What follows belongs to an exercise in optimizing a design on an open flow for small area; a production flow would make more cautious choices. Where RTL was checked, it was by simulation tests only, not by an equivalence proof against the original. Not every run is shown, and edits may drop behaviour that the tests do not exercise. Only the layout flow was run in run 4; the RTL was not checked for function there.

$ cat design/flow/run.sh
#!/bin/bash
# synth_recipe.tcl (not shown) runs the flow's synth.tcl, then flattens the netlist and writes it again
# the make line also repeats each setting of config.mk as NAME=value (left out here)
make -C /OpenROAD-flow-scripts/flow DESIGN_CONFIG=/design/flow/config.mk WORK_HOME=/design/flow/orfs CLKGATE_MAP_FILE= SYNTH_SCRIPT=/design/flow/synth_recipe.tcl finish
$ cat design/flow/config.mk
export PLATFORM = sky130hd
export DESIGN_NAME = CPU
export DESIGN_NICKNAME = CPU
export VERILOG_FILES = /design/flow/design.v
export SDC_FILE = /design/flow/constraint.sdc
export NUM_CORES = 8
export LEC_CHECK = 0
export ABC_AREA = 1
export CAP_MARGIN = 30
export CORE_MARGIN = 2
export CORE_UTILIZATION = 63
export CTS_BUF_LIST = sky130_fd_sc_hd__clkbuf_8
export CTS_CLUSTER_DIAMETER = 60
export CTS_CLUSTER_SIZE = 14
export PLACE_DENSITY = 0.72
export SLEW_MARGIN = 30
$ cat design/flow/constraint.sdc
create_clock -name core_clock -period 200.0 [get_ports {clk}]
set_input_delay 40.0000 -clock core_clock [delete_from_list [all_inputs] [get_ports {clk}]]
set_output_delay 40.0000 -clock core_clock [all_outputs]
set_load 0.01 [all_outputs]
$ cat design/flow/design.v
module mc_cneg (
    input  logic [31:0] v,
    input  logic        n,
    output logic [31:0] o
);
    logic [32:0] c;
    assign c[0] = n;
    for (genvar i = 0; i < 32; i++) begin : g
        wire t = v[i] ^ n;
        assign o[i]   = t ^ c[i];
        assign c[i+1] = t & c[i];
    end
endmodule
module mc_add #(parameter W = 32) (
    input  logic [W-1:0] a, b,
    input  logic         ci,
    output logic [W-1:0] s,
    output logic         co
);
    logic [W:0] c;
    assign c[0] = ci;
    for (genvar i = 0; i < W; i++) begin : g
        assign s[i]   = a[i] ^ b[i] ^ c[i];
        assign c[i+1] = (a[i] & b[i]) | (c[i] & (a[i] | b[i]));
    end
    assign co = c[W];
endmodule
module mc_sub #(parameter int W = 8, parameter int FB = 8, parameter int B = 8) (
    input  logic [W-1:0] a, b,
    output logic [W-1:0] d,
    output logic         co
);
    if (W <= FB) begin : grip
        logic [W:0] c;
        assign c[0] = 1'b1;
        for (genvar i = 0; i < W; i++) begin : g
            wire nb = ~b[i];
            assign d[i]   = a[i] ^ nb ^ c[i];
            assign c[i+1] = (a[i] & nb) | (c[i] & (a[i] | nb));
        end
        assign co = c[W];
    end else begin : gblk
        localparam int NB = (W - FB + B - 1) / B;     
        logic [NB:0] cb;                              
        logic [FB:0] c;
        assign c[0] = 1'b1;
        for (genvar i = 0; i < FB; i++) begin : g0
            wire nb = ~b[i];
            assign d[i]   = a[i] ^ nb ^ c[i];
            assign c[i+1] = (a[i] & nb) | (c[i] & (a[i] | nb));
        end
        assign cb[0] = c[FB];
        for (genvar k = 0; k < NB; k++) begin : gb
            localparam int LO = FB + k * B;
            localparam int HI = (LO + B < W) ? LO + B : W;
            localparam int N  = HI - LO;
            logic [N:0] cc;
            logic [N-1:0] s0;
            logic [N:0] ic;
            assign cc[0] = 1'b0;
            for (genvar i = 0; i < N; i++) begin : g
                wire nb = ~b[LO+i];
                assign s0[i]   = a[LO+i] ^ nb ^ cc[i];
                assign cc[i+1] = (a[LO+i] & nb) | (cc[i] & (a[LO+i] | nb));
            end
            assign ic[0] = cb[k];
            for (genvar i = 0; i < N; i++) begin : gi
                assign d[LO+i]  = s0[i] ^ ic[i];
                assign ic[i+1] = s0[i] & ic[i];
            end
            assign cb[k+1] = cc[N] | (cb[k] & (&s0));
        end
        assign co = cb[NB];
    end
endmodule
module mc_row #(parameter int W = 17, parameter int FB = 9, parameter int B = 7) (
    input  logic [31:0] a, b,
    input  logic        ci,
    output logic [31:0] s,
    output logic        cw, c32
);
    localparam int NB = (W - FB + B - 1) / B;
    logic [NB:0] cb;
    logic [FB:0] c;
    assign c[0] = ci;
    for (genvar i = 0; i < FB; i++) begin : g0
        assign s[i]   = a[i] ^ b[i] ^ c[i];
        assign c[i+1] = (a[i] & b[i]) | (c[i] & (a[i] | b[i]));
    end
    assign cb[0] = c[FB];
    for (genvar k = 0; k < NB; k++) begin : gb
        localparam int LO = FB + k * B;
        localparam int HI = (LO + B < W) ? LO + B : W;
        localparam int N  = HI - LO;
        logic [N:0] cc, ic;
        logic [N-1:0] s0;
        assign cc[0] = 1'b0;
        for (genvar i = 0; i < N; i++) begin : g
            assign s0[i]   = a[LO+i] ^ b[LO+i] ^ cc[i];
            assign cc[i+1] = (a[LO+i] & b[LO+i]) | (cc[i] & (a[LO+i] | b[LO+i]));
        end
        assign ic[0] = cb[k];
        for (genvar i = 0; i < N; i++) begin : gi
            assign s[LO+i] = s0[i] ^ ic[i];
            assign ic[i+1] = s0[i] & ic[i];
        end
        assign cb[k+1] = cc[N] | (cb[k] & (&s0));
    end
    assign cw = cb[NB];
    logic [32-W:0] ct;
    assign ct[0] = cw;
    for (genvar i = W; i < 32; i++) begin : gt
        assign s[i]       = a[i] ^ b[i] ^ ct[i-W];
        assign ct[i-W+1]  = (a[i] & b[i]) | (ct[i-W] & (a[i] | b[i]));
    end
    assign c32 = ct[32-W];
endmodule
module mc_md (
    input  logic        clk,
    input  logic [31:0] a, b,
    input  logic        s, div, isq, ph1,
    output logic [63:0] p,
    output logic [31:0] dres
);
    wire sa = a[31], sb = b[31];
    logic [31:0] ua;
    mc_cneg na (.v(a), .n(sa), .o(ua));
    wire [31:0] m = div ? (b ^ {32{~sb}}) : a;
    wire sm = s & ~div;     
    logic [32:17] hz;
    assign hz[32] = 1'b1;
    for (genvar w = 17; w < 32; w++) begin : ghz
        assign hz[w] = sb ? ((&b[31:w]) & (|b[w-1:0])) : ~(|b[31:w]);
    end
    wire bz = ~(|b);
    logic [48:0] mr;      
    logic [31:0] O [0:15];
    logic [15:0] co, lsb, q;
    for (genvar r = 0; r < 16; r++) begin : row
        localparam int W = r + 17;
        wire bs = div | (ph1 ? b[r] : b[r+16]);
        wire nbit = ph1 ? ua[31-r] : ua[15-r];
        logic [31:0] A, B, S;
        for (genvar i = 0; i < 32; i++) begin : gpp
            wire inv;
            if (r < 15) begin : gl
                assign inv = (i == 31) ? sm : 1'b0;
            end else begin : gl15
                assign inv = (i == 31) ? (sm & ph1) : (sm & ~ph1);
            end
            assign B[i] = (m[i] & bs) ^ inv;
        end
        for (genvar i = 0; i < 32; i++) begin : ga
            wire am, ad;    
            if (r == 0) begin : g0
                if (i < 31) begin : gm
                    assign am = ph1 ? 1'b0 : mr[17+i];
                end else begin : gm31
                    assign am = ph1 ? 1'b0 : mr[48];
                end
                if (i == 0) begin : gd0
                    assign ad = nbit;
                end else if (i <= 16) begin : gd
                    assign ad = ph1 ? 1'b0 : mr[16+i-1];
                end else begin : gdx
                    assign ad = 1'b0;
                end
            end else begin : gn
                if (r == 1 && i == 31) begin : gm1
                    assign am = co[0] | (s & ph1);     
                end else if (i == 31) begin : gm31
                    assign am = co[r-1];
                end else begin : gm
                    assign am = O[r-1][i+1];
                end
                if (i == 0) begin : gd0
                    assign ad = nbit;
                end else if (i < W) begin : gd
                    assign ad = O[r-1][i-1];
                end else begin : gdx
                    assign ad = 1'b0;
                end
            end
            assign A[i] = div ? ad : am;
        end
        logic cw, c32;
        mc_row #(.W(W), .FB(9), .B(7)) add (.a(A), .b(B), .ci(div & ~sb), .s(S), .cw(cw), .c32(c32));
        assign q[15-r] = cw & hz[W];
        assign co[r] = c32;
        assign lsb[r] = S[0];
        wire keep = div & ~q[15-r];     
        for (genvar i = 0; i < 32; i++) begin : go
            if (i < W) begin : gk
                assign O[r][i] = keep ? A[i] : S[i];
            end else begin : gs
                assign O[r][i] = S[i];
            end
        end
    end
    always_ff @(negedge clk) mr <= {co[15], O[15], (div ? q : lsb)};
    assign p = {co[15] ^ s, O[15][31:1], lsb, mr[15:0]};
    wire negq = (sa ^ sb) & ~bz;
    wire [31:0] sel = isq ? {mr[15:0], q} : O[15];
    mc_cneg no (.v(sel), .n(isq ? negq : sa), .o(dres));
endmodule
module CPU (
    input  logic        clk, rst_n,
    output logic [13:0] imem_addr,
    input  logic [31:0] imem_rdata,
    output logic [13:0] dmem_addr,
    output logic [31:0] dmem_wdata,
    output logic        dmem_we,
    input  logic [31:0] dmem_rdata,
    input  logic [7:0]  switches1, switches2, switches3,
    input  logic        bt1, bt2, bt3, bt4, bt5,
    input  logic [4:0]  kb_idx,
    output logic [7:0]  led1_out, led2_out,
    output logic [31:0] seg1_out
);
    wire rst = ~rst_n;
    function automatic [31:0] immgen(input [31:0] i);
        case (i[6:0])
            7'b0010011, 7'b0000011, 7'b1100111: immgen = {{20{i[31]}}, i[31:20]};
            7'b0100011: immgen = {{20{i[31]}}, i[31:25], i[11:7]};
            7'b1100011: immgen = {{19{i[31]}}, i[31], i[7], i[30:25], i[11:8], 1'b0};
            7'b0110111, 7'b0010111: immgen = {i[31:12], 12'b0};
            7'b1101111: immgen = {{11{i[31]}}, i[31], i[19:12], i[20], i[30:21], 1'b0};
            default: immgen = 32'b0;
        endcase
    endfunction
    function automatic [31:0] rstval(input [4:0] r);
        rstval = (r == 5'd2) ? 32'h00007ffc : (r == 5'd3) ? 32'hffffff00 : 32'h0;
    endfunction
    logic [31:0] pc;
    logic [31:0] d_inst, d_pc, d_ppc;      
    logic        d_pred;
    logic [31:0] e_inst, e_pc, e_d1, e_d2, e_ppc;   
    logic        e_pred;
    logic [31:0] m_alu, m_d2;              
    logic [4:0]  m_rd;
    logic [2:0]  m_op;
    logic        m_we, m_re, m_rw;
    logic [31:0] w_data;                   
    logic [4:0]  w_rd;
    logic        w_rw;
    logic icache_stall, dcache_stall, hz_stall, predict_fail;
    logic [31:0] old_pc;
    logic        old_branch, old_actual;
    logic ph_p, ph_n;
    always_ff @(posedge clk) ph_p <= ~ph_p;
    always_ff @(negedge clk) ph_n <= ph_p;
    wire ph1 = ph_p ^ ph_n;
    logic [15:0] ic_v;
    logic [15:0][9:0]  ic_tag;
    logic [15:0][31:0] ic_dat;
    logic [1:0]  ic_rs;
    wire [3:0] ic_off = pc[5:2];
    wire [9:0] ic_t   = pc[15:6];
    wire unc_i = pc[31:16] == 16'h1c09;
    logic [15:0] ic_sel;
    for (genvar i = 0; i < 16; i++) begin : gics
        assign ic_sel[i] = ic_off == i;
    end
    logic ic_lv;
    logic [9:0]  ic_tag_r;
    logic [31:0] ic_dat_r;    
    always_comb begin
        ic_lv = 1'b0; ic_tag_r = 10'b0; ic_dat_r = 32'b0;
        for (int i = 0; i < 16; i++) begin
            ic_lv    = ic_lv | (ic_sel[i] & ic_v[i]);
            ic_tag_r = ic_tag_r | (ic_tag[i] & {10{ic_sel[i]}});
            ic_dat_r = ic_dat_r | (ic_dat[i] & {32{ic_sel[i] & ic_v[i]}});
        end
    end
    wire ic_hit = ic_lv && ic_tag_r == ic_t;
    logic [31:0] rom_w;
    always_comb begin
        case (pc[7:2])
        6'd0: rom_w = 32'hff810113;
        6'd1: rom_w = 32'h00512223;
        6'd2: rom_w = 32'h00612023;
        6'd3: rom_w = 32'h00a00293;
        6'd4: rom_w = 32'h02588c63;
        6'd5: rom_w = 32'h00100293;
        6'd6: rom_w = 32'h04588663;
        6'd7: rom_w = 32'h00200293;
        6'd8: rom_w = 32'h04588663;
        6'd9: rom_w = 32'h00300293;
        6'd10: rom_w = 32'h04588663;
        6'd11: rom_w = 32'h00500293;
        6'd12: rom_w = 32'h00588e63;
        6'd13: rom_w = 32'h00600293;
        6'd14: rom_w = 32'h00588e63;
        6'd15: rom_w = 32'h00700293;
        6'd16: rom_w = 32'h00588e63;
        6'd17: rom_w = 32'h0380006f;
        6'd18: rom_w = 32'h0000006f;
        6'd19: rom_w = 32'h0001a503;
        6'd20: rom_w = 32'h02c0006f;
        6'd21: rom_w = 32'h0041a503;
        6'd22: rom_w = 32'h0240006f;
        6'd23: rom_w = 32'h0081a503;
        6'd24: rom_w = 32'h01c0006f;
        6'd25: rom_w = 32'h00a1a623;
        6'd26: rom_w = 32'h0140006f;
        6'd27: rom_w = 32'h00a1a823;
        6'd28: rom_w = 32'h00c0006f;
        6'd29: rom_w = 32'h02a1a423;
        6'd30: rom_w = 32'h0040006f;
        6'd31: rom_w = 32'h00012303;
        6'd32: rom_w = 32'h00412283;
        6'd33: rom_w = 32'h00810113;
        6'd34: rom_w = 32'h10200073;
        default: rom_w = 32'h00000000;
        endcase
    end
    wire [31:0] rom_out = (pc[15:8] == 8'b0 && pc[1:0] == 2'b0) ? rom_w : 32'h00000000;
    wire [31:0] mem_inst = unc_i ? rom_out : imem_rdata;
    wire [31:0] inst = (ic_rs == 2'd2 || unc_i) ? mem_inst : ic_dat_r;
    assign icache_stall = !unc_i && !predict_fail && !ic_hit && ic_rs != 2'd3;
    assign imem_addr = pc[15:2];
    always_ff @(negedge clk) ic_rs <= (rst || !icache_stall) ? 2'd0 : ic_rs + 2'd1;
    always_ff @(posedge clk)
        for (int i = 0; i < 16; i++)
            if (rst || (ic_rs == 2'd2 && ic_off == i)) ic_v[i] <= !rst;
    always_ff @(posedge clk)
        for (int i = 0; i < 16; i++)
            if (ic_rs == 2'd2 && ic_off == i) begin
                ic_tag[i] <= ic_t;
                ic_dat[i] <= mem_inst;
            end
    logic [31:0] sepc;
    logic        start_flag;
    logic [15:0][1:0]  bht;
    logic [15:0][31:0] ras;
    logic [3:0]  ras_top;
    logic [31:0] ras_r;
    always_comb begin
        ras_r = 32'b0;
        for (int i = 0; i < 16; i++) ras_r = ras_r | (ras[i] & {32{ras_top == i}});
    end
    wire [6:0] opc_i = inst[6:0];
    wire jal_i  = opc_i == 7'b1101111;
    wire jalr_i = opc_i == 7'b1100111;
    wire br_i   = opc_i == 7'b1100011;
    wire jump_i = jal_i | jalr_i;
    wire excp   = opc_i == 7'b1110011;
    wire sret   = excp && inst[31:25] == 7'b0001000;
    wire rs1_is1 = !jal_i && inst[19:15] == 5'd1;
    wire rd_is1  = inst[11:7] == 5'd1;
    wire [31:0] imm_i = immgen(inst);
    wire [31:0] pc4, pcimm;
    wire c_unused0, c_unused1;
    mc_add #(30) inc4 (.a(pc[31:2]), .b(30'd1), .ci(1'b0), .s(pc4[31:2]), .co(c_unused0));
    assign pc4[1:0] = pc[1:0];
    mc_add #(32) addi (.a(pc), .b(imm_i), .ci(1'b0), .s(pcimm), .co(c_unused1));
    logic [1:0] bht_cur;
    always_comb begin
        bht_cur = 2'b0;
        for (int i = 0; i < 16; i++) bht_cur = bht_cur | (bht[i] & {2{ic_sel[i]}});
    end
    wire taken_i = bht_cur[1];
    logic        pred_res;
    logic [31:0] tgt0;
    always_comb begin
        if (!start_flag) begin
            pred_res = 1'b0; tgt0 = 32'b0;
        end else if (predict_fail) begin
            pred_res = 1'b0; tgt0 = old_pc;
        end else if (jump_i) begin
            pred_res = 1'b1; tgt0 = rs1_is1 ? ras_r : pcimm;
        end else if (br_i) begin
            pred_res = taken_i; tgt0 = taken_i ? pcimm : pc4;
        end else begin
            pred_res = 1'b0; tgt0 = pc4;
        end
    end
    wire [31:0] target = excp ? (sret ? sepc : 32'h1c090000) : tgt0;
    wire bp_stall = icache_stall || dcache_stall || hz_stall;
    always_ff @(posedge clk)
        if (rst || (excp && !sret)) sepc <= rst ? 32'b0 : pc4;
    always_ff @(posedge clk) start_flag <= !rst;
    wire [3:0] upd = e_pc[5:2];
    logic [1:0] bht_old;
    always_comb begin
        bht_old = 2'b0;
        for (int i = 0; i < 16; i++) bht_old = bht_old | (bht[i] & {2{upd == i}});
    end
    wire [1:0] bht_new = old_actual ? ((bht_old == 2'b11) ? 2'b11 : bht_old + 2'b01)
                                    : ((bht_old == 2'b00) ? 2'b00 : bht_old - 2'b01);
    wire bht_we = old_branch && !bp_stall;
    always_ff @(posedge clk)
        for (int i = 0; i < 16; i++)
            if (rst || (bht_we && upd == i)) bht[i] <= rst ? 2'b01 : bht_new;
    wire ras_op = start_flag && jump_i && !bp_stall && !predict_fail;
    wire [3:0] ras_up = ras_top + 4'd1;
    always_ff @(posedge clk) begin
        if (rst || !start_flag) ras_top <= 4'd0;
        else if (ras_op) begin
            if (rd_is1) ras_top <= ras_up;
            else if (rs1_is1) ras_top <= ras_top - 4'd1;
        end
    end
    wire [31:0] ras_d = rst ? 32'b0 : pc4;
    always_ff @(posedge clk)
        for (int i = 0; i < 16; i++)
            if (rst || (ras_op && rd_is1 && ras_up == i)) ras[i] <= ras_d;
    always_ff @(posedge clk)
        if (rst || !(hz_stall || icache_stall || dcache_stall)) pc <= rst ? 32'b0 : target;
    wire d_clr = rst || (icache_stall && !dcache_stall && !hz_stall) || predict_fail;
    wire d_ld  = !(dcache_stall || hz_stall);
    always_ff @(posedge clk) begin
        if (d_clr || d_ld) begin
            d_inst <= d_clr ? 32'b0 : inst;
            d_pred <= d_clr ? 1'b0 : pred_res;
        end
        if (d_ld) begin
            d_pc <= pc; d_ppc <= target;
        end
    end
    wire [4:0] d_rs1 = d_inst[19:15];
    wire [4:0] d_rs2 = d_inst[24:20];
    wire [4:0] e_rd  = e_inst[11:7];
    wire e_load = e_inst[6:0] == 7'b0000011;
    assign hz_stall = e_load && (e_rd == d_rs1 || e_rd == d_rs2);
    logic rst_neg;                 
    always_ff @(negedge clk) rst_neg <= rst;
    logic [31:1][31:0] rf;
    wire w_wr = w_rw && w_rd != 5'd0;
    wire [31:0] rf_d = rst_neg ? 32'b0 : w_data;
    always_ff @(posedge clk)
        for (int i = 1; i < 32; i++)
            if (rst_neg || (w_wr && w_rd == i))
                rf[i] <= (i == 2 || i == 3) ? (rst_neg ? rstval(i[4:0]) : w_data) : rf_d;
    wire [31:0][31:0] regs = {rf, 32'b0};
    wire [4:0]  raddr = ph1 ? d_rs1 : d_rs2;
    logic [31:0] rport;
    always_comb begin
        rport = 32'b0;
        for (int i = 1; i < 32; i++) rport = rport | (rf[i] & {32{raddr == i}});
    end
    wire [31:0] rval  = (w_wr && w_rd == raddr) ? w_data : rport;
    logic [31:0] r1tmp;
    always_ff @(negedge clk) r1tmp <= rst ? rstval(d_rs1) : rval;
    wire [31:0] r2val = rst_neg ? rstval(d_rs2) : rval;
    wire e_clr = rst || ((hz_stall || predict_fail) && !dcache_stall);
    wire e_ld  = !dcache_stall;
    always_ff @(posedge clk) begin
        if (e_clr || e_ld) begin
            e_inst <= e_clr ? 32'b0 : d_inst;
            e_pred <= e_clr ? 1'b0 : d_pred;
            e_d1   <= e_clr ? 32'b0 : r1tmp;
        end
        if (e_ld) begin
            e_pc <= d_pc; e_d2 <= r2val; e_ppc <= d_ppc;
        end
    end
    logic [3:0] aluop;
    logic [2:0] bruop, memop;
    logic [1:0] alusrc;
    logic jalr_e, memwrite, memread, regwrite;
    wire [6:0] opc = e_inst[6:0];
    wire [2:0] f3  = e_inst[14:12];
    wire [6:0] f7  = e_inst[31:25];
    always_comb begin
        aluop = 4'd3; bruop = 3'd0; memop = 3'd0; alusrc = 2'd0;
        jalr_e = 1'b0; memwrite = 1'b0; memread = 1'b0; regwrite = 1'b0;
        case (opc)
            7'b0110011: begin
                regwrite = 1'b1;
                if (f7 == 7'h01) begin
                    case (f3)
                        3'd0: aluop = 4'd10;
                        3'd1: aluop = 4'd11;
                        3'd2: aluop = 4'd12;
                        3'd3: aluop = 4'd13;
                        3'd4: aluop = 4'd14;
                        3'd6: aluop = 4'd15;
                        default: aluop = 4'd0;
                    endcase
                end else begin
                    case (f3)
                        3'd0: aluop = (f7 == 7'h20) ? 4'd4 : 4'd3;
                        3'd1: aluop = 4'd5;
                        3'd2: aluop = 4'd8;
                        3'd3: aluop = 4'd9;
                        3'd4: aluop = 4'd2;
                        3'd5: aluop = (f7 == 7'h20) ? 4'd7 : 4'd6;
                        3'd6: aluop = 4'd1;
                        default: aluop = 4'd0;
                    endcase
                end
            end
            7'b0010011: begin
                regwrite = 1'b1; alusrc = 2'd1;
                case (f3)
                    3'd0: aluop = 4'd3;
                    3'd1: aluop = 4'd5;
                    3'd2: aluop = 4'd8;
                    3'd3: aluop = 4'd9;
                    3'd4: aluop = 4'd2;
                    3'd5: aluop = (f7 == 7'h20) ? 4'd7 : 4'd6;
                    3'd6: aluop = 4'd1;
                    default: aluop = 4'd0;
                endcase
            end
            7'b0000011: begin
                alusrc = 2'd1; memread = 1'b1; regwrite = 1'b1;
                case (f3)
                    3'd0: memop = 3'd0;
                    3'd1: memop = 3'd1;
                    3'd2: memop = 3'd2;
                    3'd4: memop = 3'd3;
                    3'd5: memop = 3'd4;
                    default: memop = 3'd0;
                endcase
            end
            7'b0100011: begin
                alusrc = 2'd1; memwrite = 1'b1;
                case (f3)
                    3'd0: memop = 3'd5;
                    3'd1: memop = 3'd6;
                    3'd2: memop = 3'd7;
                    default: memop = 3'd0;
                endcase
            end
            7'b1100011: begin
                case (f3)
                    3'd0: bruop = 3'd1;
                    3'd1: bruop = 3'd2;
                    3'd4: bruop = 3'd3;
                    3'd5: bruop = 3'd4;
                    3'd6: bruop = 3'd5;
                    3'd7: bruop = 3'd6;
                    default: bruop = 3'd0;
                endcase
            end
            7'b1100111: begin bruop = 3'd7; jalr_e = 1'b1; alusrc = 2'd1; regwrite = 1'b1; end
            7'b1101111: begin bruop = 3'd7; alusrc = 2'd2; regwrite = 1'b1; end
            7'b0110111: begin alusrc = 2'd1; regwrite = 1'b1; end
            7'b0010111: begin alusrc = 2'd3; regwrite = 1'b1; end
            7'b1110011: begin end
            default: aluop = 4'd0;
        endcase
    end
    wire [31:0] imm = immgen(e_inst);
    wire [4:0] e_rs1 = e_inst[19:15];
    wire [4:0] e_rs2 = e_inst[24:20];
    logic [31:0] mem_addr;
    wire fa_m = m_rw && m_rd != 5'd0 && m_rd == e_rs1;
    wire fa_w = !fa_m && w_wr && w_rd == e_rs1;
    wire fb_m = m_rw && m_rd != 5'd0 && m_rd == e_rs2;
    wire fb_w = !fb_m && w_wr && w_rd == e_rs2;
    wire [31:0] s1r = fa_m ? mem_addr : fa_w ? w_data : e_d1;
    wire [31:0] s2r = fb_m ? mem_addr : fb_w ? w_data : e_d2;
    wire [31:0] s1c = fa_m ? m_alu : fa_w ? w_data : e_d1;
    wire [31:0] s2c = fb_m ? m_alu : fb_w ? w_data : e_d2;
    wire [31:0] bx = s1r ^ s2r;
    wire beq = bx == 32'b0;
    logic [31:0] blc;
    assign blc[0] = 1'b0;
    for (genvar i = 0; i < 31; i++) begin : gblc
        assign blc[i+1] = (~s1r[i] & s2r[i]) | (~s1r[i] & blc[i]) | (s2r[i] & blc[i]);
    end
    wire bsd  = s1r[31] ^ s2r[31];
    wire bltu = bsd ? s2r[31] : blc[31];
    wire blt  = bsd ? s1r[31] : blc[31];
    always_comb begin
        case (bruop)
            3'd1: old_actual = beq;
            3'd2: old_actual = !beq;
            3'd3: old_actual = blt;
            3'd4: old_actual = !blt;
            3'd5: old_actual = bltu;
            3'd6: old_actual = !bltu;
            3'd7: old_actual = 1'b1;
            default: old_actual = 1'b0;
        endcase
    end
    assign old_branch = bruop != 3'd0;
    wire [31:0] ta = (old_actual && jalr_e) ? s1r : e_pc;
    wire [31:0] tb = old_actual ? imm : 32'd4;
    wire c_unused2;
    mc_add #(32) tadd (.a(ta), .b(tb), .ci(1'b0), .s(old_pc), .co(c_unused2));
    assign predict_fail = (old_actual != e_pred) || (old_branch && e_ppc != old_pc);
    wire [31:0] x = alusrc[1] ? e_pc : s1c;
    logic [31:0] y;
    always_comb begin
        case (alusrc)
            2'd0: y = s2c;
            2'd2: y = 32'd4;
            default: y = imm;
        endcase
    end
    wire is_sub = aluop == 4'd4 || aluop == 4'd8 || aluop == 4'd9;
    logic [31:0] asum;
    logic aco;
    mc_add #(32) aadd (.a(x), .b(y ^ {32{is_sub}}), .ci(is_sub), .s(asum), .co(aco));
    wire slt  = (x[31] ^ y[31]) ? x[31] : asum[31];
    wire sltu = !aco;
    wire is_sh = aluop == 4'd5 || aluop == 4'd6 || aluop == 4'd7;
    wire [4:0] sh = y[4:0];
    wire [4:0] shk = (aluop == 4'd5) ? sh : (5'd0 - sh);
    logic [31:0] shb, shmask;
    for (genvar i = 0; i < 32; i++) begin : gsh
        assign shb[i] = is_sh ? (shk == i) : s2c[i];
        assign shmask[i] = (i > 31 - sh);      
    end
    logic [63:0] prod;
    logic [31:0] dres;
    mc_md md (.clk(clk), .a(s1c), .b(shb), .s(aluop == 4'd11), .div(aluop == 4'd14 || aluop == 4'd15),
              .isq(aluop == 4'd14), .ph1(ph1), .p(prod), .dres(dres));
    logic [31:0] alu_res;
    always_comb begin
        case (aluop)
            4'd0:  alu_res = x & y;
            4'd1:  alu_res = x | y;
            4'd2:  alu_res = x ^ y;
            4'd3, 4'd4: alu_res = asum;
            4'd5:  alu_res = prod[31:0];
            4'd6:  alu_res = (sh == 5'd0) ? prod[31:0] : prod[63:32];
            4'd7:  alu_res = ((sh == 5'd0) ? prod[31:0] : prod[63:32]) | (shmask & {32{x[31]}});
            4'd8:  alu_res = {31'b0, slt};
            4'd9:  alu_res = {31'b0, sltu};
            4'd10: alu_res = prod[31:0];
            4'd11, 4'd12, 4'd13: alu_res = prod[63:32];
            default: alu_res = dres;
        endcase
    end
    always_ff @(posedge clk) begin
        if (rst || !dcache_stall) begin
            m_alu <= rst ? 32'b0 : alu_res;
            m_we <= !rst && memwrite; m_re <= !rst && memread; m_rw <= !rst && regwrite;
        end
        if (!dcache_stall) begin
            m_d2 <= s2c; m_rd <= e_rd; m_op <= memop;
        end
    end
    logic [15:0] dc_v, dc_dt;
    logic [15:0][9:0]  dc_tag;
    logic [15:0][31:0] dc_dat;
    logic [2:0]  cs;             
    logic        od;             
    logic [9:0]  otag;
    logic [31:0] odata;
    wire [3:0] off = m_alu[5:2];
    wire [9:0] tg  = m_alu[15:6];
    wire unc = m_alu[19:16] == 4'hf;
    logic [15:0] dc_sel;
    for (genvar i = 0; i < 16; i++) begin : gdcs
        assign dc_sel[i] = off == i;
    end
    logic lv, ldt;
    logic [9:0]  ltag;
    logic [31:0] ldat;
    always_comb begin
        lv = 1'b0; ldt = 1'b0; ltag = 10'b0; ldat = 32'b0;
        for (int i = 0; i < 16; i++) begin
            lv   = lv | (dc_sel[i] & dc_v[i]);
            ldt  = ldt | (dc_sel[i] & dc_dt[i]);
            ltag = ltag | (dc_tag[i] & {10{dc_sel[i]}});
            ldat = ldat | (dc_dat[i] & {32{dc_sel[i]}});
        end
    end
    wire hit = lv && ltag == tg;
    wire wbn = od && otag != tg;
    wire acc_ = m_re || m_we;
    assign dcache_stall = !unc && acc_ && (cs != (wbn ? 3'd4 : 3'd2)) && (!hit || wbn);
    wire cs2 = cs == 3'd2;
    wire io = m_alu[31:16] == 16'hffff;
    logic [31:0] io_data;
    always_comb begin
        case (m_alu)
            32'hffffff00: io_data = {24'b0, switches1};
            32'hffffff04: io_data = {24'b0, switches2};
            32'hffffff08: io_data = {24'b0, switches3};
            32'hffffff14: io_data = {31'b0, bt1};
            32'hffffff18: io_data = {31'b0, bt2};
            32'hffffff1c: io_data = {31'b0, bt3};
            32'hffffff20: io_data = {31'b0, bt4};
            32'hffffff24: io_data = {31'b0, bt5};
            32'hffffff2c: io_data = {31'b0, kb_idx[4]};
            32'hffffff30: io_data = {28'b0, kb_idx[3:0]};
            default:      io_data = 32'b0;
        endcase
    end
    wire [31:0] mem_data = io ? io_data : dmem_rdata;
    wire [31:0] rin = (cs2 || unc) ? mem_data : ldat;
    logic [31:0] rout;
    always_comb begin
        case (m_op)
            3'd2: rout = rin;
            3'd1: rout = m_alu[1] ? {{16{rin[31]}}, rin[31:16]} : {{16{rin[15]}}, rin[15:0]};
            3'd4: rout = {16'b0, m_alu[1] ? rin[31:16] : rin[15:0]};
            3'd3: case (m_alu[1:0])
                      2'd0: rout = {24'b0, rin[7:0]};
                      2'd1: rout = {24'b0, rin[15:8]};
                      2'd2: rout = {24'b0, rin[23:16]};
                      default: rout = {24'b0, rin[31:24]};
                  endcase
            3'd0: case (m_alu[1:0])
                      2'd0: rout = {{24{rin[7]}}, rin[7:0]};
                      2'd1: rout = {{24{rin[15]}}, rin[15:8]};
                      2'd2: rout = {{24{rin[23]}}, rin[23:16]};
                      default: rout = {{24{rin[31]}}, rin[31:24]};
                  endcase
            3'd7: rout = m_d2;
            3'd6: rout = m_alu[1] ? {m_d2[15:0], rin[15:0]} : {rin[31:16], m_d2[15:0]};
            default: case (m_alu[1:0])
                      2'd0: rout = {rin[31:8], m_d2[7:0]};
                      2'd1: rout = {rin[31:16], m_d2[7:0], rin[7:0]};
                      2'd2: rout = {rin[31:24], m_d2[7:0], rin[15:0]};
                      default: rout = {m_d2[7:0], rin[23:0]};
                  endcase
        endcase
    end
    wire cweb = (acc_ && cs2) || (m_we && hit && cs == 3'd0);
    wire [31:0] cwdata = (m_re && cs2) ? mem_data : rout;
    always_ff @(negedge clk) begin
        if (rst || !dcache_stall) begin
            cs <= 3'd0; od <= 1'b0;
        end else begin
            cs <= cs + 3'd1;
            if (cs == 3'd0) od <= lv & ldt;
        end
        if (cs == 3'd0) begin
            otag  <= lv ? ltag : 10'b0;
            odata <= ldat;
        end
    end
    always_ff @(posedge clk)
        for (int i = 0; i < 16; i++)
            if (rst || (cweb && off == i)) dc_v[i] <= !rst;
    always_ff @(posedge clk)
        for (int i = 0; i < 16; i++)
            if (cweb && off == i) begin
                dc_dt[i]  <= m_we;
                dc_tag[i] <= tg;
                dc_dat[i] <= cwdata;
            end
    always_comb begin
        case (cs)
            3'd0, 3'd1: mem_addr = m_alu;
            3'd2, 3'd3: mem_addr = {16'b0, otag, m_alu[5:0]};
            default:    mem_addr = 32'b0;
        endcase
    end
    assign dmem_addr  = mem_addr[15:2];
    assign dmem_we    = (cs2 && wbn) || cs == 3'd3;
    assign dmem_wdata = odata;
    logic [7:0]  led1, led2;
    logic [31:0] seg1;
    wire [31:0] io_wd = rst ? 32'b0 : m_d2;
    always_ff @(posedge clk) begin
        if (rst || m_alu == 32'hffffff0c) led1 <= io_wd[7:0];
        if (rst || m_alu == 32'hffffff10) led2 <= io_wd[7:0];
        if (rst || m_alu == 32'hffffff28) seg1 <= io_wd;
    end
    assign led1_out = led1;
    assign led2_out = led2;
    assign seg1_out = seg1;
    always_ff @(posedge clk) begin
        if (rst || !dcache_stall) w_rw <= !rst && m_rw;
        if (!dcache_stall) begin
            w_data <= m_re ? rout : m_alu; w_rd <= m_rd;
        end
    end
endmodule
Figure 1. Floorplan with the power grid (run 1).
Pins as bars on the die edge. Tap cells in grey.
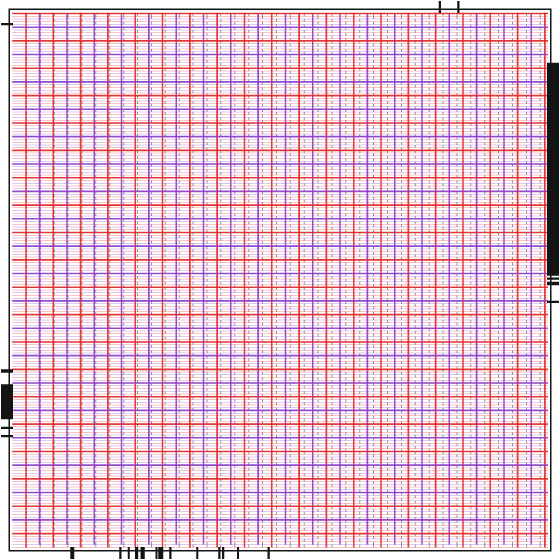
red -> VSS
purple -> VDD
signal pins = 209
met5 straps = 39
met1 rails = 196
met4 straps = 39
tap cells = 3,743
Core Region: 0.282 mm^2
die width: 537 um
Die H: 537 um

Figure 2. Cells coloured by class (run 1).
The bar under the picture is 200 um long. Fill, decap, tap and diode cells in grey.
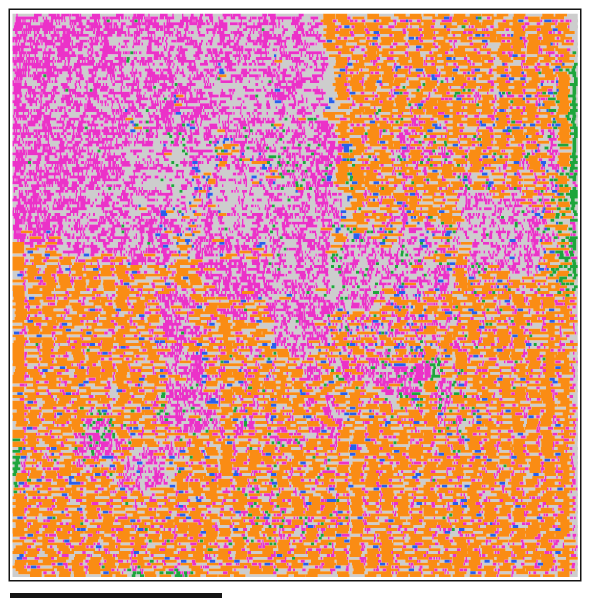
magenta -> all other logic  # cells 11,481, share of their area 38%
orange -> flip-flops  # cells 3,571, share of their area 56%
blue -> clock drivers and dummy loads  # cells 574, share of their area 3.1%
green -> other buffers and delay cells  # cells 667, share of their area 3.0%
Seq/total area: 0.549
FP Rows: 195
design area: 0.193 mm^2
Util after Layout: 0.684

Figure 3. Clock distribution (run 1).
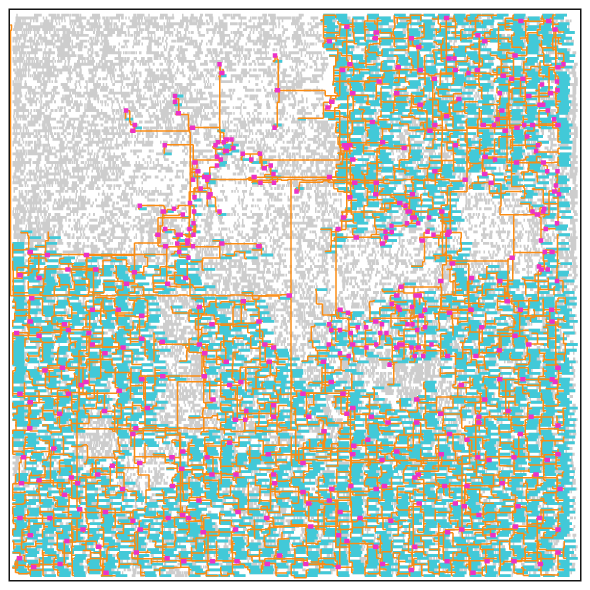
magenta -> cells driving clock nets  # count 444
orange -> clock wires  # length 37.6 mm
cyan -> flip-flops  # count 3,571
flops lie = all over the die
routed clock nets = 445
Clock Latency Late Sink: 1.11 ns
clk_skew: 0.172 ns

## run 1: how the worst min path moves through the flow
stage | startpoint | end | slack [ns] | cells past startpoint
final | d_ppc[14] | e_ppc[14] | 0.39 | 0
after global routing | d_ppc[14] | e_ppc[14] | 0.42 | 0
after CTS | d_ppc[14] | e_ppc[14] | 0.40 | 0
after detailed placement | d_pc[12] | e_pc[12] | 0.40 | 0
after global placement | d_pc[4] | e_pc[4] | 0.40 | 0
after floorplan | ph_p | ph_p | 0.37 | 1
## run 1: cells in the final DEF (no fill, tap or decap), drive strengths merged, types with 118 or more instances in the layout
master,instances
edfxtp,3453
nand2,3145
inv,1729
nor2,1376
o21ai,1049
fa,563
a221oi,541
a21oi,509
ha,489
buf,459
nand3,454
clkbuf,318
nand4,306
a22o,234
clkdlybuf4s50,207
xor2,202
o22ai,154
dfxtp,118
## run 1: worst max-delay path: cells and delay by family (launching register included)
family                     cells  cell delay [ns]
adders and majority gates    153            53.59
xor gates and xnor gates       1             0.28
AOI/OAI and AO/OA             70            13.35
DFF                            1             0.54
muxes                          6             1.63
and+or+nand+nor               69            10.39
buffers and inverters         36             7.01
## run 1: registers in the layout, summed over array words and instances (netlist names), 49 cells and up
signal / flops
rf: 992
dc_dat: 512
ic_dat: 512
ras: 512
dc_tag: 160
ic_tag: 160
md.mr: 49
## run 1: metal layers
metal | share of wire | wire, um | track usage
met5 | 0.00020 | 122 | 0
met3 | 0.14 | 86300 | 0.113
met1 | 0.38 | 227000 | 0.593
met4 | 0.051 | 30700 | 0.176
met2 | 0.43 | 260000 | 0.604
## run 1: synthesized netlist by cell type (all sizes together) (79+ instances only)
library cell,n
a21oi,509
a221oi,541
a22o,234
a22oi,79
buf,183
clkbuf,599
dfxtp,118
edfxtp,3453
fa,563
ha,489
inv,1502
nand2,3145
nand3,454
nand4,306
nor2,1376
o211ai,95
o21a,83
o21ai,1049
o22ai,154
xor2,202
## run 1: cell families (layout without fill, tap and decap cells)
family | Yosys count | in the layout | synth area share
AO/OA/AOI/OAI | 3142 | 3142 | 0.118
XOR/XNOR | 256 | 256 | 0.0125
adder cells (fa/ha/maj) | 1052 | 1052 | 0.0973
buffers and inverters | 2306 | 2764 | 0.0498
flip-flops | 3571 | 3571 | 0.593
multiplexers | 46 | 46 | 0.00258
other | 0 | 19 | 0
AND/OR/NAND/NOR | 5462 | 5462 | 0.127
==> summary.txt, run 1 <==
Layout
  • Layout Area Growth over Synthesis: 8.07%
  • Multi-input gate area: 0.0652 mm^2
  • Multi-input gate count: 9,958
  • Layout fillers: 20,900
  • Final Instance Count excl. Fillers: 20,100
  • Layout cells sized above 1: 0.0830
  • Clock-cell share of area: 0.0302
  • Dominant class by area: registers
  • Nets: 17,300
  • CLK BUF: 317
  • Inverters: 1,523
  • Sequential cells: 3,571
  • Register area: 0.106 mm^2
  • Non-clk buf share: 0.0288
  • Ant diodes: 19
  • Multi-input combinational area share: 0.338
  • Non-clock buffers: 667

Clocking
  • CTS H-tree depth: 5
  • # resized after CTS: 0
  • Post-CTS Setup Bufs: 0
  • Post-CTS Hold Fix Bufs: 0
  • Root Driver: clkbuf_8
  • Clock Path Buffers: 4
  • CTS Sinks: 3,571
  • Worst-path clk slew: 0.09 ns
  • CTS tree: yes
  • CTS Buf Count: 313

Die
  • Starting Density: 0.633
  • Ports: 209
  • Tap Count: 3,743
  • Die Area: 0.288 mm^2

Logic synthesis
  • Post-synth EDFFs: 3,453
  • Register area share after synthesis: 0.593
  • Post-Synthesis Cells: 15,800
  • Yosys top cell area share: 0.580
  • Synth top area cells: edfxtp_1 58%, nand2_1 6.5%, fa_1 6.3%
  • Yosys reg bits: 3,571
  • Syn Area/Cell: 11.3 um^2
  • Async S/R FF share, synth: 0
  • Synthesized net count: 17,000
  • Post-synthesis cell area: 0.179 mm^2
  • Synth unique cells: 88
  • Synthesis warning total: 3
  • Predominant post-synthesis flop cell: edfxtp_1
  • Synth area leader: edfxtp_1

STA
  • Final setup fails: 0
  • Worst Hold Slack: 0.391 ns
  • TNS Setup: 0 ns
  • Final Hold Fails: 0
  • RSZ-0062 raised after global routing: false
  • Worst slew pin tran: 1.20 ns
  • Max Slew Vio Count: 0
  • Max-slew headroom: 0.202
  • Final worst slack: 12.90 ns

Critical path
  • CP arrival: 87.88 ns
  • Reg2reg path depth: 335
  • Crit path to: md.mr[23]
  • R2R setup slack: 12.90 ns
  • Reg2reg start: w_rd[3]
  • Critical Path Sink Type: flop
  • Reg2reg end: md.mr[23]
  • Max incr delay on CP: 0.67 ns
  • Most numerous cell on the critical path: fa_1
  • Crit-path max FO: 46
  • Data required, critical path: 100.78 ns
  • Crit path kind: reg2reg
  • Crit path from: w_rd[3]
  • Crit-path slowest cell: clkinv_1
  • Startpoint Class: flop

Placement
  • Pre-CTS setup slack: 13.86 ns
  • Placed cell count: 19,500
  • RePlAce Congestion: 1.06
  • Number of I/O port buffers: 208
  • Area after DPL: 0.187 mm^2
  • Dpl hpwl: 412,000 um

Global route
  • Antenna violations before repair: 34
  • Gr ovfl total: 0
  • Number of global-route vias before repair: 124,000
  • Largest net degree at the start of global routing: 139
  • Gr usage total: 0.415
  • First-pass GRT wire length: 864,000 um

Detailed routing
  • Iter 0 DRT Violations: 20,800
  • Vias per cell: 6.62
  • Post-Route WL: 604,000 um
  • Routed via count: 133,000
  • DR DRC count: 0
  • Final antenna-violating net count: 0
  • Wirelength per Cell: 30.1 um
  • DRT Pass-1 Iters: 7

Status
  • Outcome: complete, no violations

Job
  • Max Cap Viol: 0

Worst hold path
  • Min-Delay Path Class: reg2reg
==> run 1 -> run 2 <==
--- a/design/flow/design.v
+++ b/design/flow/design.v
@@ -247,7 +247,7 @@
     logic [31:0] old_pc;
     logic        old_branch, old_actual;
     logic ph_p, ph_n;
-    always_ff @(posedge clk) ph_p <= ~ph_p;
+    always_ff @(posedge clk) ph_p <= !rst && !ph_p;
     always_ff @(negedge clk) ph_n <= ph_p;
     wire ph1 = ph_p ^ ph_n;
     logic [15:0] ic_v;
Figure 4. Signal wires by layer (run 2).
The bar under the picture is 200 um long.
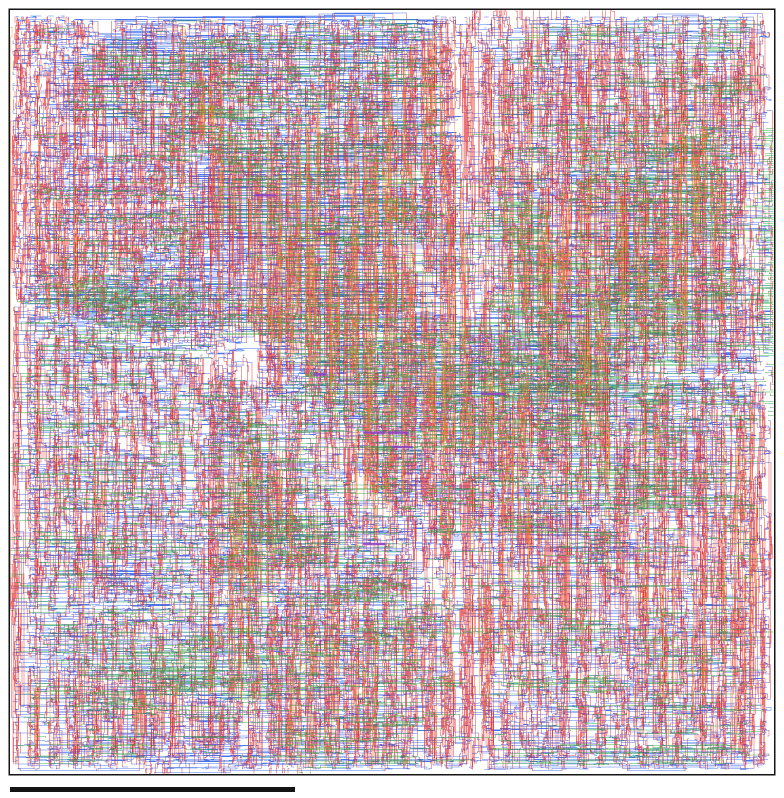
red -> met2  # wire length 259 mm
orange -> met4  # wire length 33.7 mm
purple -> met5  # wire length 127 um
green -> met3  # wire length 86.1 mm
blue -> met1  # wire length 229 mm
Wirelength per Cell: 30.2 um
gr usage total: 0.418
routed via count: 133,000
Post-Route WL: 608,000 um

Figure 5. Clock distribution (run 2).
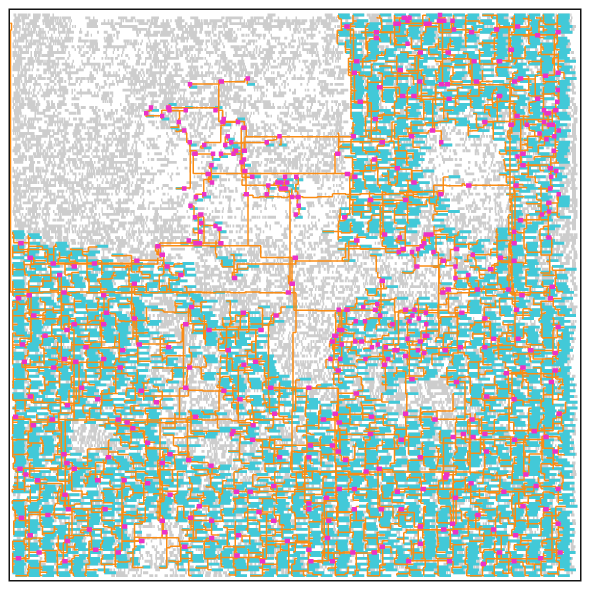
cyan -> flip-flops  # count 3,571
magenta -> cells driving clock nets  # count 442
orange -> clock wires  # length 37.0 mm
flops lie = all over the die
routed clock nets = 443
clk_skew: 0.150 ns
Clock Latency Late Sink: 1.09 ns

Figure 6. Worst path highlighted (run 2).
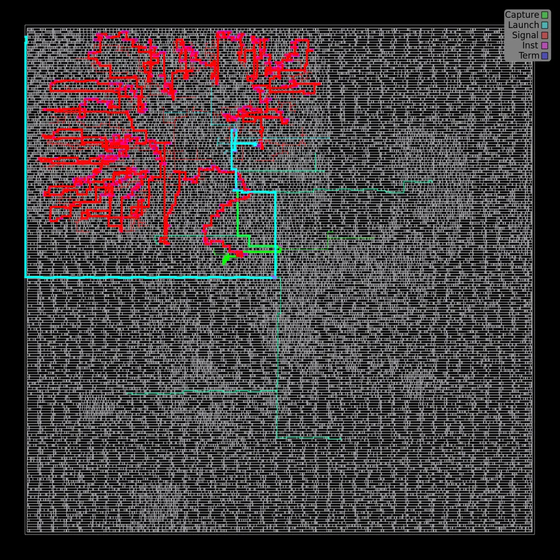
final worst slack: 9.89 ns
TNS Setup: 0 ns
Final Instance Count excl. Fillers: 20,100
Util after Layout: 0.685

Figure 7. Floorplan with the power grid (run 2).
Pins as bars on the die edge. Tap cells in grey.
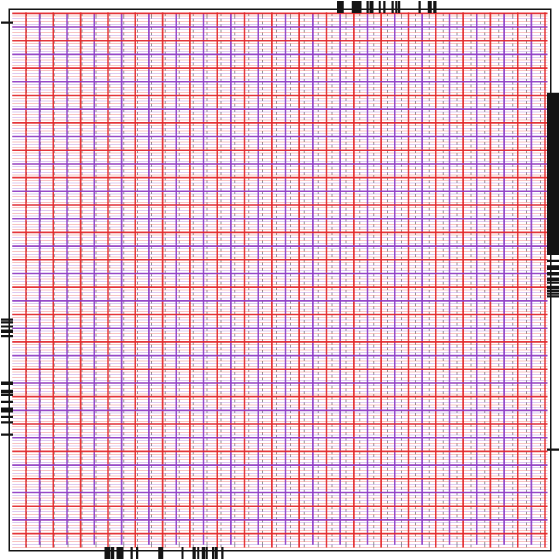
purple -> VDD
red -> VSS
met1 rails = 196
rows = 195
signal pins = 209
met4 straps = 39
met5 straps = 39
Die H: 536 um

==> run 2 against run 1 <==
Compared with the run above:
- sequential share of layout area barely moved
- first-iteration DRC count rose by 0.38%
- clock skew fell by 0.022 ns
- highest routed layer unchanged
- cell count rose by 0.31%
- setup slack got worse by 3.0 ns
- synthesized cell count rose by 0.20%
- critical path type unchanged
- critical endpoint is now m_alu[31]
- hold slack got worse by 0.0086 ns
- critical path depth fell by 1
==> summary.txt, run 2 <==
Logic synthesis
  • Largest family of logic cells by synthesized area: simple AND/OR/NAND/NOR gates
  • Post-synth EDFFs: 3,453 (unchanged)
  • Adder-Cell Fraction of Synth Area: 0.0974 (about the same)
  • Predominant post-synthesis flop cell: edfxtp_1
  • Yosys reg bits: 3,571 (unchanged)
  • Synth unique cells: 95 (+8.0%)
  • Synthesis warning total: 3 (unchanged)
  • Post-synthesis simple-gate area fraction: 0.129 (+0.00216)
  • Multiplexer share of the synthesized area: 0.00247 (-0.000104)
  • Synth area leader: edfxtp_1
  • Syn Area/Cell: 11.3 um^2 (-0.25%)
  • Post-synthesis cell area: 0.179 mm^2 (about the same)
  • Most common cell in the netlist: edfxtp_1
  • Synthesized net count: 17,000 (+0.18%)
  • Synth top area cells: edfxtp_1 58%, nand2_1 6.7%, fa_1 6.3%
  • Post-Synthesis Cells: 15,900 (+0.20%)
  • Yosys top cell area share: 0.581 (about the same)
  • Register area share after synthesis: 0.594 (about the same)
  • Post-synth top cells: 3,453 x edfxtp_1, 3,175 x nand2_1, 1,476 x inv_1
  • Xor and xnor fraction of the mapped netlist area: 0.0122 (-0.000392)
  • Async S/R FF share, synth: 0 (unchanged)
  • Area fraction in compound gates after synthesis: 0.115 (-0.00250)

Clocking
  • CTS H-tree depth: 5 (unchanged)
  • Root Driver: clkbuf_8
  • Post-CTS Setup Bufs: 0 (unchanged)
  • Worst-path clk slew: 0.09 ns (about the same)
  • CTS Sinks: 3,571 (unchanged)
  • CTS tree: yes
  • # resized after CTS: 0 (unchanged)
  • Clock Path Buffers: 4 (unchanged)
  • CTS Buf Count: 311 (-0.64%)
  • Post-CTS Hold Fix Bufs: 0 (unchanged)

Layout
  • Largest register by flop count: rf
  • Max reg flops: 992 (unchanged)
  • Layout cells sized above 1: 0.0824 (-0.000544)
  • Nets: 17,400 (+0.28%)
  • Most common cell after layout, fill and taps aside: edfxtp_1
  • Most frequent cells in the layout: 3,453 x edfxtp_1, 3,169 x nand2_1, 1,669 x inv_1
  • Layout Area Growth over Synthesis: 8.18%
  • Layout fillers: 20,800 (-0.48%)

STA
  • Worst slew pin tran: 1.25 ns (+0.0534 ns)
  • Worst Hold Slack: 0.383 ns (-0.00856 ns)
  • RSZ-0062 raised after global routing: false
  • Max Slew Vio Count: 0 (unchanged)
  • Max-slew headroom: 0.158 (-0.0444)
  • Final Hold Fails: 0 (unchanged)
  • Final setup fails: 0 (unchanged)

Critical path
  • Data required, critical path: 200.78 ns (+100.00 ns)
  • Reg2reg path depth: 334 (-0.30%)
  • CP delay by family, top: adder cells
  • Crit-path max FO: 64 (+39%)
  • Max incr delay on CP: 0.70 ns (+0.03 ns)
  • Critical Path Sink Type: flop
  • Number of cells on the critical path: 334 (-0.30%)
  • CP arrival: 190.88 ns (+103.00 ns)
  • WP buf/inv: 38 (+5.6%)
  • Crit-path slowest cell: inv_1
  • Most numerous cell on the critical path: fa_1
  • Crit path kind: reg2reg
  • Startpoint Class: flop

Global route
  • Largest net degree at the start of global routing: 131 (-5.8%)
  • Number of global-route vias before repair: 125,000 (+0.70%)
  • Antenna violations before repair: 34 (unchanged)
  • Gr ovfl total: 0 (unchanged)
  • First-pass GRT wire length: 867,000 um (+0.40%)

Job
  • Max Cap Viol: 0 (unchanged)

Detailed routing
  • Final antenna-violating net count: 0 (unchanged)
  • DRT Pass-1 Iters: 7 (unchanged)
  • Iter 0 DRT Violations: 20,800 (+0.38%)
  • Vias per cell: 6.60 (-0.24%)
  • DR DRC count: 0 (unchanged)

Placement
  • Placed cell count: 19,500 (+0.23%)
  • RePlAce Congestion: 1.05 (-0.97%)
  • Number of I/O port buffers: 208 (unchanged)
  • Pre-CTS setup slack: 10.43 ns (-3.43 ns)
  • Dpl hpwl: 414,000 um (+0.40%)

Die
  • Die width: 536 um (about the same)
  • Die Area: 0.288 mm^2 (about the same)
  • FP Rows: 195 (unchanged)
  • Starting Density: 0.633 (about the same)
  • Core Region: 0.282 mm^2 (about the same)
  • Ports: 209 (unchanged)

Status
  • Outcome: complete, no violations

Worst hold path
  • Min-Delay Path Class: reg2reg
  • Hold path depth: 0 (unchanged)
[run 2: cell families (layout without fill, tap and decap cells)]
group,count (synthesis),after routing
compound gates,3067,3067
xor+xnor,247,247
flops,3571,3571
other cells,0,23
buf+inv,2341,2827
fa+ha+maj,1052,1052
mux,44,44
simple gates,5544,5544
[run 2: layout make-up]
cell class | count | area, um^2 | share of cell area
Multi-Input combinational cell | 9954 | 64900 | 0.336
Tap cell | 3743 | 4680 | 0.0242
Clock inverter | 270 | 1520 | 0.00785
Antenna cell | 23 | 57.6 | 0.000298
Inverter | 1552 | 5840 | 0.0302
Clock buffer | 313 | 4310 | 0.0223
Timing Repair Buffer | 692 | 5840 | 0.0302
Sequential cell | 3571 | 106000 | 0.549
[run 2: layer usage]
metal  up-vias  wire [um]  GRT usage
met4        20      33700      0.189
met5         -        126          0
met1     64600     229000      0.597
met2      9721     259000      0.605
li1      56800          -          -
met3      1615      86100      0.109
[run 2: metrics by stage]
step	instance area [um^2]
final	193000
after global routing	193000
after CTS	193000
after detailed placement	187000
after global placement	187000
after floorplan	179000
[run 2: path summary, 6_finish.rpt]
kind / end / slack [ns] / startpoint
setup reg to reg: m_alu[31] / 9.89 / ph_n
setup / recovery: m_alu[31] / 9.89 / ph_n
hold reg to reg: e_ppc[20] / 0.38 / d_ppc[20]
hold / removal: e_ppc[20] / 0.38 / d_ppc[20]
[run 2: worst reg2reg max path, delay by kind of cell, from the launching register on]
kind	cells	cell delay (ns)
adder cells (fa/ha/maj)	154	55.16
AND/OR/NAND/NOR	65	12.09
flip-flops	1	0.30
multiplexers	4	0.70
AO/OA/AOI/OAI	70	12.80
XOR/XNOR	3	0.47
buffers and inverters	38	8.38
==> run 2 -> run 3 <==
--- a/design/flow/config.mk
+++ b/design/flow/config.mk
@@ -8,9 +8,9 @@
 export ABC_AREA = 1
 export CAP_MARGIN = 30
 export CORE_MARGIN = 2
-export CORE_UTILIZATION = 63
+export CORE_UTILIZATION = 67
 export CTS_BUF_LIST = sky130_fd_sc_hd__clkbuf_8
 export CTS_CLUSTER_DIAMETER = 60
-export CTS_CLUSTER_SIZE = 14
-export PLACE_DENSITY = 0.72
+export CTS_CLUSTER_SIZE = 15
+export PLACE_DENSITY = 0.76
 export SLEW_MARGIN = 30
Figure 8. Signal wires by layer (run 3).
The bar under the picture is 200 um long.
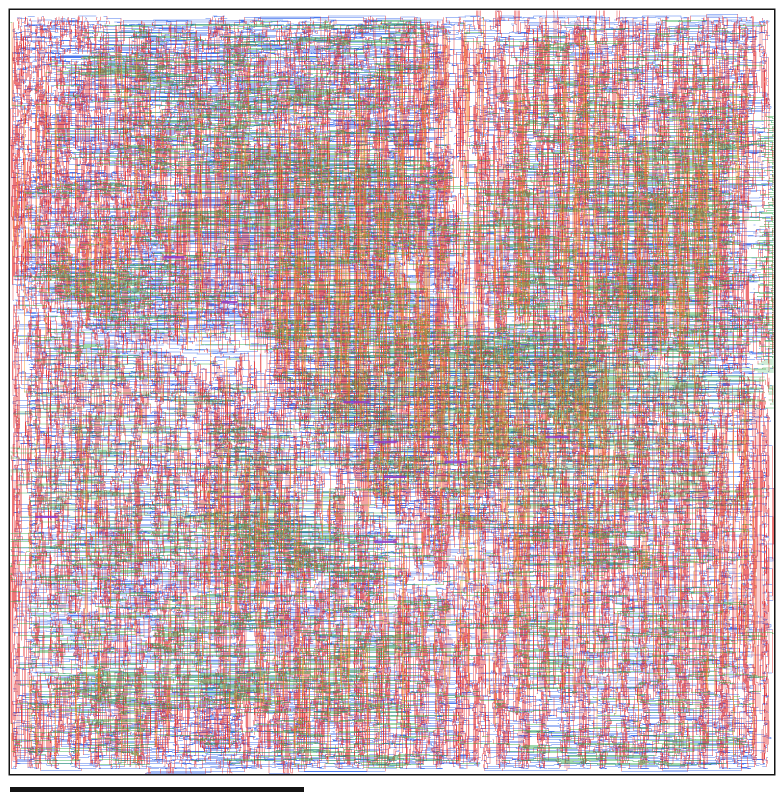
orange -> met4  # wire length 36.0 mm
purple -> met5  # wire length 144 um
red -> met2  # wire length 257 mm
green -> met3  # wire length 91.3 mm
blue -> met1  # wire length 215 mm
routed via count: 134,000
Post-Route WL: 600,000 um
gr usage total: 0.437
Wirelength per Cell: 30.2 um

Figure 9. Clock distribution (run 3).
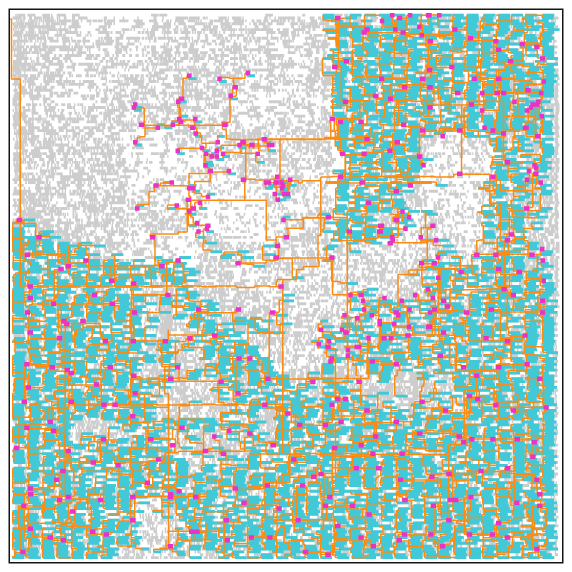
magenta -> cells driving clock nets  # count 427
cyan -> flip-flops  # count 3,571
orange -> clock wires  # length 36.0 mm
routed clock nets = 428
flops lie = all over the die
Clock Latency Late Sink: 1.10 ns

Figure 10. Cells coloured by class (run 3).
The bar under the picture is 200 um long. Fill, decap, tap and diode cells in grey.
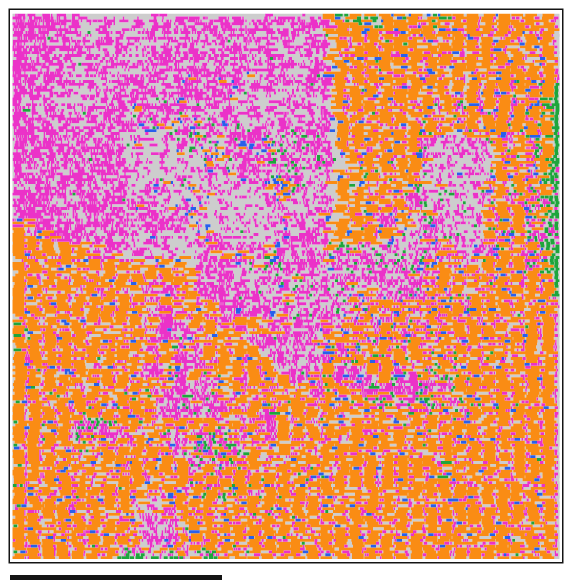
magenta -> all other logic  # cells 11,506, share of their area 38%
orange -> flip-flops  # cells 3,571, share of their area 56%
green -> other buffers and delay cells  # cells 681, share of their area 3.1%
blue -> clock drivers and dummy loads  # cells 565, share of their area 3.1%
Util after Layout: 0.728
design area: 0.193 mm^2
Seq/total area: 0.550
FP Rows: 189

Figure 11. Floorplan with the power grid (run 3).
Pins as bars on the die edge. Tap cells in grey.
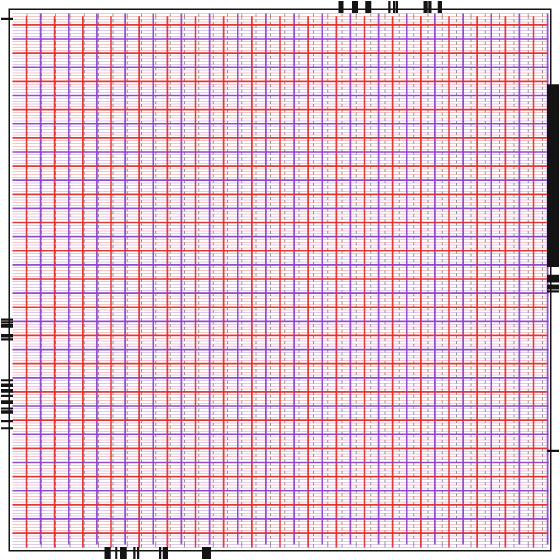
purple -> VDD
red -> VSS
rows = 189
met4 straps = 38
Core Region: 0.265 mm^2

==> run 3 against run 2 <==
Compared with the run above:
- critical endpoint unchanged
- largest cell class unchanged
- core utilization rose by 4.3 points
- flip-flop and latch count did not move
- die area fell by 5.9%
- cell count fell by 1.2%
==> summary.txt, run 3 <==
Status
  • Outcome: complete, no violations

Clocking
  • Post-CTS Hold Fix Bufs: 0 (unchanged)
  • CTS tree: yes
  • Root Driver: clkbuf_8
  • CTS Buf Count: 296 (-4.8%)
  • CTS Sinks: 3,571 (unchanged)
  • # resized after CTS: 0 (unchanged)
  • CTS H-tree depth: 5 (unchanged)
  • Clock Path Buffers: 4 (unchanged)
  • Worst-path clk slew: 0.09 ns (about the same)
  • Post-CTS Setup Bufs: 0 (unchanged)

Critical path
  • Crit path from: ph_n
  • WP buf/inv: 37 (-2.6%)
  • Most numerous cell on the critical path: fa_1
  • CP delay by family, top: adder cells
  • Crit path to: m_alu[31]
  • Reg2reg end: m_alu[31]
  • Max incr delay on CP: 0.69 ns (about the same)
  • Reg2reg start: ph_n
  • Startpoint Class: flop
  • Crit-path max FO: 57 (-11%)
  • CP arrival: 191.74 ns (+0.86 ns)
  • Critical Path Sink Type: flop
  • Reg2reg path depth: 333 (-0.30%)
  • Crit path kind: reg2reg
  • Data required, critical path: 200.76 ns (-0.02 ns)
  • Number of cells on the critical path: 333 (-0.30%)
  • R2R setup slack: 9.02 ns (-0.87 ns)
  • Crit-path slowest cell: inv_1

Logic synthesis
  • Synthesized net count: 17,000 (unchanged)
  • Most common cell in the netlist: edfxtp_1
  • Adder-Cell Fraction of Synth Area: 0.0974 (unchanged)
  • Post-Synthesis Cells: 15,900 (unchanged)
  • Register area share after synthesis: 0.594 (unchanged)
  • Yosys reg bits: 3,571 (unchanged)
  • Synth top area cells: edfxtp_1 58%, nand2_1 6.7%, fa_1 6.3%
  • Async S/R FF share, synth: 0 (unchanged)
  • Post-synthesis cell area: 0.179 mm^2 (unchanged)
  • Yosys top cell area share: 0.581 (unchanged)
  • Synthesis warning total: 3 (unchanged)
  • Area fraction in compound gates after synthesis: 0.115 (unchanged)
  • Multiplexer share of the synthesized area: 0.00247 (unchanged)
  • Post-synth EDFFs: 3,453 (unchanged)
  • Predominant post-synthesis flop cell: edfxtp_1
  • Post-synthesis simple-gate area fraction: 0.129 (unchanged)
  • Post-synth top cells: 3,453 x edfxtp_1, 3,175 x nand2_1, 1,476 x inv_1
  • Synth area leader: edfxtp_1
  • Largest family of logic cells by synthesized area: simple AND/OR/NAND/NOR gates
  • Xor and xnor fraction of the mapped netlist area: 0.0122 (unchanged)
  • Syn Area/Cell: 11.3 um^2 (unchanged)
  • Synth unique cells: 95 (unchanged)

STA
  • TNS Setup: 0 ns (unchanged)
  • Max Slew Vio Count: 0 (unchanged)
  • Max-slew headroom: 0.183 (+0.0255)
  • Clk_skew: 0.161 ns (+0.0115 ns)
  • Final setup fails: 0 (unchanged)
  • Final Hold Fails: 0 (unchanged)
  • Worst Hold Slack: 0.420 ns (+0.0368 ns)
  • RSZ-0062 raised after global routing: false
  • Worst slew pin tran: 1.22 ns (-0.0250 ns)

Placement
  • RePlAce Congestion: 1.08 (+2.8%)
  • Number of I/O port buffers: 208 (unchanged)
  • Area after DPL: 0.187 mm^2 (-0.20%)
  • Dpl hpwl: 409,000 um (-1.3%)

Layout
  • Nets: 17,300 (-0.15%)
  • Layout fillers: 18,200 (-13%)
  • Most frequent cells in the layout: 3,453 x edfxtp_1, 3,166 x nand2_1, 1,646 x inv_1
  • Register area: 0.106 mm^2 (unchanged)
  • Max reg flops: 992 (unchanged)
  • Layout Area Growth over Synthesis: 8.00%
  • Multi-input gate area: 0.0649 mm^2 (about the same)
  • Largest register by flop count: rf
  • Layout cells sized above 1: 0.0822 (-0.000221)
  • Most common cell after layout, fill and taps aside: edfxtp_1

Detailed routing
  • DRT Pass-1 Iters: 10 (+3)
  • Vias per cell: 6.74 (+2.0%)
  • Iter 0 DRT Violations: 22,100 (+6.1%)
  • Final antenna-violating net count: 0 (unchanged)
  • DR DRC count: 0 (unchanged)

Die
  • Die Area: 0.271 mm^2 (-5.9%)
  • Starting Density: 0.674 (+0.0405)
  • Die H: 520 um (-3.0%)
  • Ports: 209 (unchanged)
  • Die width: 520 um (-3.0%)

Global route
  • Largest net degree at the start of global routing: 117 (-11%)
  • First-pass GRT wire length: 858,000 um (-1.1%)
  • Number of global-route vias before repair: 126,000 (+1.0%)
  • Antenna violations before repair: 28 (-18%)
  • Gr ovfl total: 0 (unchanged)

Job
  • Max Cap Viol: 0 (unchanged)

Worst hold path
  • Min-Delay Path Class: reg2reg
==> run 3: cell counts after synthesis <==
Identical to the previous run, type by type.
==> run 3: cell families after synthesis <==
kind of cell / count (synthesis)
and+or+nand+nor: 5544
xor gates and xnor gates: 247
DFF: 3571
AOI/OAI and AO/OA: 3067
adders and majority gates: 1052
buffers and inverters: 2341
muxes: 44
==> run 3: how the worst min path moves through the flow <==
stage	start	to	slack (ns)	cells after the start
finish	d_pc[19]	e_pc[19]	0.42	0
global route	d_pc[10]	e_pc[10]	0.41	0
CTS	d_ppc[27]	e_ppc[27]	0.40	0
detailed placement	d_pc[0]	e_pc[0]	0.40	0
global placement	d_ppc[1]	e_ppc[1]	0.40	0
floorplan	d_pc[0]	e_pc[0]	0.40	0
==> run 3: per-layer routing <==
layer,part of all wire,vias to the layer above,track usage
met5,0.00024,-,0
met4,0.060,22,0.213
met3,0.15,1849,0.128
met2,0.43,10700,0.635
met1,0.36,64500,0.610
li1,-,56700,-
==> run 3: layout make-up <==
class,count,share of cell area
timing repair buffer,681,0.0300
clock buffer,309,0.0220
sequential,3571,0.550
multi-input combinational,9954,0.336
antenna,20,0.000259
tap,3533,0.0229
clock inverter,256,0.00825
inverter,1552,0.0303
==> run 3: worst reg2reg max path, delay by kind of cell (launching register included) <==
kind            cells  cell delay [ns]
buf+inv            37             8.48
xor+xnor            3             0.48
compound gates     70            13.15
fa+ha+maj         153            55.34
flops               1             0.30
simple gates       67            12.56
mux                 3             0.52
==> run 3: through the flow <==
| step | worst slack [ns] | instances | utilization |
|---|---|---|---|
| finish | 9.02 | 19900 | 0.728 |
| floorplan | 21.11 | 15900 | - |
| global placement | 12.42 | 19300 | 0.704 |
| global route | 4.85 | 19900 | 0.727 |
| CTS | 10.65 | 19900 | 0.727 |
| detailed placement | 10.42 | 19300 | 0.705 |
==> run 3 -> run 4 <==
--- a/design/flow/design.v
+++ b/design/flow/design.v
@@ -184,7 +184,7 @@
             assign A[i] = div ? ad : am;
         end
         logic cw, c32;
-        mc_row #(.W(W), .FB(9), .B(7)) add (.a(A), .b(B), .ci(div & ~sb), .s(S), .cw(cw), .c32(c32));
+        mc_row #(.W(W), .FB(11), .B(8)) add (.a(A), .b(B), .ci(div & ~sb), .s(S), .cw(cw), .c32(c32));
         assign q[15-r] = cw & hz[W];
         assign co[r] = c32;
         assign lsb[r] = S[0];
==> design/flow/flow/run.sh (new file) <==
#!/bin/bash
# Layout flow: the standard ORFS flow (standard.sh) with one change: the
# port buffers are sky130_fd_sc_hd__buf_1 cells instead of the 10 um2 buffer
# ORFS picks. Synthesis and every other step run ORFS's scripts unchanged.
# Each tool's full output goes to a log file in this folder (make.log,
# write_def.log) and ORFS's per-step logs under orfs/logs/.
set -euo pipefail
W=$(pwd)
sed -e "s#CLKGATE_MAP_FILE= #CLKGATE_MAP_FILE= 'BUFFER_PORTS_ARGS=-buffer_cell sky130_fd_sc_hd__buf_1' #" \
    -e "s#^  openroad -no_init -exit \(.*\)\$#  openroad -no_init -exit \1 > $W/write_def.log 2>\&1#" \
    standard.sh > "$W/own_standard.sh"
grep -q "BUFFER_PORTS_ARGS=-buffer_cell" "$W/own_standard.sh"
bash "$W/own_standard.sh" > "$W/make.log" 2>&1
test -s "$W/out/final.def"
==> design/flow/standard.sh (new file) <==
#!/bin/bash
# synth_recipe.tcl (not shown) runs the flow's synth.tcl, then flattens the netlist and writes it again
# the make line also repeats each setting of config.mk as NAME=value (left out here)
make -C /OpenROAD-flow-scripts/flow DESIGN_CONFIG=/design/flow/config.mk WORK_HOME=/design/flow/orfs CLKGATE_MAP_FILE= SYNTH_SCRIPT=/design/flow/synth_recipe.tcl "${@:-finish}"
--- a/design/flow/config.mk
+++ b/design/flow/config.mk
@@ -8,9 +8,9 @@
 export ABC_AREA = 1
 export CAP_MARGIN = 30
 export CORE_MARGIN = 2
-export CORE_UTILIZATION = 67
+export CORE_UTILIZATION = 63
 export CTS_BUF_LIST = sky130_fd_sc_hd__clkbuf_8
 export CTS_CLUSTER_DIAMETER = 60
 export CTS_CLUSTER_SIZE = 15
-export PLACE_DENSITY = 0.76
+export PLACE_DENSITY = 0.72
 export SLEW_MARGIN = 30
removed: design/flow/run.sh
Figure 12. Worst path highlighted (run 4).
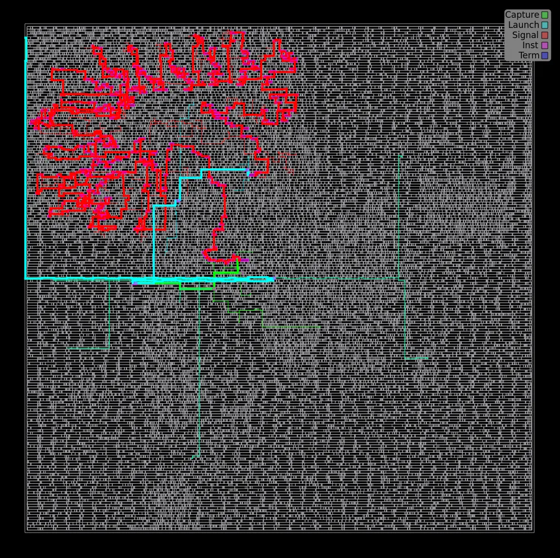
Final Instance Count excl. Fillers: 20,000
final worst slack: 4.36 ns
Util after Layout: 0.681

Figure 13. Clock distribution (run 4).
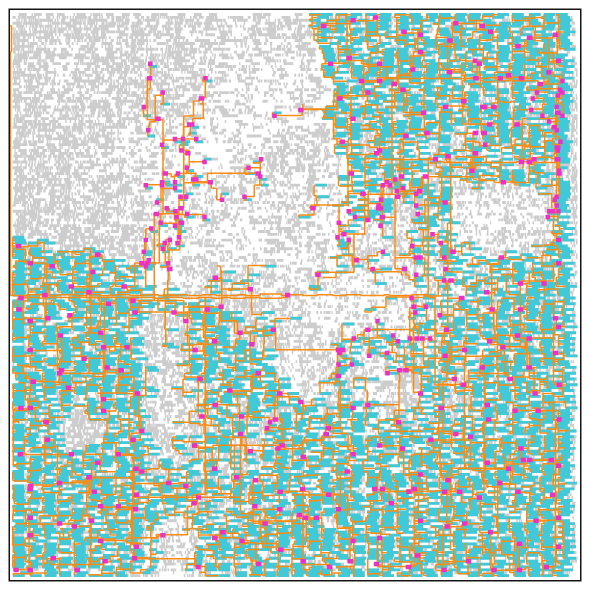
magenta -> cells driving clock nets  # count 428
cyan -> flip-flops  # count 3,571
orange -> clock wires  # length 37.0 mm
routed clock nets = 429
clk_skew: 0.138 ns

Figure 14. Floorplan with the power grid (run 4).
Pins as bars on the die edge. Tap cells in grey.
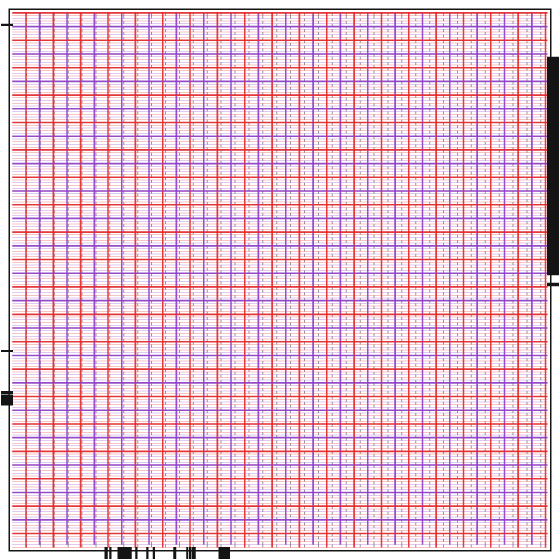
red -> VSS
purple -> VDD
rows = 195
met5 straps = 39
signal pins = 209
die width: 536 um
Core Region: 0.282 mm^2

Figure 15. Signal wires by layer (run 4).
The bar under the picture is 200 um long.
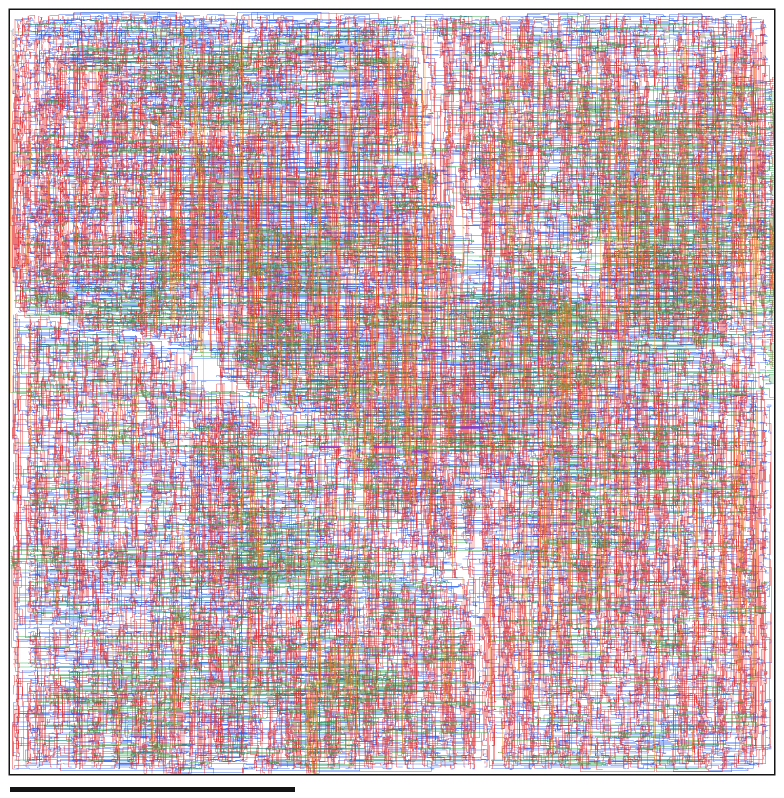
green -> met3  # wire length 84.6 mm
purple -> met5  # wire length 107 um
orange -> met4  # wire length 32.3 mm
blue -> met1  # wire length 231 mm
red -> met2  # wire length 262 mm
gr usage total: 0.419
Wirelength per Cell: 30.5 um
routed via count: 132,000
Post-Route WL: 610,000 um

==> run 4 against run 3 <==
Compared with the run above:
- setup slack worse by 4.7 ns
- wire length up 1.7%
- non-clock buffer count up 19
- clock skew down 0.023 ns
- cell count up 0.67%
- critical path depth up 30
- sequential share of layout area up 0.31 points
- hold slack worse by 0.039 ns
- die area up 6.1%
- critical endpoint unchanged
==> summary.txt, run 4 <==
Global route
  • Antenna violations before repair: 29 (+3.6%)
  • First-pass GRT wire length: 869,000 um (+1.2%)
  • GR Layer Usage met3: 0.104 (-0.0234)
  • Global Route met1 Usage: 0.602 (-0.00772)
  • Number of global-route vias before repair: 124,000 (-1.8%)
  • Gr ovfl total: 0 (unchanged)
  • Largest net degree at the start of global routing: 132 (+13%)
  • GR peak layer: met2
  • Met2 global-route usage: 0.607 (-0.0277)

Logic synthesis
  • Most common cell in the netlist: edfxtp_1
  • Async S/R FF share, synth: 0 (unchanged)
  • Predominant post-synthesis flop cell: edfxtp_1
  • Syn Area/Cell: 11.3 um^2 (+0.42%)
  • Post-synth EDFFs: 3,453 (unchanged)
  • Register area share after synthesis: 0.595 (+0.000992)
  • Yosys top cell area share: 0.582 (+0.000970)
  • Synthesized net count: 16,900 (-0.68%)
  • Synth area leader: edfxtp_1
  • Synth unique cells: 93 (-2.1%)
  • Synthesis warning total: 3 (unchanged)
  • Post-synthesis cell area: 0.178 mm^2 (-0.17%)
  • Synth top area cells: edfxtp_1 58%, nand2_1 6.5%, fa_1 6.4%
  • Post-synth top cells: 3,453 x edfxtp_1, 3,076 x nand2_1, 1,426 x inv_1
  • Yosys reg bits: 3,571 (unchanged)
  • Post-Synthesis Cells: 15,800 (-0.59%)

Critical path
  • CP arrival: 196.45 ns (+4.71 ns)
  • Data required, critical path: 200.81 ns (+0.05 ns)
  • Most numerous cell on the critical path: fa_1
  • Crit-path slowest cell: fa_1
  • Reg2reg start: ph_n
  • R2R setup slack: 4.36 ns (-4.66 ns)
  • Max incr delay on CP: 0.54 ns (-0.15 ns)
  • Critical Path Sink Type: flop
  • Crit path kind: reg2reg
  • Crit-path max FO: 38 (-33%)
  • Startpoint Class: flop
  • Crit path from: ph_n

Job
  • Max Cap Viol: 0 (unchanged)

STA
  • Final Hold Fails: 0 (unchanged)
  • Max Slew Vio Count: 0 (unchanged)
  • Worst Hold Slack: 0.381 ns (-0.0390 ns)
  • Final setup fails: 0 (unchanged)
  • Worst slew pin tran: 1.10 ns (-0.123 ns)
  • Max-slew headroom: 0.244 (+0.0607)

Layout
  • Most frequent cells in the layout: 3,453 x edfxtp_1, 3,060 x nand2_1, 1,608 x inv_1
  • Largest register by flop count: rf
  • Max reg flops: 992 (unchanged)
  • Nets: 17,200 (-0.57%)
  • Layout fillers: 21,000 (+16%)
  • Layout Area Growth over Synthesis: 7.56%
  • Layout cells sized above 1: 0.0846 (+0.00239)
  • Most common cell after layout, fill and taps aside: edfxtp_1

Clocking
  • CTS Sinks: 3,571 (unchanged)
  • CTS H-tree depth: 5 (unchanged)
  • CTS tree: yes
  • CTS Buf Count: 297 (+0.34%)
  • Clock Path Buffers: 4 (unchanged)
  • Worst-path clk slew: 0.10 ns (about the same)
  • Root Driver: clkbuf_8
  • Clock Latency Late Sink: 1.10 ns (about the same)
  • Post-CTS Hold Fix Bufs: 0 (unchanged)

Detailed routing
  • DRT Pass-1 Iters: 12 (+2)
  • Final antenna-violating net count: 0 (unchanged)
  • Iter 0 DRT Violations: 20,200 (-8.6%)
  • Vias per cell: 6.62 (-1.7%)
  • DR DRC count: 0 (unchanged)

Die
  • Die Area: 0.287 mm^2 (+6.1%)
  • FP Rows: 195 (+3.2%)
  • Starting Density: 0.633 (-0.0410)
  • Ports: 209 (unchanged)

Placement
  • Dpl hpwl: 418,000 um (+2.3%)
  • RePlAce Congestion: 1.04 (-3.2%)
  • Number of I/O port buffers: 208 (unchanged)

Status
  • Outcome: complete, no violations

Worst hold path
  • HP Start: d_pc[22]
  • Min-Delay Path Class: reg2reg
## run 4: path summary, 6_finish.rpt
| path | endpoint | cells past startpoint |
|---|---|---|
| setup / recovery | m_alu[31] | 363 |
| setup reg to reg | m_alu[31] | 363 |
| hold reg to reg | e_pc[22] | 0 |
| hold / removal | e_pc[22] | 0 |
## run 4: critical path: cells and delay by family (launching register included)
kind | cells | cell delay (ns)
AOI/OAI and AO/OA | 62 | 11.12
xor gates and xnor gates | 2 | 0.37
adders and majority gates | 188 | 68.75
buffers and inverters | 26 | 3.90
DFF | 1 | 0.30
muxes | 2 | 0.46
and+or+nand+nor | 83 | 10.44
## run 4: final cells by class
cell class                      instances  area (um^2)  share of cell area
Timing Repair Buffer                  700         4600              0.0240
Multi-Input combinational cell       9910        65000               0.339
Tap cell                             3743         4680              0.0244
Antenna cell                           14         35.0            0.000183
Clock inverter                        264         1490             0.00776
Clock buffer                          308         4240              0.0221
Inverter                             1497         5670              0.0296
Sequential cell                      3571       106000               0.553
Timing Repair inverter                  2         10.0           0.0000522
## run 4: through the flow
step	instances	worst slack [ns]	setup TNS [ns]	area [um^2]
6_report	20000	4.36	0	192000
5_1_grt	20000	-0.00149	-0.00149	192000
4_1_cts	20000	1.61	0	191000
3_5_place_dp	19400	1.43	0	186000
3_3_place_gp	19400	3.38	0	185000
2_1_floorplan	15800	10.12	0	178000
## run 4: layer usage
metal  up-vias  routed length (um)  part of all wire
met1     64700              231000              0.38
met5         -                 106           0.00017
met4        16               32300             0.053
li1      56600                   -                 -
met2      9716              262000              0.43
met3      1447               84600              0.14
## run 4: logic make-up after synthesis
| group | count (synthesis) | synth area share |
|---|---|---|
| multiplexers | 42 | 0.00243 |
| adder cells (fa/ha/maj) | 1030 | 0.0963 |
| XOR/XNOR | 245 | 0.0120 |
| flip-flops | 3571 | 0.595 |
| buffers and inverters | 2292 | 0.0496 |
| AO/OA/AOI/OAI | 3171 | 0.119 |
| AND/OR/NAND/NOR | 5422 | 0.126 |
## run 4: timing repair
item                       4_1_cts  5_1_grt
setup endpoints to repair        0       62
resized for setup                0       38
setup buffers                    0       26
==> run 4 -> run 5 <==
--- a/design/flow/design.v
+++ b/design/flow/design.v
@@ -184,7 +184,7 @@
             assign A[i] = div ? ad : am;
         end
         logic cw, c32;
-        mc_row #(.W(W), .FB(11), .B(8)) add (.a(A), .b(B), .ci(div & ~sb), .s(S), .cw(cw), .c32(c32));
+        mc_row #(.W(W), .FB(9), .B(7)) add (.a(A), .b(B), .ci(div & ~sb), .s(S), .cw(cw), .c32(c32));
         assign q[15-r] = cw & hz[W];
         assign co[r] = c32;
         assign lsb[r] = S[0];
--- a/design/flow/config.mk
+++ b/design/flow/config.mk
@@ -11,6 +11,6 @@
 export CORE_UTILIZATION = 63
 export CTS_BUF_LIST = sky130_fd_sc_hd__clkbuf_8
 export CTS_CLUSTER_DIAMETER = 60
-export CTS_CLUSTER_SIZE = 15
+export CTS_CLUSTER_SIZE = 14
 export PLACE_DENSITY = 0.72
 export SLEW_MARGIN = 30
Figure 16. Signal wires by layer (run 5).
The bar under the picture is 200 um long.
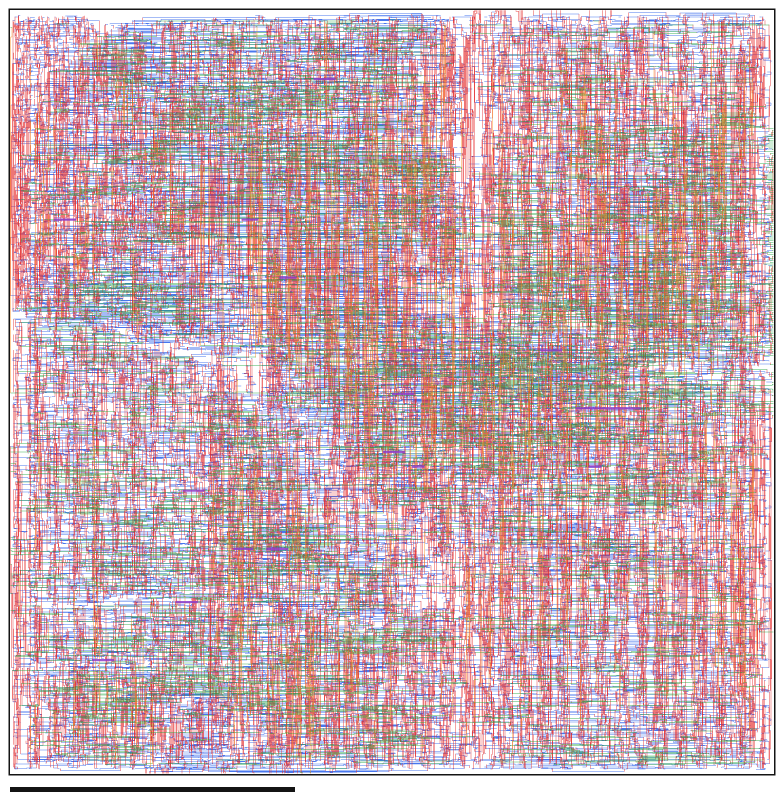
blue -> met1  # wire length 230 mm
purple -> met5  # wire length 233 um
red -> met2  # wire length 263 mm
orange -> met4  # wire length 31.7 mm
green -> met3  # wire length 85.5 mm
routed via count: 133,000
Wirelength per Cell: 30.3 um
gr usage total: 0.420
Post-Route WL: 610,000 um

Figure 17. Worst path highlighted (run 5).
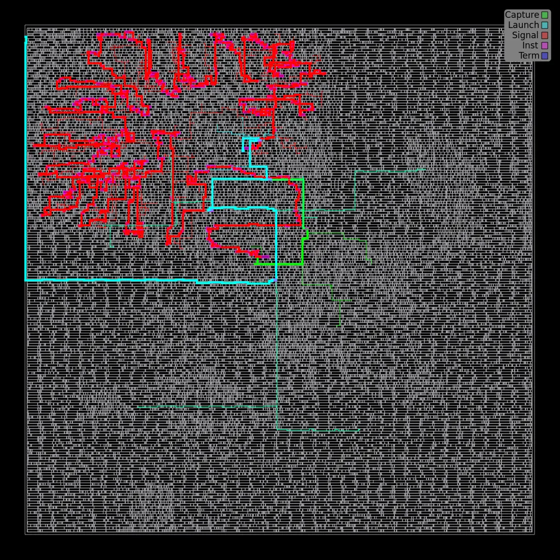
Util after Layout: 0.681
final worst slack: 10.65 ns

Figure 18. Clock distribution (run 5).
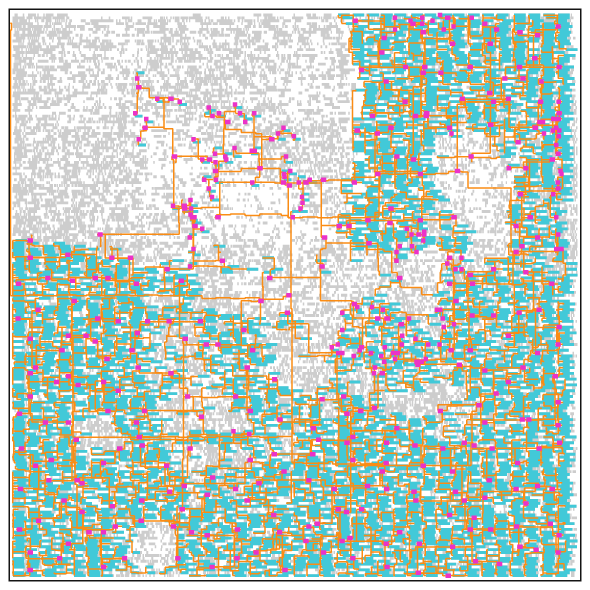
orange -> clock wires  # length 37.3 mm
cyan -> flip-flops  # count 3,571
magenta -> cells driving clock nets  # count 444
routed clock nets = 445
Clock Latency Late Sink: 1.13 ns

Figure 19. Cells coloured by class (run 5).
The bar under the picture is 200 um long. Fill, decap, tap and diode cells in grey.
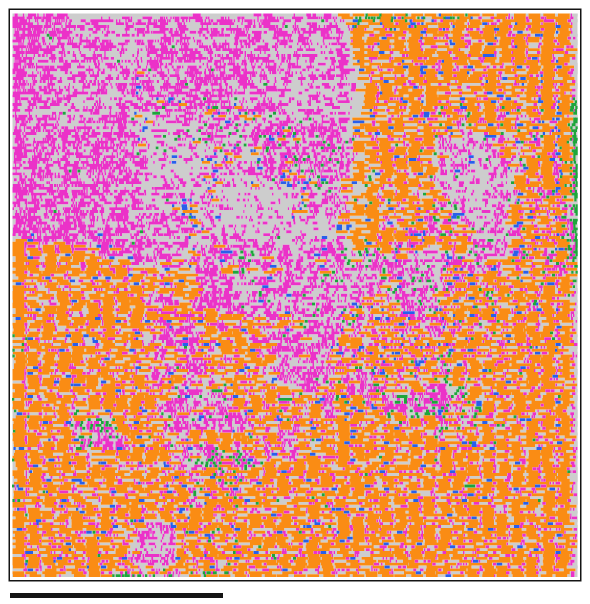
magenta -> all other logic  # cells 11,506, share of their area 38%
orange -> flip-flops  # cells 3,571, share of their area 57%
blue -> clock drivers and dummy loads  # cells 615, share of their area 3.2%
green -> other buffers and delay cells  # cells 683, share of their area 2.4%
FP Rows: 195
design area: 0.192 mm^2

==> run 5 against run 4 <==
Compared with the run above:
- still clean on timing, DRC and antenna
- setup slack improved by 6.3 ns
- critical path depth fell by 29
- non-clock buffer count fell by 17
- flip-flop and latch count did not move
- cell count rose by 0.66%
- hold slack got worse by 0.027 ns
- critical path type unchanged
- critical endpoint unchanged
- largest cell class unchanged
==> summary.txt, run 5 <==
Layout
  • Largest register by flop count: rf
  • Sequential cells: 3,571 (unchanged)
  • Max reg flops: 992 (unchanged)
  • Multi-input gate area: 0.0649 mm^2 (-0.13%)
  • CLK BUF: 322 (+4.5%)
  • Layout Area Growth over Synthesis: 7.53% (about the same)
  • Ant diodes: 23 (+9)
  • Register area: 0.106 mm^2 (unchanged)
  • Non-clk buf share: 0.0232 (-0.000788)
  • Most frequent cells in the layout: 3,453 x edfxtp_1, 3,168 x nand2_1, 1,697 x inv_1
  • Clock-cell share of area: 0.0314 (+0.00153)
  • Nets: 17,400 (+0.68%)
  • Seq/total area: 0.552 (-0.000734)
  • Layout fillers: 20,800 (-0.74%)
  • Multi-input combinational area share: 0.338 (-0.000906)
  • Layout cells sized above 1: 0.0827 (-0.00192)
  • Inverters: 1,552 (+3.5%)
  • Most common cell after layout, fill and taps aside: edfxtp_1
  • Multi-input gate count: 9,954 (+0.44%)
  • Dominant class by area: registers
  • Non-clock buffers: 683 (-2.4%)

Status
  • Outcome: complete, no violations

Die
  • Core Region: 0.282 mm^2 (about the same)
  • Die Area: 0.288 mm^2 (+0.16%)
  • Ports: 209 (unchanged)
  • Tap Count: 3,743 (unchanged)
  • Starting Density: 0.633 (about the same)
  • Die H: 536 um
  • Die width: 536 um (about the same)

Critical path
  • Reg2reg end: m_alu[31]
  • Reg2reg start: ph_n
  • Most numerous cell on the critical path: fa_1
  • CP arrival: 190.16 ns (-6.29 ns)
  • Crit path kind: reg2reg
  • Reg2reg path depth: 334 (-8.0%)
  • Max incr delay on CP: 0.73 ns (+0.19 ns)
  • Startpoint Class: flop
  • R2R setup slack: 10.65 ns (+6.29 ns)
  • Crit-path slowest cell: inv_1
  • Critical Path Sink Type: flop
  • Crit-path max FO: 40 (+5.3%)
  • Data required, critical path: 200.81 ns (about the same)

Worst hold path
  • Min-Delay Path Class: reg2reg
  • Hold Path End: e_pc[22]
  • Hold path depth: 0 (unchanged)
  • HP Start: d_pc[22]

STA
  • Worst slew pin tran: 1.18 ns (+0.0813 ns)
  • RSZ-0062 raised after global routing: false
  • Max Slew Vio Count: 0 (unchanged)
  • Max-slew headroom: 0.211 (-0.0332)
  • Final Hold Fails: 0 (unchanged)
  • TNS Setup: 0 ns (unchanged)
  • Final setup fails: 0 (unchanged)
  • Clk_skew: 0.202 ns (+0.0638 ns)

Clocking
  • Worst-path clk slew: 0.08 ns (-0.02 ns)
  • Clock Path Buffers: 4 (unchanged)
  • CTS Buf Count: 313 (+5.4%)
  • CTS H-tree depth: 5 (unchanged)
  • # resized after CTS: 0 (unchanged)
  • CTS tree: yes
  • CTS Sinks: 3,571 (unchanged)
  • Root Driver: clkbuf_8
  • Post-CTS Setup Bufs: 0 (unchanged)
  • Post-CTS Hold Fix Bufs: 0 (unchanged)

Logic synthesis
  • Synth area leader: edfxtp_1
  • Post-synthesis simple-gate area fraction: 0.129 (+0.00315)
  • Synth unique cells: 95 (+2.2%)
  • Multiplexer share of the synthesized area: 0.00247 (+0.0000450)
  • Yosys top cell area share: 0.581 (-0.000970)
  • Post-synthesis cell area: 0.179 mm^2 (+0.17%)
  • Predominant post-synthesis flop cell: edfxtp_1
  • Yosys reg bits: 3,571 (unchanged)
  • Post-synth EDFFs: 3,453 (unchanged)
  • Synthesized net count: 17,000 (+0.68%)
  • Xor and xnor fraction of the mapped netlist area: 0.0122 (+0.000120)
  • Synthesis warning total: 3 (unchanged)
  • Syn Area/Cell: 11.3 um^2 (-0.42%)
  • Register area share after synthesis: 0.594 (-0.000992)
  • Most common cell in the netlist: edfxtp_1
  • Adder-Cell Fraction of Synth Area: 0.0974 (+0.00104)
  • Post-synth top cells: 3,453 x edfxtp_1, 3,175 x nand2_1, 1,476 x inv_1
  • Synth top area cells: edfxtp_1 58%, nand2_1 6.7%, fa_1 6.3%
  • Async S/R FF share, synth: 0 (unchanged)
  • Largest family of logic cells by synthesized area: simple AND/OR/NAND/NOR gates
  • Post-Synthesis Cells: 15,900 (+0.59%)
  • Area fraction in compound gates after synthesis: 0.115 (-0.00397)

Placement
  • Area after DPL: 0.186 mm^2 (+0.15%)
  • RePlAce Congestion: 1.05 (+0.46%)
  • Number of I/O port buffers: 208 (unchanged)
  • Dpl hpwl: 416,000 um (-0.51%)

Detailed routing
  • Vias per cell: 6.59 (-0.47%)
  • Iter 0 DRT Violations: 20,700 (+2.6%)
  • Final antenna-violating net count: 0 (unchanged)
  • DR DRC count: 0 (unchanged)
  • DRT Pass-1 Iters: 7 (-5)

Global route
  • Gr ovfl total: 0 (unchanged)
  • First-pass GRT wire length: 871,000 um (+0.24%)
  • Antenna violations before repair: 37 (+28%)
  • Number of global-route vias before repair: 125,000 (+0.80%)
  • Largest net degree at the start of global routing: 120 (-9.1%)

Job
  • Max Cap Viol: 0 (unchanged)
[run 5: cell types whose count changed after synthesis, sizes merged, moves of 30 or more]
cell and change:
buf -34, nand2 +104, nor2 -52, o21ai -44, inv +63, a22o -30, ha +30
[run 5: worst max-delay path: cells and delay by family, from the launching register on]
kind	cells	cell delay (ns)
AOI/OAI and AO/OA	71	13.31
xor gates and xnor gates	3	0.47
adders and majority gates	152	54.56
buffers and inverters	39	8.70
DFF	1	0.30
muxes	3	0.55
and+or+nand+nor	66	11.17
[run 5: per-layer routing]
layer,track usage,routed length [um],vias to the layer above
li1,-,-,56800
met1,0.599,230000,64500
met2,0.614,263000,9832
met3,0.106,85500,1544
met4,0.184,31700,32
met5,0,232,-
[run 5: logic make-up (layout without fill, tap and decap cells)]
| kind of cell | Yosys count | after routing |
|---|---|---|
| and+or+nand+nor | 5544 | 5544 |
| DFF | 3571 | 3571 |
| AOI/OAI and AO/OA | 3067 | 3067 |
| buffers and inverters | 2341 | 2850 |
| adders and majority gates | 1052 | 1052 |
| xor gates and xnor gates | 247 | 247 |
| muxes | 44 | 44 |
| other | 0 | 23 |
[run 5: worst max path at each step]
stage	start	end	slack [ns]	depth (start not counted)
after floorplan	ph_n	m_alu[31]	21.11	354
after global placement	ph_n	m_alu[31]	13.36	334
after detailed placement	ph_n	m_alu[31]	11.66	334
after CTS	ph_n	m_alu[31]	11.88	334
after global routing	ph_n	m_alu[31]	6.15	335
final	ph_n	m_alu[31]	10.65	334
[run 5: per-stage QoR]
step | hold WS, ns | instances | utilization | worst slack [ns]
floorplan | 0.400 | 15900 | - | 21.11
finish | 0.354 | 20100 | 0.681 | 10.65
global placement | 0.401 | 19500 | 0.658 | 13.36
global route | 0.377 | 20100 | 0.681 | 6.15
detailed placement | 0.405 | 19500 | 0.659 | 11.66
CTS | 0.339 | 20100 | 0.680 | 11.88
==> run 5 -> run 6 <==
==> design/flow/flow/run.sh (replaced) <==
#!/bin/bash
# Layout flow: the standard ORFS flow (standard.sh) with two changes: the
# port buffers are sky130_fd_sc_hd__buf_1 cells instead of the 10 um2 buffer
# ORFS picks, and after global routing ORFS's power recovery may downsize
# cells on up to 40% of the paths with positive slack (RECOVER_POWER=40).
# Synthesis and every other step run ORFS's scripts unchanged.
# Each tool's full output goes to a log file in this folder (make.log,
# write_def.log) and ORFS's per-step logs under orfs/logs/.
set -euo pipefail
W=$(pwd)
sed -e "s#CLKGATE_MAP_FILE= #CLKGATE_MAP_FILE= 'BUFFER_PORTS_ARGS=-buffer_cell sky130_fd_sc_hd__buf_1' RECOVER_POWER=40 #" \
    -e "s#^  openroad -no_init -exit \(.*\)\$#  openroad -no_init -exit \1 > $W/write_def.log 2>\&1#" \
    standard.sh > "$W/own_standard.sh"
grep -q "BUFFER_PORTS_ARGS=-buffer_cell" "$W/own_standard.sh"
grep -q "RECOVER_POWER=40" "$W/own_standard.sh"
bash "$W/own_standard.sh" > "$W/make.log" 2>&1
test -s "$W/out/final.def"
Figure 20. Signal wires by layer (run 6).
The bar under the picture is 200 um long.
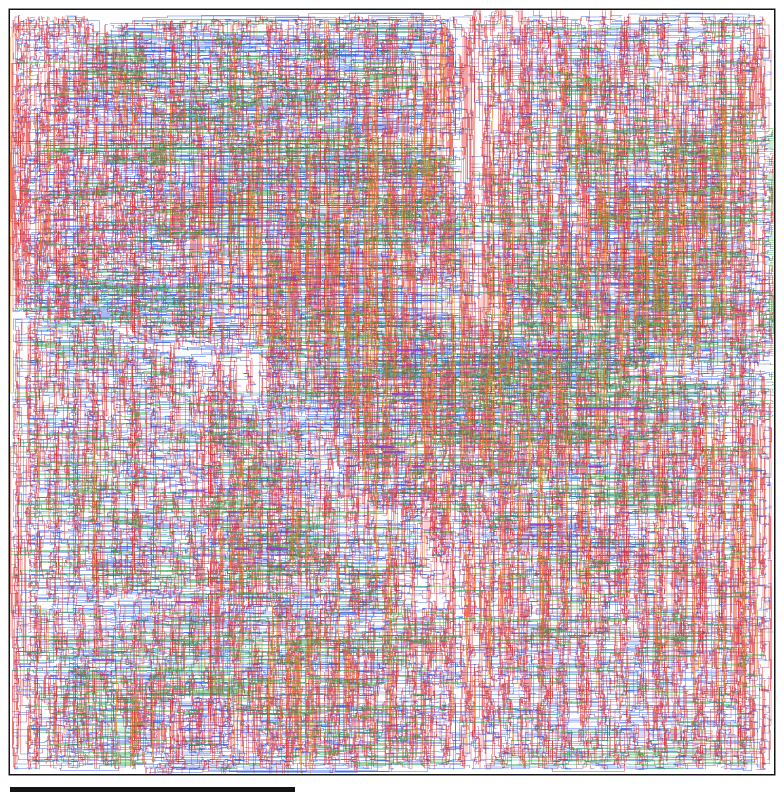
orange -> met4  # wire length 31.9 mm
red -> met2  # wire length 263 mm
green -> met3  # wire length 85.4 mm
purple -> met5  # wire length 254 um
blue -> met1  # wire length 230 mm
routed via count: 133,000
Post-Route WL: 610,000 um
Wirelength per Cell: 30.3 um

Figure 21. Cells coloured by class (run 6).
The bar under the picture is 200 um long. Fill, decap, tap and diode cells in grey.
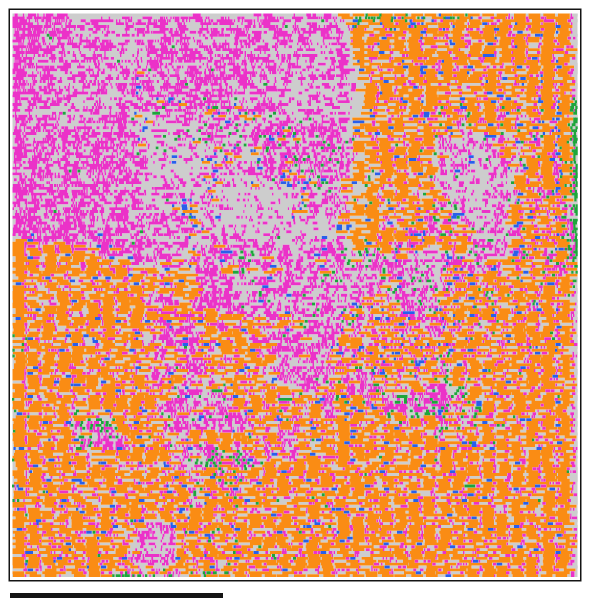
blue -> clock drivers and dummy loads  # cells 615, share of their area 3.2%
magenta -> all other logic  # cells 11,506, share of their area 38%
green -> other buffers and delay cells  # cells 683, share of their area 2.3%
orange -> flip-flops  # cells 3,571, share of their area 57%
Util after Layout: 0.679
design area: 0.192 mm^2
Seq/total area: 0.554
Core Region: 0.282 mm^2

Figure 22. Worst path highlighted (run 6).
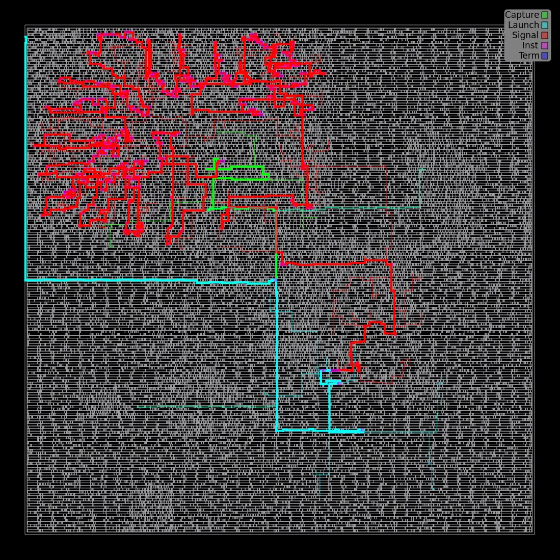
final worst slack: 9.12 ns
Final Instance Count excl. Fillers: 20,100

Figure 23. Clock distribution (run 6).
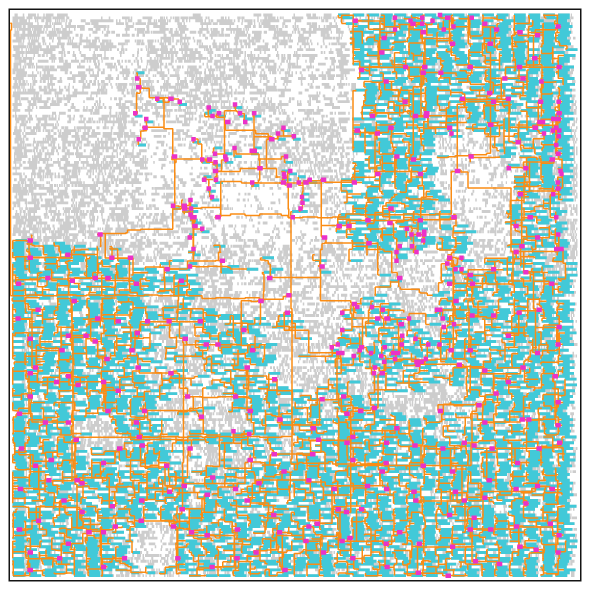
cyan -> flip-flops  # count 3,571
orange -> clock wires  # length 37.3 mm
magenta -> cells driving clock nets  # count 444
flops lie = all over the die
routed clock nets = 445
Clock Latency Late Sink: 1.12 ns
clk_skew: 0.187 ns

==> run 6 against run 5 <==
Compared with the run above:
- now fails the layout checks on capacitance limit, slew limit
- non-clock buffer count did not move
- sequential share of layout area is 0.13 points higher
- area after synthesis unchanged
- largest cell class unchanged
- register-to-register slack lost 1.5 ns
- flip-flop and latch count did not move
- via count about the same
==> summary.txt, run 6 <==
Status
  • Outcome: complete, but fails checks
  • SO Viols: capacitance limit, slew limit

Logic synthesis
  • Yosys top cell area share: 0.581 (unchanged)
  • Post-synth top cells: 3,453 x edfxtp_1, 3,175 x nand2_1, 1,476 x inv_1
  • Synthesized net count: 17,000 (unchanged)
  • Synth area leader: edfxtp_1
  • Yosys reg bits: 3,571 (unchanged)
  • Predominant post-synthesis flop cell: edfxtp_1
  • Post-Synthesis Cells: 15,900 (unchanged)
  • Synth unique cells: 95 (unchanged)
  • Post-synth EDFFs: 3,453 (unchanged)
  • Async S/R FF share, synth: 0 (unchanged)
  • Synth top area cells: edfxtp_1 58%, nand2_1 6.7%, fa_1 6.3%
  • Most common cell in the netlist: edfxtp_1
  • Syn Area/Cell: 11.3 um^2 (unchanged)
  • Synthesis warning total: 3 (unchanged)
  • Post-synthesis cell area: 0.179 mm^2 (unchanged)
  • Register area share after synthesis: 0.594 (unchanged)

Critical path
  • R2R setup slack: 9.12 ns (-1.52 ns)
  • Data required, critical path: 100.80 ns (-100.01 ns)
  • Reg2reg end: md.mr[20]
  • Reg2reg start: w_rd[3]
  • CP arrival: 91.67 ns (-98.49 ns)
  • Startpoint Class: flop
  • Max incr delay on CP: 1.60 ns (+0.87 ns)
  • Crit path from: w_rd[3]
  • Reg2reg path depth: 308 (-7.8%)
  • Number of cells on the critical path: 308 (-7.8%)
  • Critical Path Sink Type: flop
  • CP delay by family, top: adder cells
  • Crit-path slowest cell: nand2_1
  • Crit path kind: reg2reg
  • WP buf/inv: 40 (+2.6%)
  • Most numerous cell on the critical path: fa_1
  • Crit path to: md.mr[20]
  • Crit-path max FO: 63 (+57%)

Die
  • Ports: 209 (unchanged)
  • FP Rows: 195 (unchanged)
  • Die H: 536 um (unchanged)
  • Starting Density: 0.633 (unchanged)
  • Die Area: 0.288 mm^2 (unchanged)
  • Die width: 536 um (unchanged)

Placement
  • Dpl hpwl: 416,000 um (unchanged)
  • Number of I/O port buffers: 208 (unchanged)

Clocking
  • Root Driver: clkbuf_8
  • Worst-path clk slew: 0.09 ns (about the same)
  • Post-CTS Hold Fix Bufs: 0 (unchanged)
  • Clock Path Buffers: 4 (unchanged)
  • Post-CTS Setup Bufs: 0 (unchanged)
  • CTS Sinks: 3,571 (unchanged)
  • CTS Buf Count: 313 (unchanged)
  • CTS H-tree depth: 5 (unchanged)
  • CTS tree: yes

Layout
  • Register area: 0.106 mm^2 (about the same)
  • Largest register by flop count: rf
  • Most frequent cells in the layout: 3,453 x edfxtp_1, 3,172 x nand2_1, 1,698 x inv_1
  • Layout cells sized above 1: 0.0765 (-0.00623)
  • Layout fillers: 20,900 (+0.53%)
  • Layout Area Growth over Synthesis: 7.28%
  • Most common cell after layout, fill and taps aside: edfxtp_1
  • Max reg flops: 992 (unchanged)
  • Multi-input gate area: 0.0647 mm^2 (-0.27%)

Detailed routing
  • Iter 0 DRT Violations: 21,200 (+2.1%)
  • Vias per cell: 6.59 (about the same)
  • DRT Pass-1 Iters: 9 (+2)
  • Final antenna-violating net count: 0 (unchanged)
  • DR DRC count: 0 (unchanged)

Global route
  • First-pass GRT wire length: 871,000 um (unchanged)
  • GR peak layer: met2
  • GR Layer Usage met3: 0.106 (unchanged)
  • Antenna violations before repair: 38 (+2.7%)
  • Gr ovfl total: 0 (unchanged)
  • Met2 global-route usage: 0.614 (unchanged)
  • Largest net degree at the start of global routing: 120 (unchanged)
  • Gr usage total: 0.420 (unchanged)
  • Global Route met1 Usage: 0.599 (unchanged)
  • Number of global-route vias before repair: 125,000 (unchanged)

STA
  • Final Hold Fails: 0 (unchanged)
  • Max-slew headroom: -1.40 (-1.61)
  • TNS Setup: 0 ns (unchanged)
  • Worst slew pin tran: 3.60 ns (+2.42 ns)
  • Max Slew Vio Count: 1,678 (+1,678)
  • Final setup fails: 0 (unchanged)
  • RSZ-0062 raised after global routing: false

Worst hold path
  • HP Start: d_pc[22]
  • Hold path depth: 0 (unchanged)
  • Hold Path End: e_pc[22]
  • Min-Delay Path Class: reg2reg

Job
  • Max Cap Viol: 51 (+51)
-- run 6: cell counts after synthesis --
No cell type changed its count.
-- run 6: through the flow --
stage	hold WS (ns)	instance area (um^2)	instances	utilization	setup slack (ns)
after floorplan	0.400	179000	15900	-	21.11
after global placement	0.401	186000	19500	0.658	13.36
after detailed placement	0.405	186000	19500	0.659	11.66
after CTS	0.339	192000	20100	0.680	11.88
after global routing	0.377	192000	20100	0.679	4.94
final	0.361	192000	20100	0.679	9.12
-- run 6: cell families after synthesis --
group                    synth area share
multiplexers                      0.00247
adder cells (fa/ha/maj)            0.0974
AND/OR/NAND/NOR                     0.129
flip-flops                          0.594
AO/OA/AOI/OAI                       0.115
XOR/XNOR                           0.0122
buffers and inverters              0.0502
-- run 6: worst min-delay path by stage --
stage | endpoint | slack [ns] | cells past startpoint
after detailed placement | e_pc[0] | 0.40 | 0
after floorplan | e_pc[0] | 0.40 | 0
after CTS | e_pc[22] | 0.34 | 0
after global placement | e_ppc[1] | 0.40 | 0
-- run 6: cell type report --
cell class | instances | area share
clock buffer | 322 | 0.0231
sequential | 3571 | 0.554
timing repair buffer | 683 | 0.0219
multi-input combinational | 9954 | 0.338
tap | 3743 | 0.0244
antenna | 15 | 0.000196
inverter | 1552 | 0.0305
clock inverter | 293 | 0.00833
-- run 6: routing by layer --
layer  part of all wire  wire length (um)
met1               0.38            230000
met2               0.43            263000
met3               0.14             85400
met4              0.052             31900
met5            0.00041               253
==> run 6 -> run 7 <==
==> design/flow/flow/run.sh (replaced) <==
#!/bin/bash
# Layout flow: the standard ORFS flow (standard.sh) with two changes that
# leave synthesis untouched:
#  - the port buffers are sky130_fd_sc_hd__buf_1 cells;
#  - after synthesis, the steps that repair slew, capacitance and timing may
#    not use the large buffers (buf_4 and up, clkbuf_4 and clkbuf_16), so
#    they buffer with buf_1/buf_2; clkbuf_8, the clock tree's buffer, stays.
# Synthesis and every other step run ORFS's scripts unchanged. Each tool's
# full output goes to a log file in this folder (make_synth.log,
# make_layout.log, print.log, write_def.log) and ORFS's per-step logs under
# orfs/logs/.
set -euo pipefail
W=$(pwd)
sed -e "s#CLKGATE_MAP_FILE= #CLKGATE_MAP_FILE= 'BUFFER_PORTS_ARGS=-buffer_cell sky130_fd_sc_hd__buf_1' #" \
    -e "s#^  openroad -no_init -exit \(.*\)\$#  openroad -no_init -exit \1 > $W/write_def.log 2>\&1#" \
    standard.sh > "$W/own_standard.sh"
grep -q "BUFFER_PORTS_ARGS=-buffer_cell" "$W/own_standard.sh"
bash "$W/own_standard.sh" synth > "$W/make_synth.log" 2>&1
# the platform's don't-use list, plus the large buffers
PLAT=$(make -s -C "$FLOW_HOME" DESIGN_CONFIG="$W/config.mk" WORK_HOME="$W/orfs" print-DONT_USE_CELLS 2> "$W/print.log" | sed -n 's/^DONT_USE_CELLS[:=] *//p')
echo "$PLAT" >> "$W/print.log"
echo "$PLAT" | grep -q lpflow_bleeder_1
EXTRA="sky130_fd_sc_hd__buf_4 sky130_fd_sc_hd__buf_6 sky130_fd_sc_hd__buf_8 sky130_fd_sc_hd__buf_12 sky130_fd_sc_hd__buf_16 sky130_fd_sc_hd__clkbuf_4 sky130_fd_sc_hd__clkbuf_16"
sed -i -e "s#CLKGATE_MAP_FILE= #CLKGATE_MAP_FILE= 'DONT_USE_CELLS=$PLAT $EXTRA' #" "$W/own_standard.sh"
bash "$W/own_standard.sh" finish > "$W/make_layout.log" 2>&1
test -s "$W/out/final.def"
Figure 24. Clock distribution (run 7).
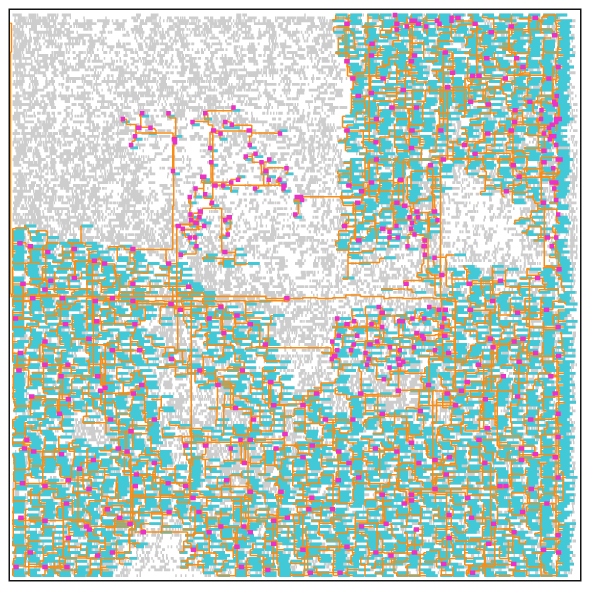
magenta -> cells driving clock nets  # count 440
cyan -> flip-flops  # count 3,571
orange -> clock wires  # length 37.1 mm
routed clock nets = 441
flops lie = all over the die
clk_skew: 0.161 ns

Figure 25. Signal wires by layer (run 7).
The bar under the picture is 200 um long.
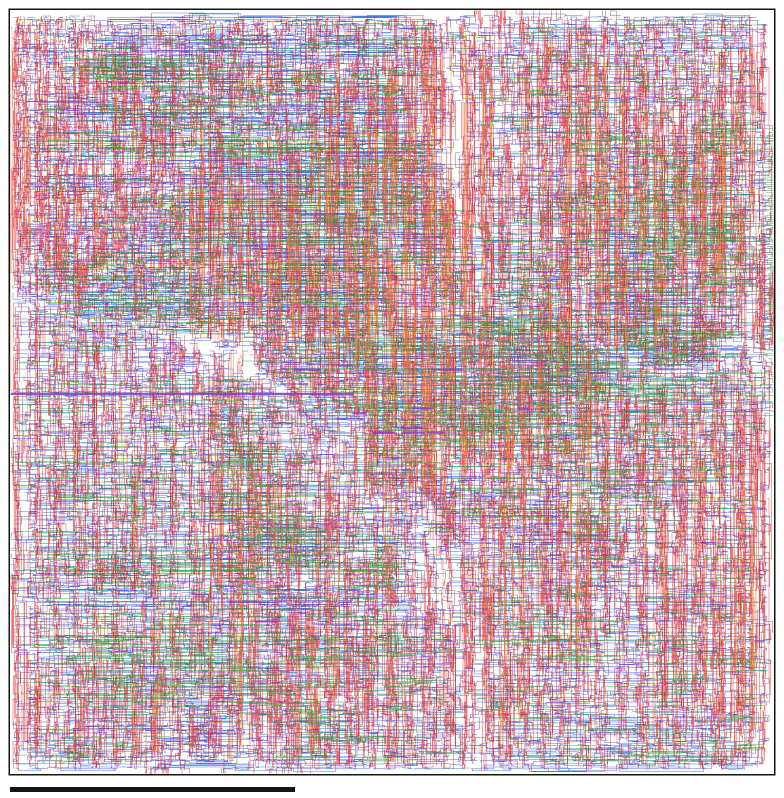
blue -> met1  # wire length 232 mm
purple -> met5  # wire length 370 um
red -> met2  # wire length 261 mm
orange -> met4  # wire length 32.5 mm
green -> met3  # wire length 79.9 mm
gr usage total: 0.415
Post-Route WL: 605,000 um
routed via count: 133,000
Wirelength per Cell: 30.1 um

Figure 26. Cells coloured by class (run 7).
The bar under the picture is 200 um long. Fill, decap, tap and diode cells in grey.
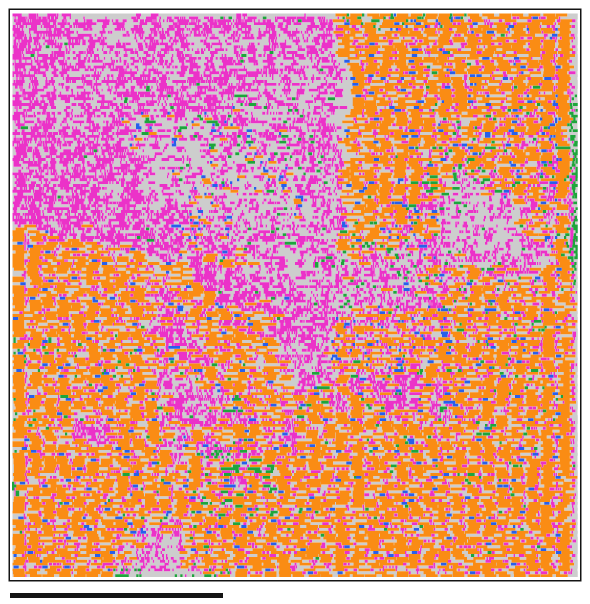
orange -> flip-flops  # cells 3,571, share of their area 56%
magenta -> all other logic  # cells 11,506, share of their area 38%
blue -> clock drivers and dummy loads  # cells 577, share of their area 3.1%
green -> other buffers and delay cells  # cells 688, share of their area 2.9%
design area: 0.193 mm^2
Seq/total area: 0.550
Util after Layout: 0.684

Figure 27. Worst path highlighted (run 7).
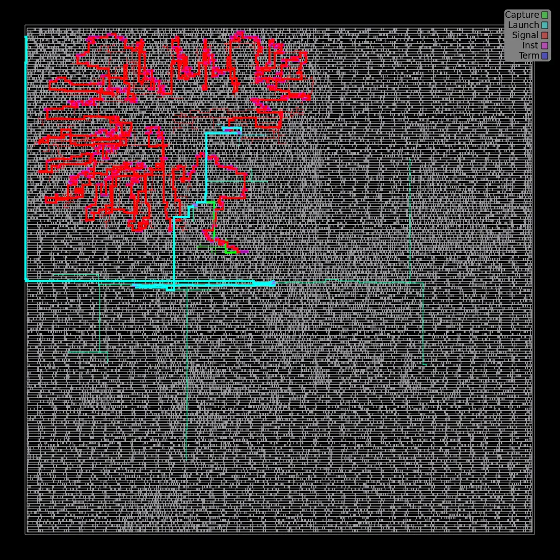
final worst slack: 7.17 ns
Final Instance Count excl. Fillers: 20,100

==> run 7 against run 6 <==
Compared with the run above:
- the run now finishes clean
- register-to-register slack got worse by 2.0 ns
- highest routed layer unchanged
==> summary.txt, run 7 <==
Status
  • Outcome: complete, no violations

Worst hold path
  • HP Start: d_ppc[16]
  • Hold path depth: 0 (unchanged)
  • Hold Path End: e_ppc[16]

Layout
  • Largest register by flop count: rf
  • Max reg flops: 992 (unchanged)
  • Layout Area Growth over Synthesis: 8.06%
  • Most frequent cells in the layout: 3,453 x edfxtp_1, 3,169 x nand2_1, 1,651 x inv_1

Critical path
  • Reg2reg start: ph_n
  • CP arrival: 193.61 ns (+101.94 ns)
  • Startpoint Class: flop
  • WP buf/inv: 37 (-7.5%)
  • Crit-path max FO: 40 (-37%)
  • Crit path kind: reg2reg
  • Data required, critical path: 200.78 ns (+99.98 ns)
  • CP delay by family, top: adder cells
  • Reg2reg end: m_alu[31]
  • Critical Path Sink Type: flop
  • Max incr delay on CP: 0.84 ns (-0.76 ns)
  • Most numerous cell on the critical path: fa_1

Die
  • Die Area: 0.288 mm^2 (unchanged)
  • FP Rows: 195 (unchanged)
  • Die width: 536 um (unchanged)
  • Ports: 209 (unchanged)
  • Starting Density: 0.633 (unchanged)

Placement
  • Dpl hpwl: 432,000 um (+3.9%)
  • Area after DPL: 0.187 mm^2 (+0.57%)

Clocking
  • Clock Latency Late Sink: 1.11 ns (about the same)
  • CTS H-tree depth: 5 (unchanged)
  • CTS Sinks: 3,571 (unchanged)
  • CTS tree: yes
  • CTS Buf Count: 309 (-1.3%)
  • Post-CTS Hold Fix Bufs: 0 (unchanged)
  • Post-CTS Setup Bufs: 0 (unchanged)

STA
  • Worst Hold Slack: 0.379 ns (+0.0176 ns)
  • RSZ-0062 raised after global routing: false
  • Max-slew headroom: 0.146 (+1.55)
  • Final Hold Fails: 0 (unchanged)
  • Max Slew Vio Count: 0 (-100%)
  • TNS Setup: 0 ns (unchanged)
  • Worst slew pin tran: 1.27 ns (-2.33 ns)
  • Final setup fails: 0 (unchanged)

Detailed routing
  • DR DRC count: 0 (unchanged)
  • Final antenna-violating net count: 0 (unchanged)
  • Iter 0 DRT Violations: 21,300 (+0.59%)

Global route
  • Gr ovfl total: 0 (unchanged)
  • Antenna violations before repair: 31 (-18%)
  • Largest net degree at the start of global routing: 143 (+19%)
  • First-pass GRT wire length: 865,000 um (-0.72%)

Logic synthesis
  • Post-synth top cells: 3,453 x edfxtp_1, 3,175 x nand2_1, 1,476 x inv_1
  • Syn Area/Cell: 11.3 um^2 (unchanged)
  • Predominant post-synthesis flop cell: edfxtp_1
  • Synthesized net count: 17,000 (unchanged)
  • Most common cell in the netlist: edfxtp_1
  • Post-synth EDFFs: 3,453 (unchanged)
  • Async S/R FF share, synth: 0 (unchanged)
  • Synthesis warning total: 3 (unchanged)
  • Synth unique cells: 95 (unchanged)
  • Synth area leader: edfxtp_1
  • Post-synthesis cell area: 0.179 mm^2 (unchanged)
[run 7: cell count changes in the layout (fill, tap and decap cells not counted), sizes merged, moves of 46 or more]
| cell | previous run | this run |
|---|---|---|
| clkbuf | 394 | 329 |
| clkdlybuf4s18 | 0 | 71 |
| inv | 1783 | 1737 |
| buf | 611 | 305 |
| bufbuf | 0 | 65 |
| dlygate4sd1 | 0 | 237 |
[run 7: cell families after synthesis]
| kind of cell | after synthesis | share of synthesized area |
|---|---|---|
| adder cells (fa/ha/maj) | 1052 | 0.0974 |
| AO/OA/AOI/OAI | 3067 | 0.115 |
| AND/OR/NAND/NOR | 5544 | 0.129 |
| flip-flops | 3571 | 0.594 |
| XOR/XNOR | 247 | 0.0122 |
| buffers and inverters | 2341 | 0.0502 |
| multiplexers | 44 | 0.00247 |
[run 7: final cells by class]
cell class,instances,area [um^2]
Antenna cell,12,30.0
Clock buffer,319,4390
Clock inverter,258,1540
Fill cell,20900,89000
Inverter,1552,5840
Multi-Input combinational cell,9954,65000
Sequential cell,3571,106000
Tap cell,3743,4680
Timing Repair Buffer,688,5490
[run 7: worst max path at each step]
stage	start	end	slack, ns	cells past startpoint
global placement	ph_n	m_alu[31]	10.71	331
detailed placement	ph_n	m_alu[31]	8.66	331
global route	ph_n	m_alu[31]	3.12	332
CTS	ph_n	m_alu[31]	8.87	331
finish	ph_n	m_alu[31]	7.17	331
floorplan	ph_n	m_alu[31]	21.11	354
[run 7: per-layer routing]
| layer | part of all wire | wire length (um) | vias to the layer above | GRT usage |
|---|---|---|---|---|
| met4 | 0.054 | 32500 | 22 | 0.187 |
| met1 | 0.38 | 232000 | 65000 | 0.595 |
| met5 | 0.00061 | 369 | - | 0 |
| li1 | - | - | 56800 | - |
| met3 | 0.13 | 79900 | 1444 | 0.100 |
| met2 | 0.43 | 261000 | 9600 | 0.606 |
[run 7: per-stage QoR]
step	instances
3_3_place_gp	19500
3_5_place_dp	19500
5_1_grt	20100
6_report	20100
2_1_floorplan	15900
4_1_cts	20100
==> run 7 -> run 8 <==
--- a/design/flow/design.v
+++ b/design/flow/design.v
@@ -247,7 +247,7 @@
     logic [31:0] old_pc;
     logic        old_branch, old_actual;
     logic ph_p, ph_n;
-    always_ff @(posedge clk) ph_p <= !rst && !ph_p;
+    always_ff @(posedge clk) ph_p <= ~ph_p;
     always_ff @(negedge clk) ph_n <= ph_p;
     wire ph1 = ph_p ^ ph_n;
     logic [15:0] ic_v;
==> design/flow/flow/run.sh (replaced) <==
#!/bin/bash
# Layout flow: the standard ORFS flow (standard.sh), with two changes:
#  - synthesis runs ORFS's own ABC area script without its last buffering and
#    upsizing commands (flow/abc_area.script), which size gates for a 200 ps
#    target that this design's 200 ns clock does not need; registers are
#    mapped by the unchanged synthesis script before ABC runs, so they are
#    the standard synthesis's, with the same names and cells;
#  - the port buffers are sky130_fd_sc_hd__buf_1 cells.
# Every other step runs ORFS's own scripts unchanged. Each tool's full output
# goes to a log file in this folder (make.log, write_def.log) and ORFS's
# per-step logs under orfs/logs/.
set -euo pipefail
W=$(pwd)
rm -rf "$W/scripts_mod"
cp -r "$FLOW_HOME/scripts" "$W/scripts_mod"
cp "$W/flow/abc_area.script" "$W/scripts_mod/abc_area.script"
# standard.sh's make call, with the copied scripts and the port-buffer cell
sed -e "s#CLKGATE_MAP_FILE= #CLKGATE_MAP_FILE= SCRIPTS_DIR=$W/scripts_mod 'BUFFER_PORTS_ARGS=-buffer_cell sky130_fd_sc_hd__buf_1' #" \
    -e "s#^  openroad -no_init -exit \(.*\)\$#  openroad -no_init -exit \1 > $W/write_def.log 2>\&1#" \
    standard.sh > "$W/own_standard.sh"
grep -q "SCRIPTS_DIR=$W/scripts_mod" "$W/own_standard.sh"
bash "$W/own_standard.sh" > "$W/make.log" 2>&1
test -s "$W/out/final.def"
==> design/flow/flow/abc_area.script (new file) <==
strash
dch
map -B 0.9
topo
stime -c
dnsize -c
Figure 28. Signal wires by layer (run 8).
The bar under the picture is 200 um long.
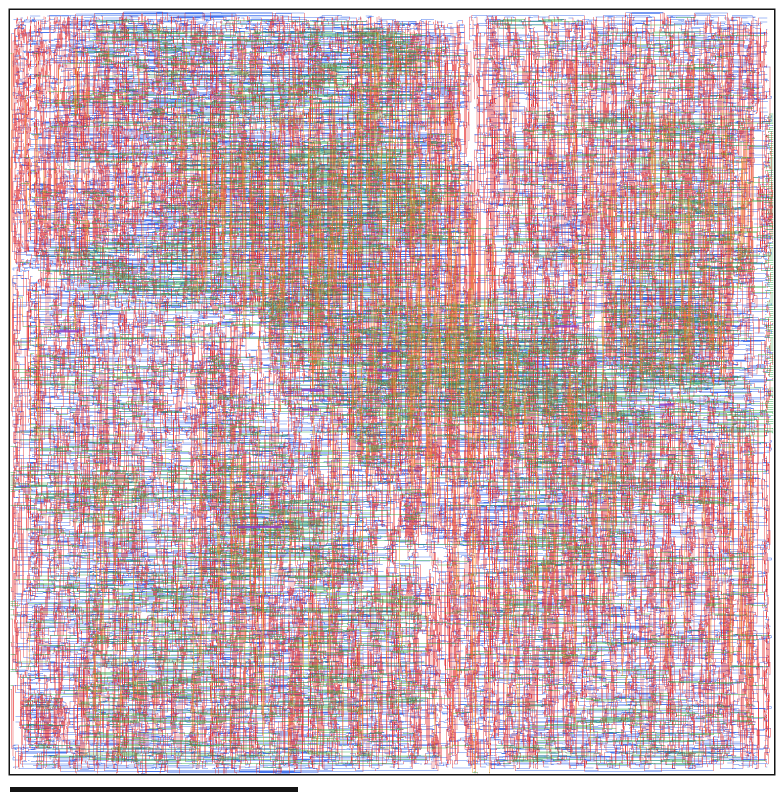
blue -> met1  # wire length 227 mm
red -> met2  # wire length 259 mm
orange -> met4  # wire length 31.2 mm
purple -> met5  # wire length 119 um
green -> met3  # wire length 84.6 mm
gr usage total: 0.422
routed via count: 133,000

Figure 29. Cells coloured by class (run 8).
The bar under the picture is 200 um long. Fill, decap, tap and diode cells in grey.
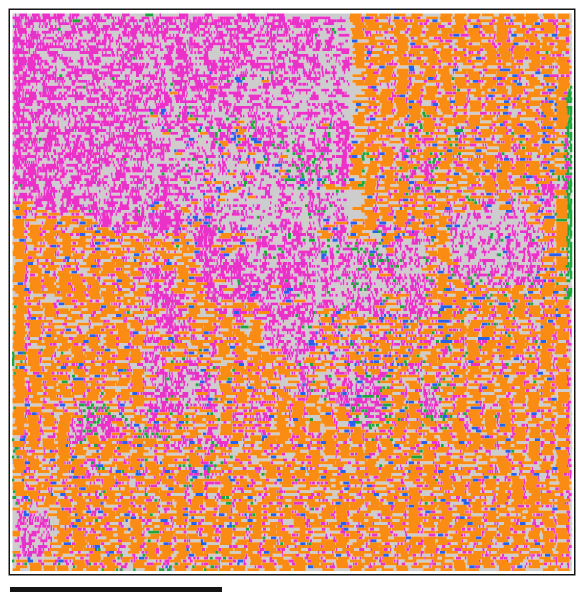
orange -> flip-flops  # cells 3,571, share of their area 57%
blue -> clock drivers and dummy loads  # cells 583, share of their area 3.2%
magenta -> all other logic  # cells 11,481, share of their area 38%
green -> other buffers and delay cells  # cells 702, share of their area 2.5%
Seq/total area: 0.553
design area: 0.192 mm^2

Figure 30. Clock distribution (run 8).
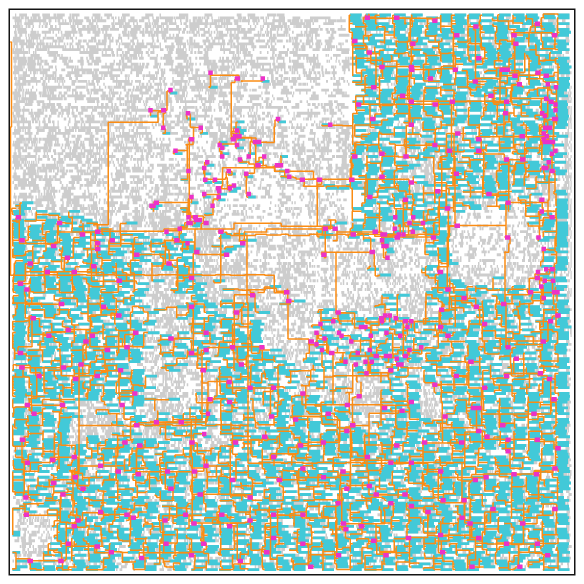
orange -> clock wires  # length 37.1 mm
magenta -> cells driving clock nets  # count 444
cyan -> flip-flops  # count 3,571
flops lie = all over the die
clk_skew: 0.208 ns

Figure 31. Worst path highlighted (run 8).
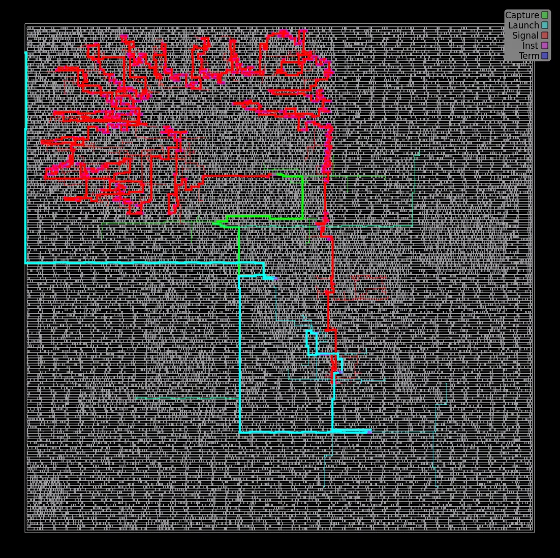
Util after Layout: 0.693
Final Instance Count excl. Fillers: 20,100
final worst slack: 8.01 ns

==> run 8 against run 7 <==
Compared with the run above:
- first-iteration DRC count down 2.1%
- critical path depth up 8
- flip-flop and latch count stayed put
- final area shrank 0.66%
- cell count down 0.18%
- highest routed layer unchanged
- die area down 2.0%
- register-to-register slack better by 0.84 ns
==> summary.txt, run 8 <==
Status
  • Outcome: complete, no violations

STA
  • Final setup fails: 0 (unchanged)

Detailed routing
  • Iter 0 DRT Violations: 20,800 (-2.1%)

Die
  • Starting Density: 0.633 (about the same)
  • FP Rows: 193 (-1.0%)
  • Die Area: 0.282 mm^2 (-2.0%)

Logic synthesis
  • Multiplexer share of the synthesized area: 0.00263 (+0.000158)
  • Largest family of logic cells by synthesized area: simple AND/OR/NAND/NOR gates
  • Xor and xnor fraction of the mapped netlist area: 0.0128 (+0.000659)
  • Synthesis warning total: 3 (unchanged)
  • Most common cell in the netlist: edfxtp_1

Critical path
  • Critical Path Sink Type: flop
  • CP delay by family, top: adder cells
  • Data required, critical path: 100.80 ns (-99.98 ns)
  • Startpoint Class: flop

Placement
  • Area after DPL: 0.185 mm^2 (-0.78%)
run 8: cell count changes after synthesis, moves of 27 or more:
cell	change
o21ai_2	-27
nand3_1	-40
buf_1	-87
inv_1	-1476
clkbuf_1	-615
inv_2	-57
nand2_1	-30
clkinv_1	+1507
buf_2	-64
o21ai_1	-158
o21ai_0	+254
nand2_2	-31
nor2_1	+90
run 8: final cells by class:
cell class                 count  area, um^2
clock buffer                 323        4450
inverter                    1523        5730
multi-input combinational   9958       64600
timing repair buffer         702        4630
tap                         3705        4640
antenna                       19        47.5
sequential                  3571      106000
clock inverter               260        1630
fill                       20300       84800
run 8: final timing paths:
| kind | startpoint | endpoint | slack [ns] | cells past startpoint |
|---|---|---|---|---|
| max | w_rd[3] | md.mr[30] | 8.01 | 339 |
| min | ph_p | ph_p | 0.41 | 1 |
| max reg2reg | w_rd[3] | md.mr[30] | 8.01 | 339 |
| min reg2reg | ph_p | ph_p | 0.41 | 1 |
run 8: routing by layer:
metal	track usage	vias up	share of wire
met5	0	-	0.00020
met4	0.181	16	0.052
met3	0.108	1529	0.14
met2	0.618	9872	0.43
met1	0.604	64600	0.38
li1	-	56900	-
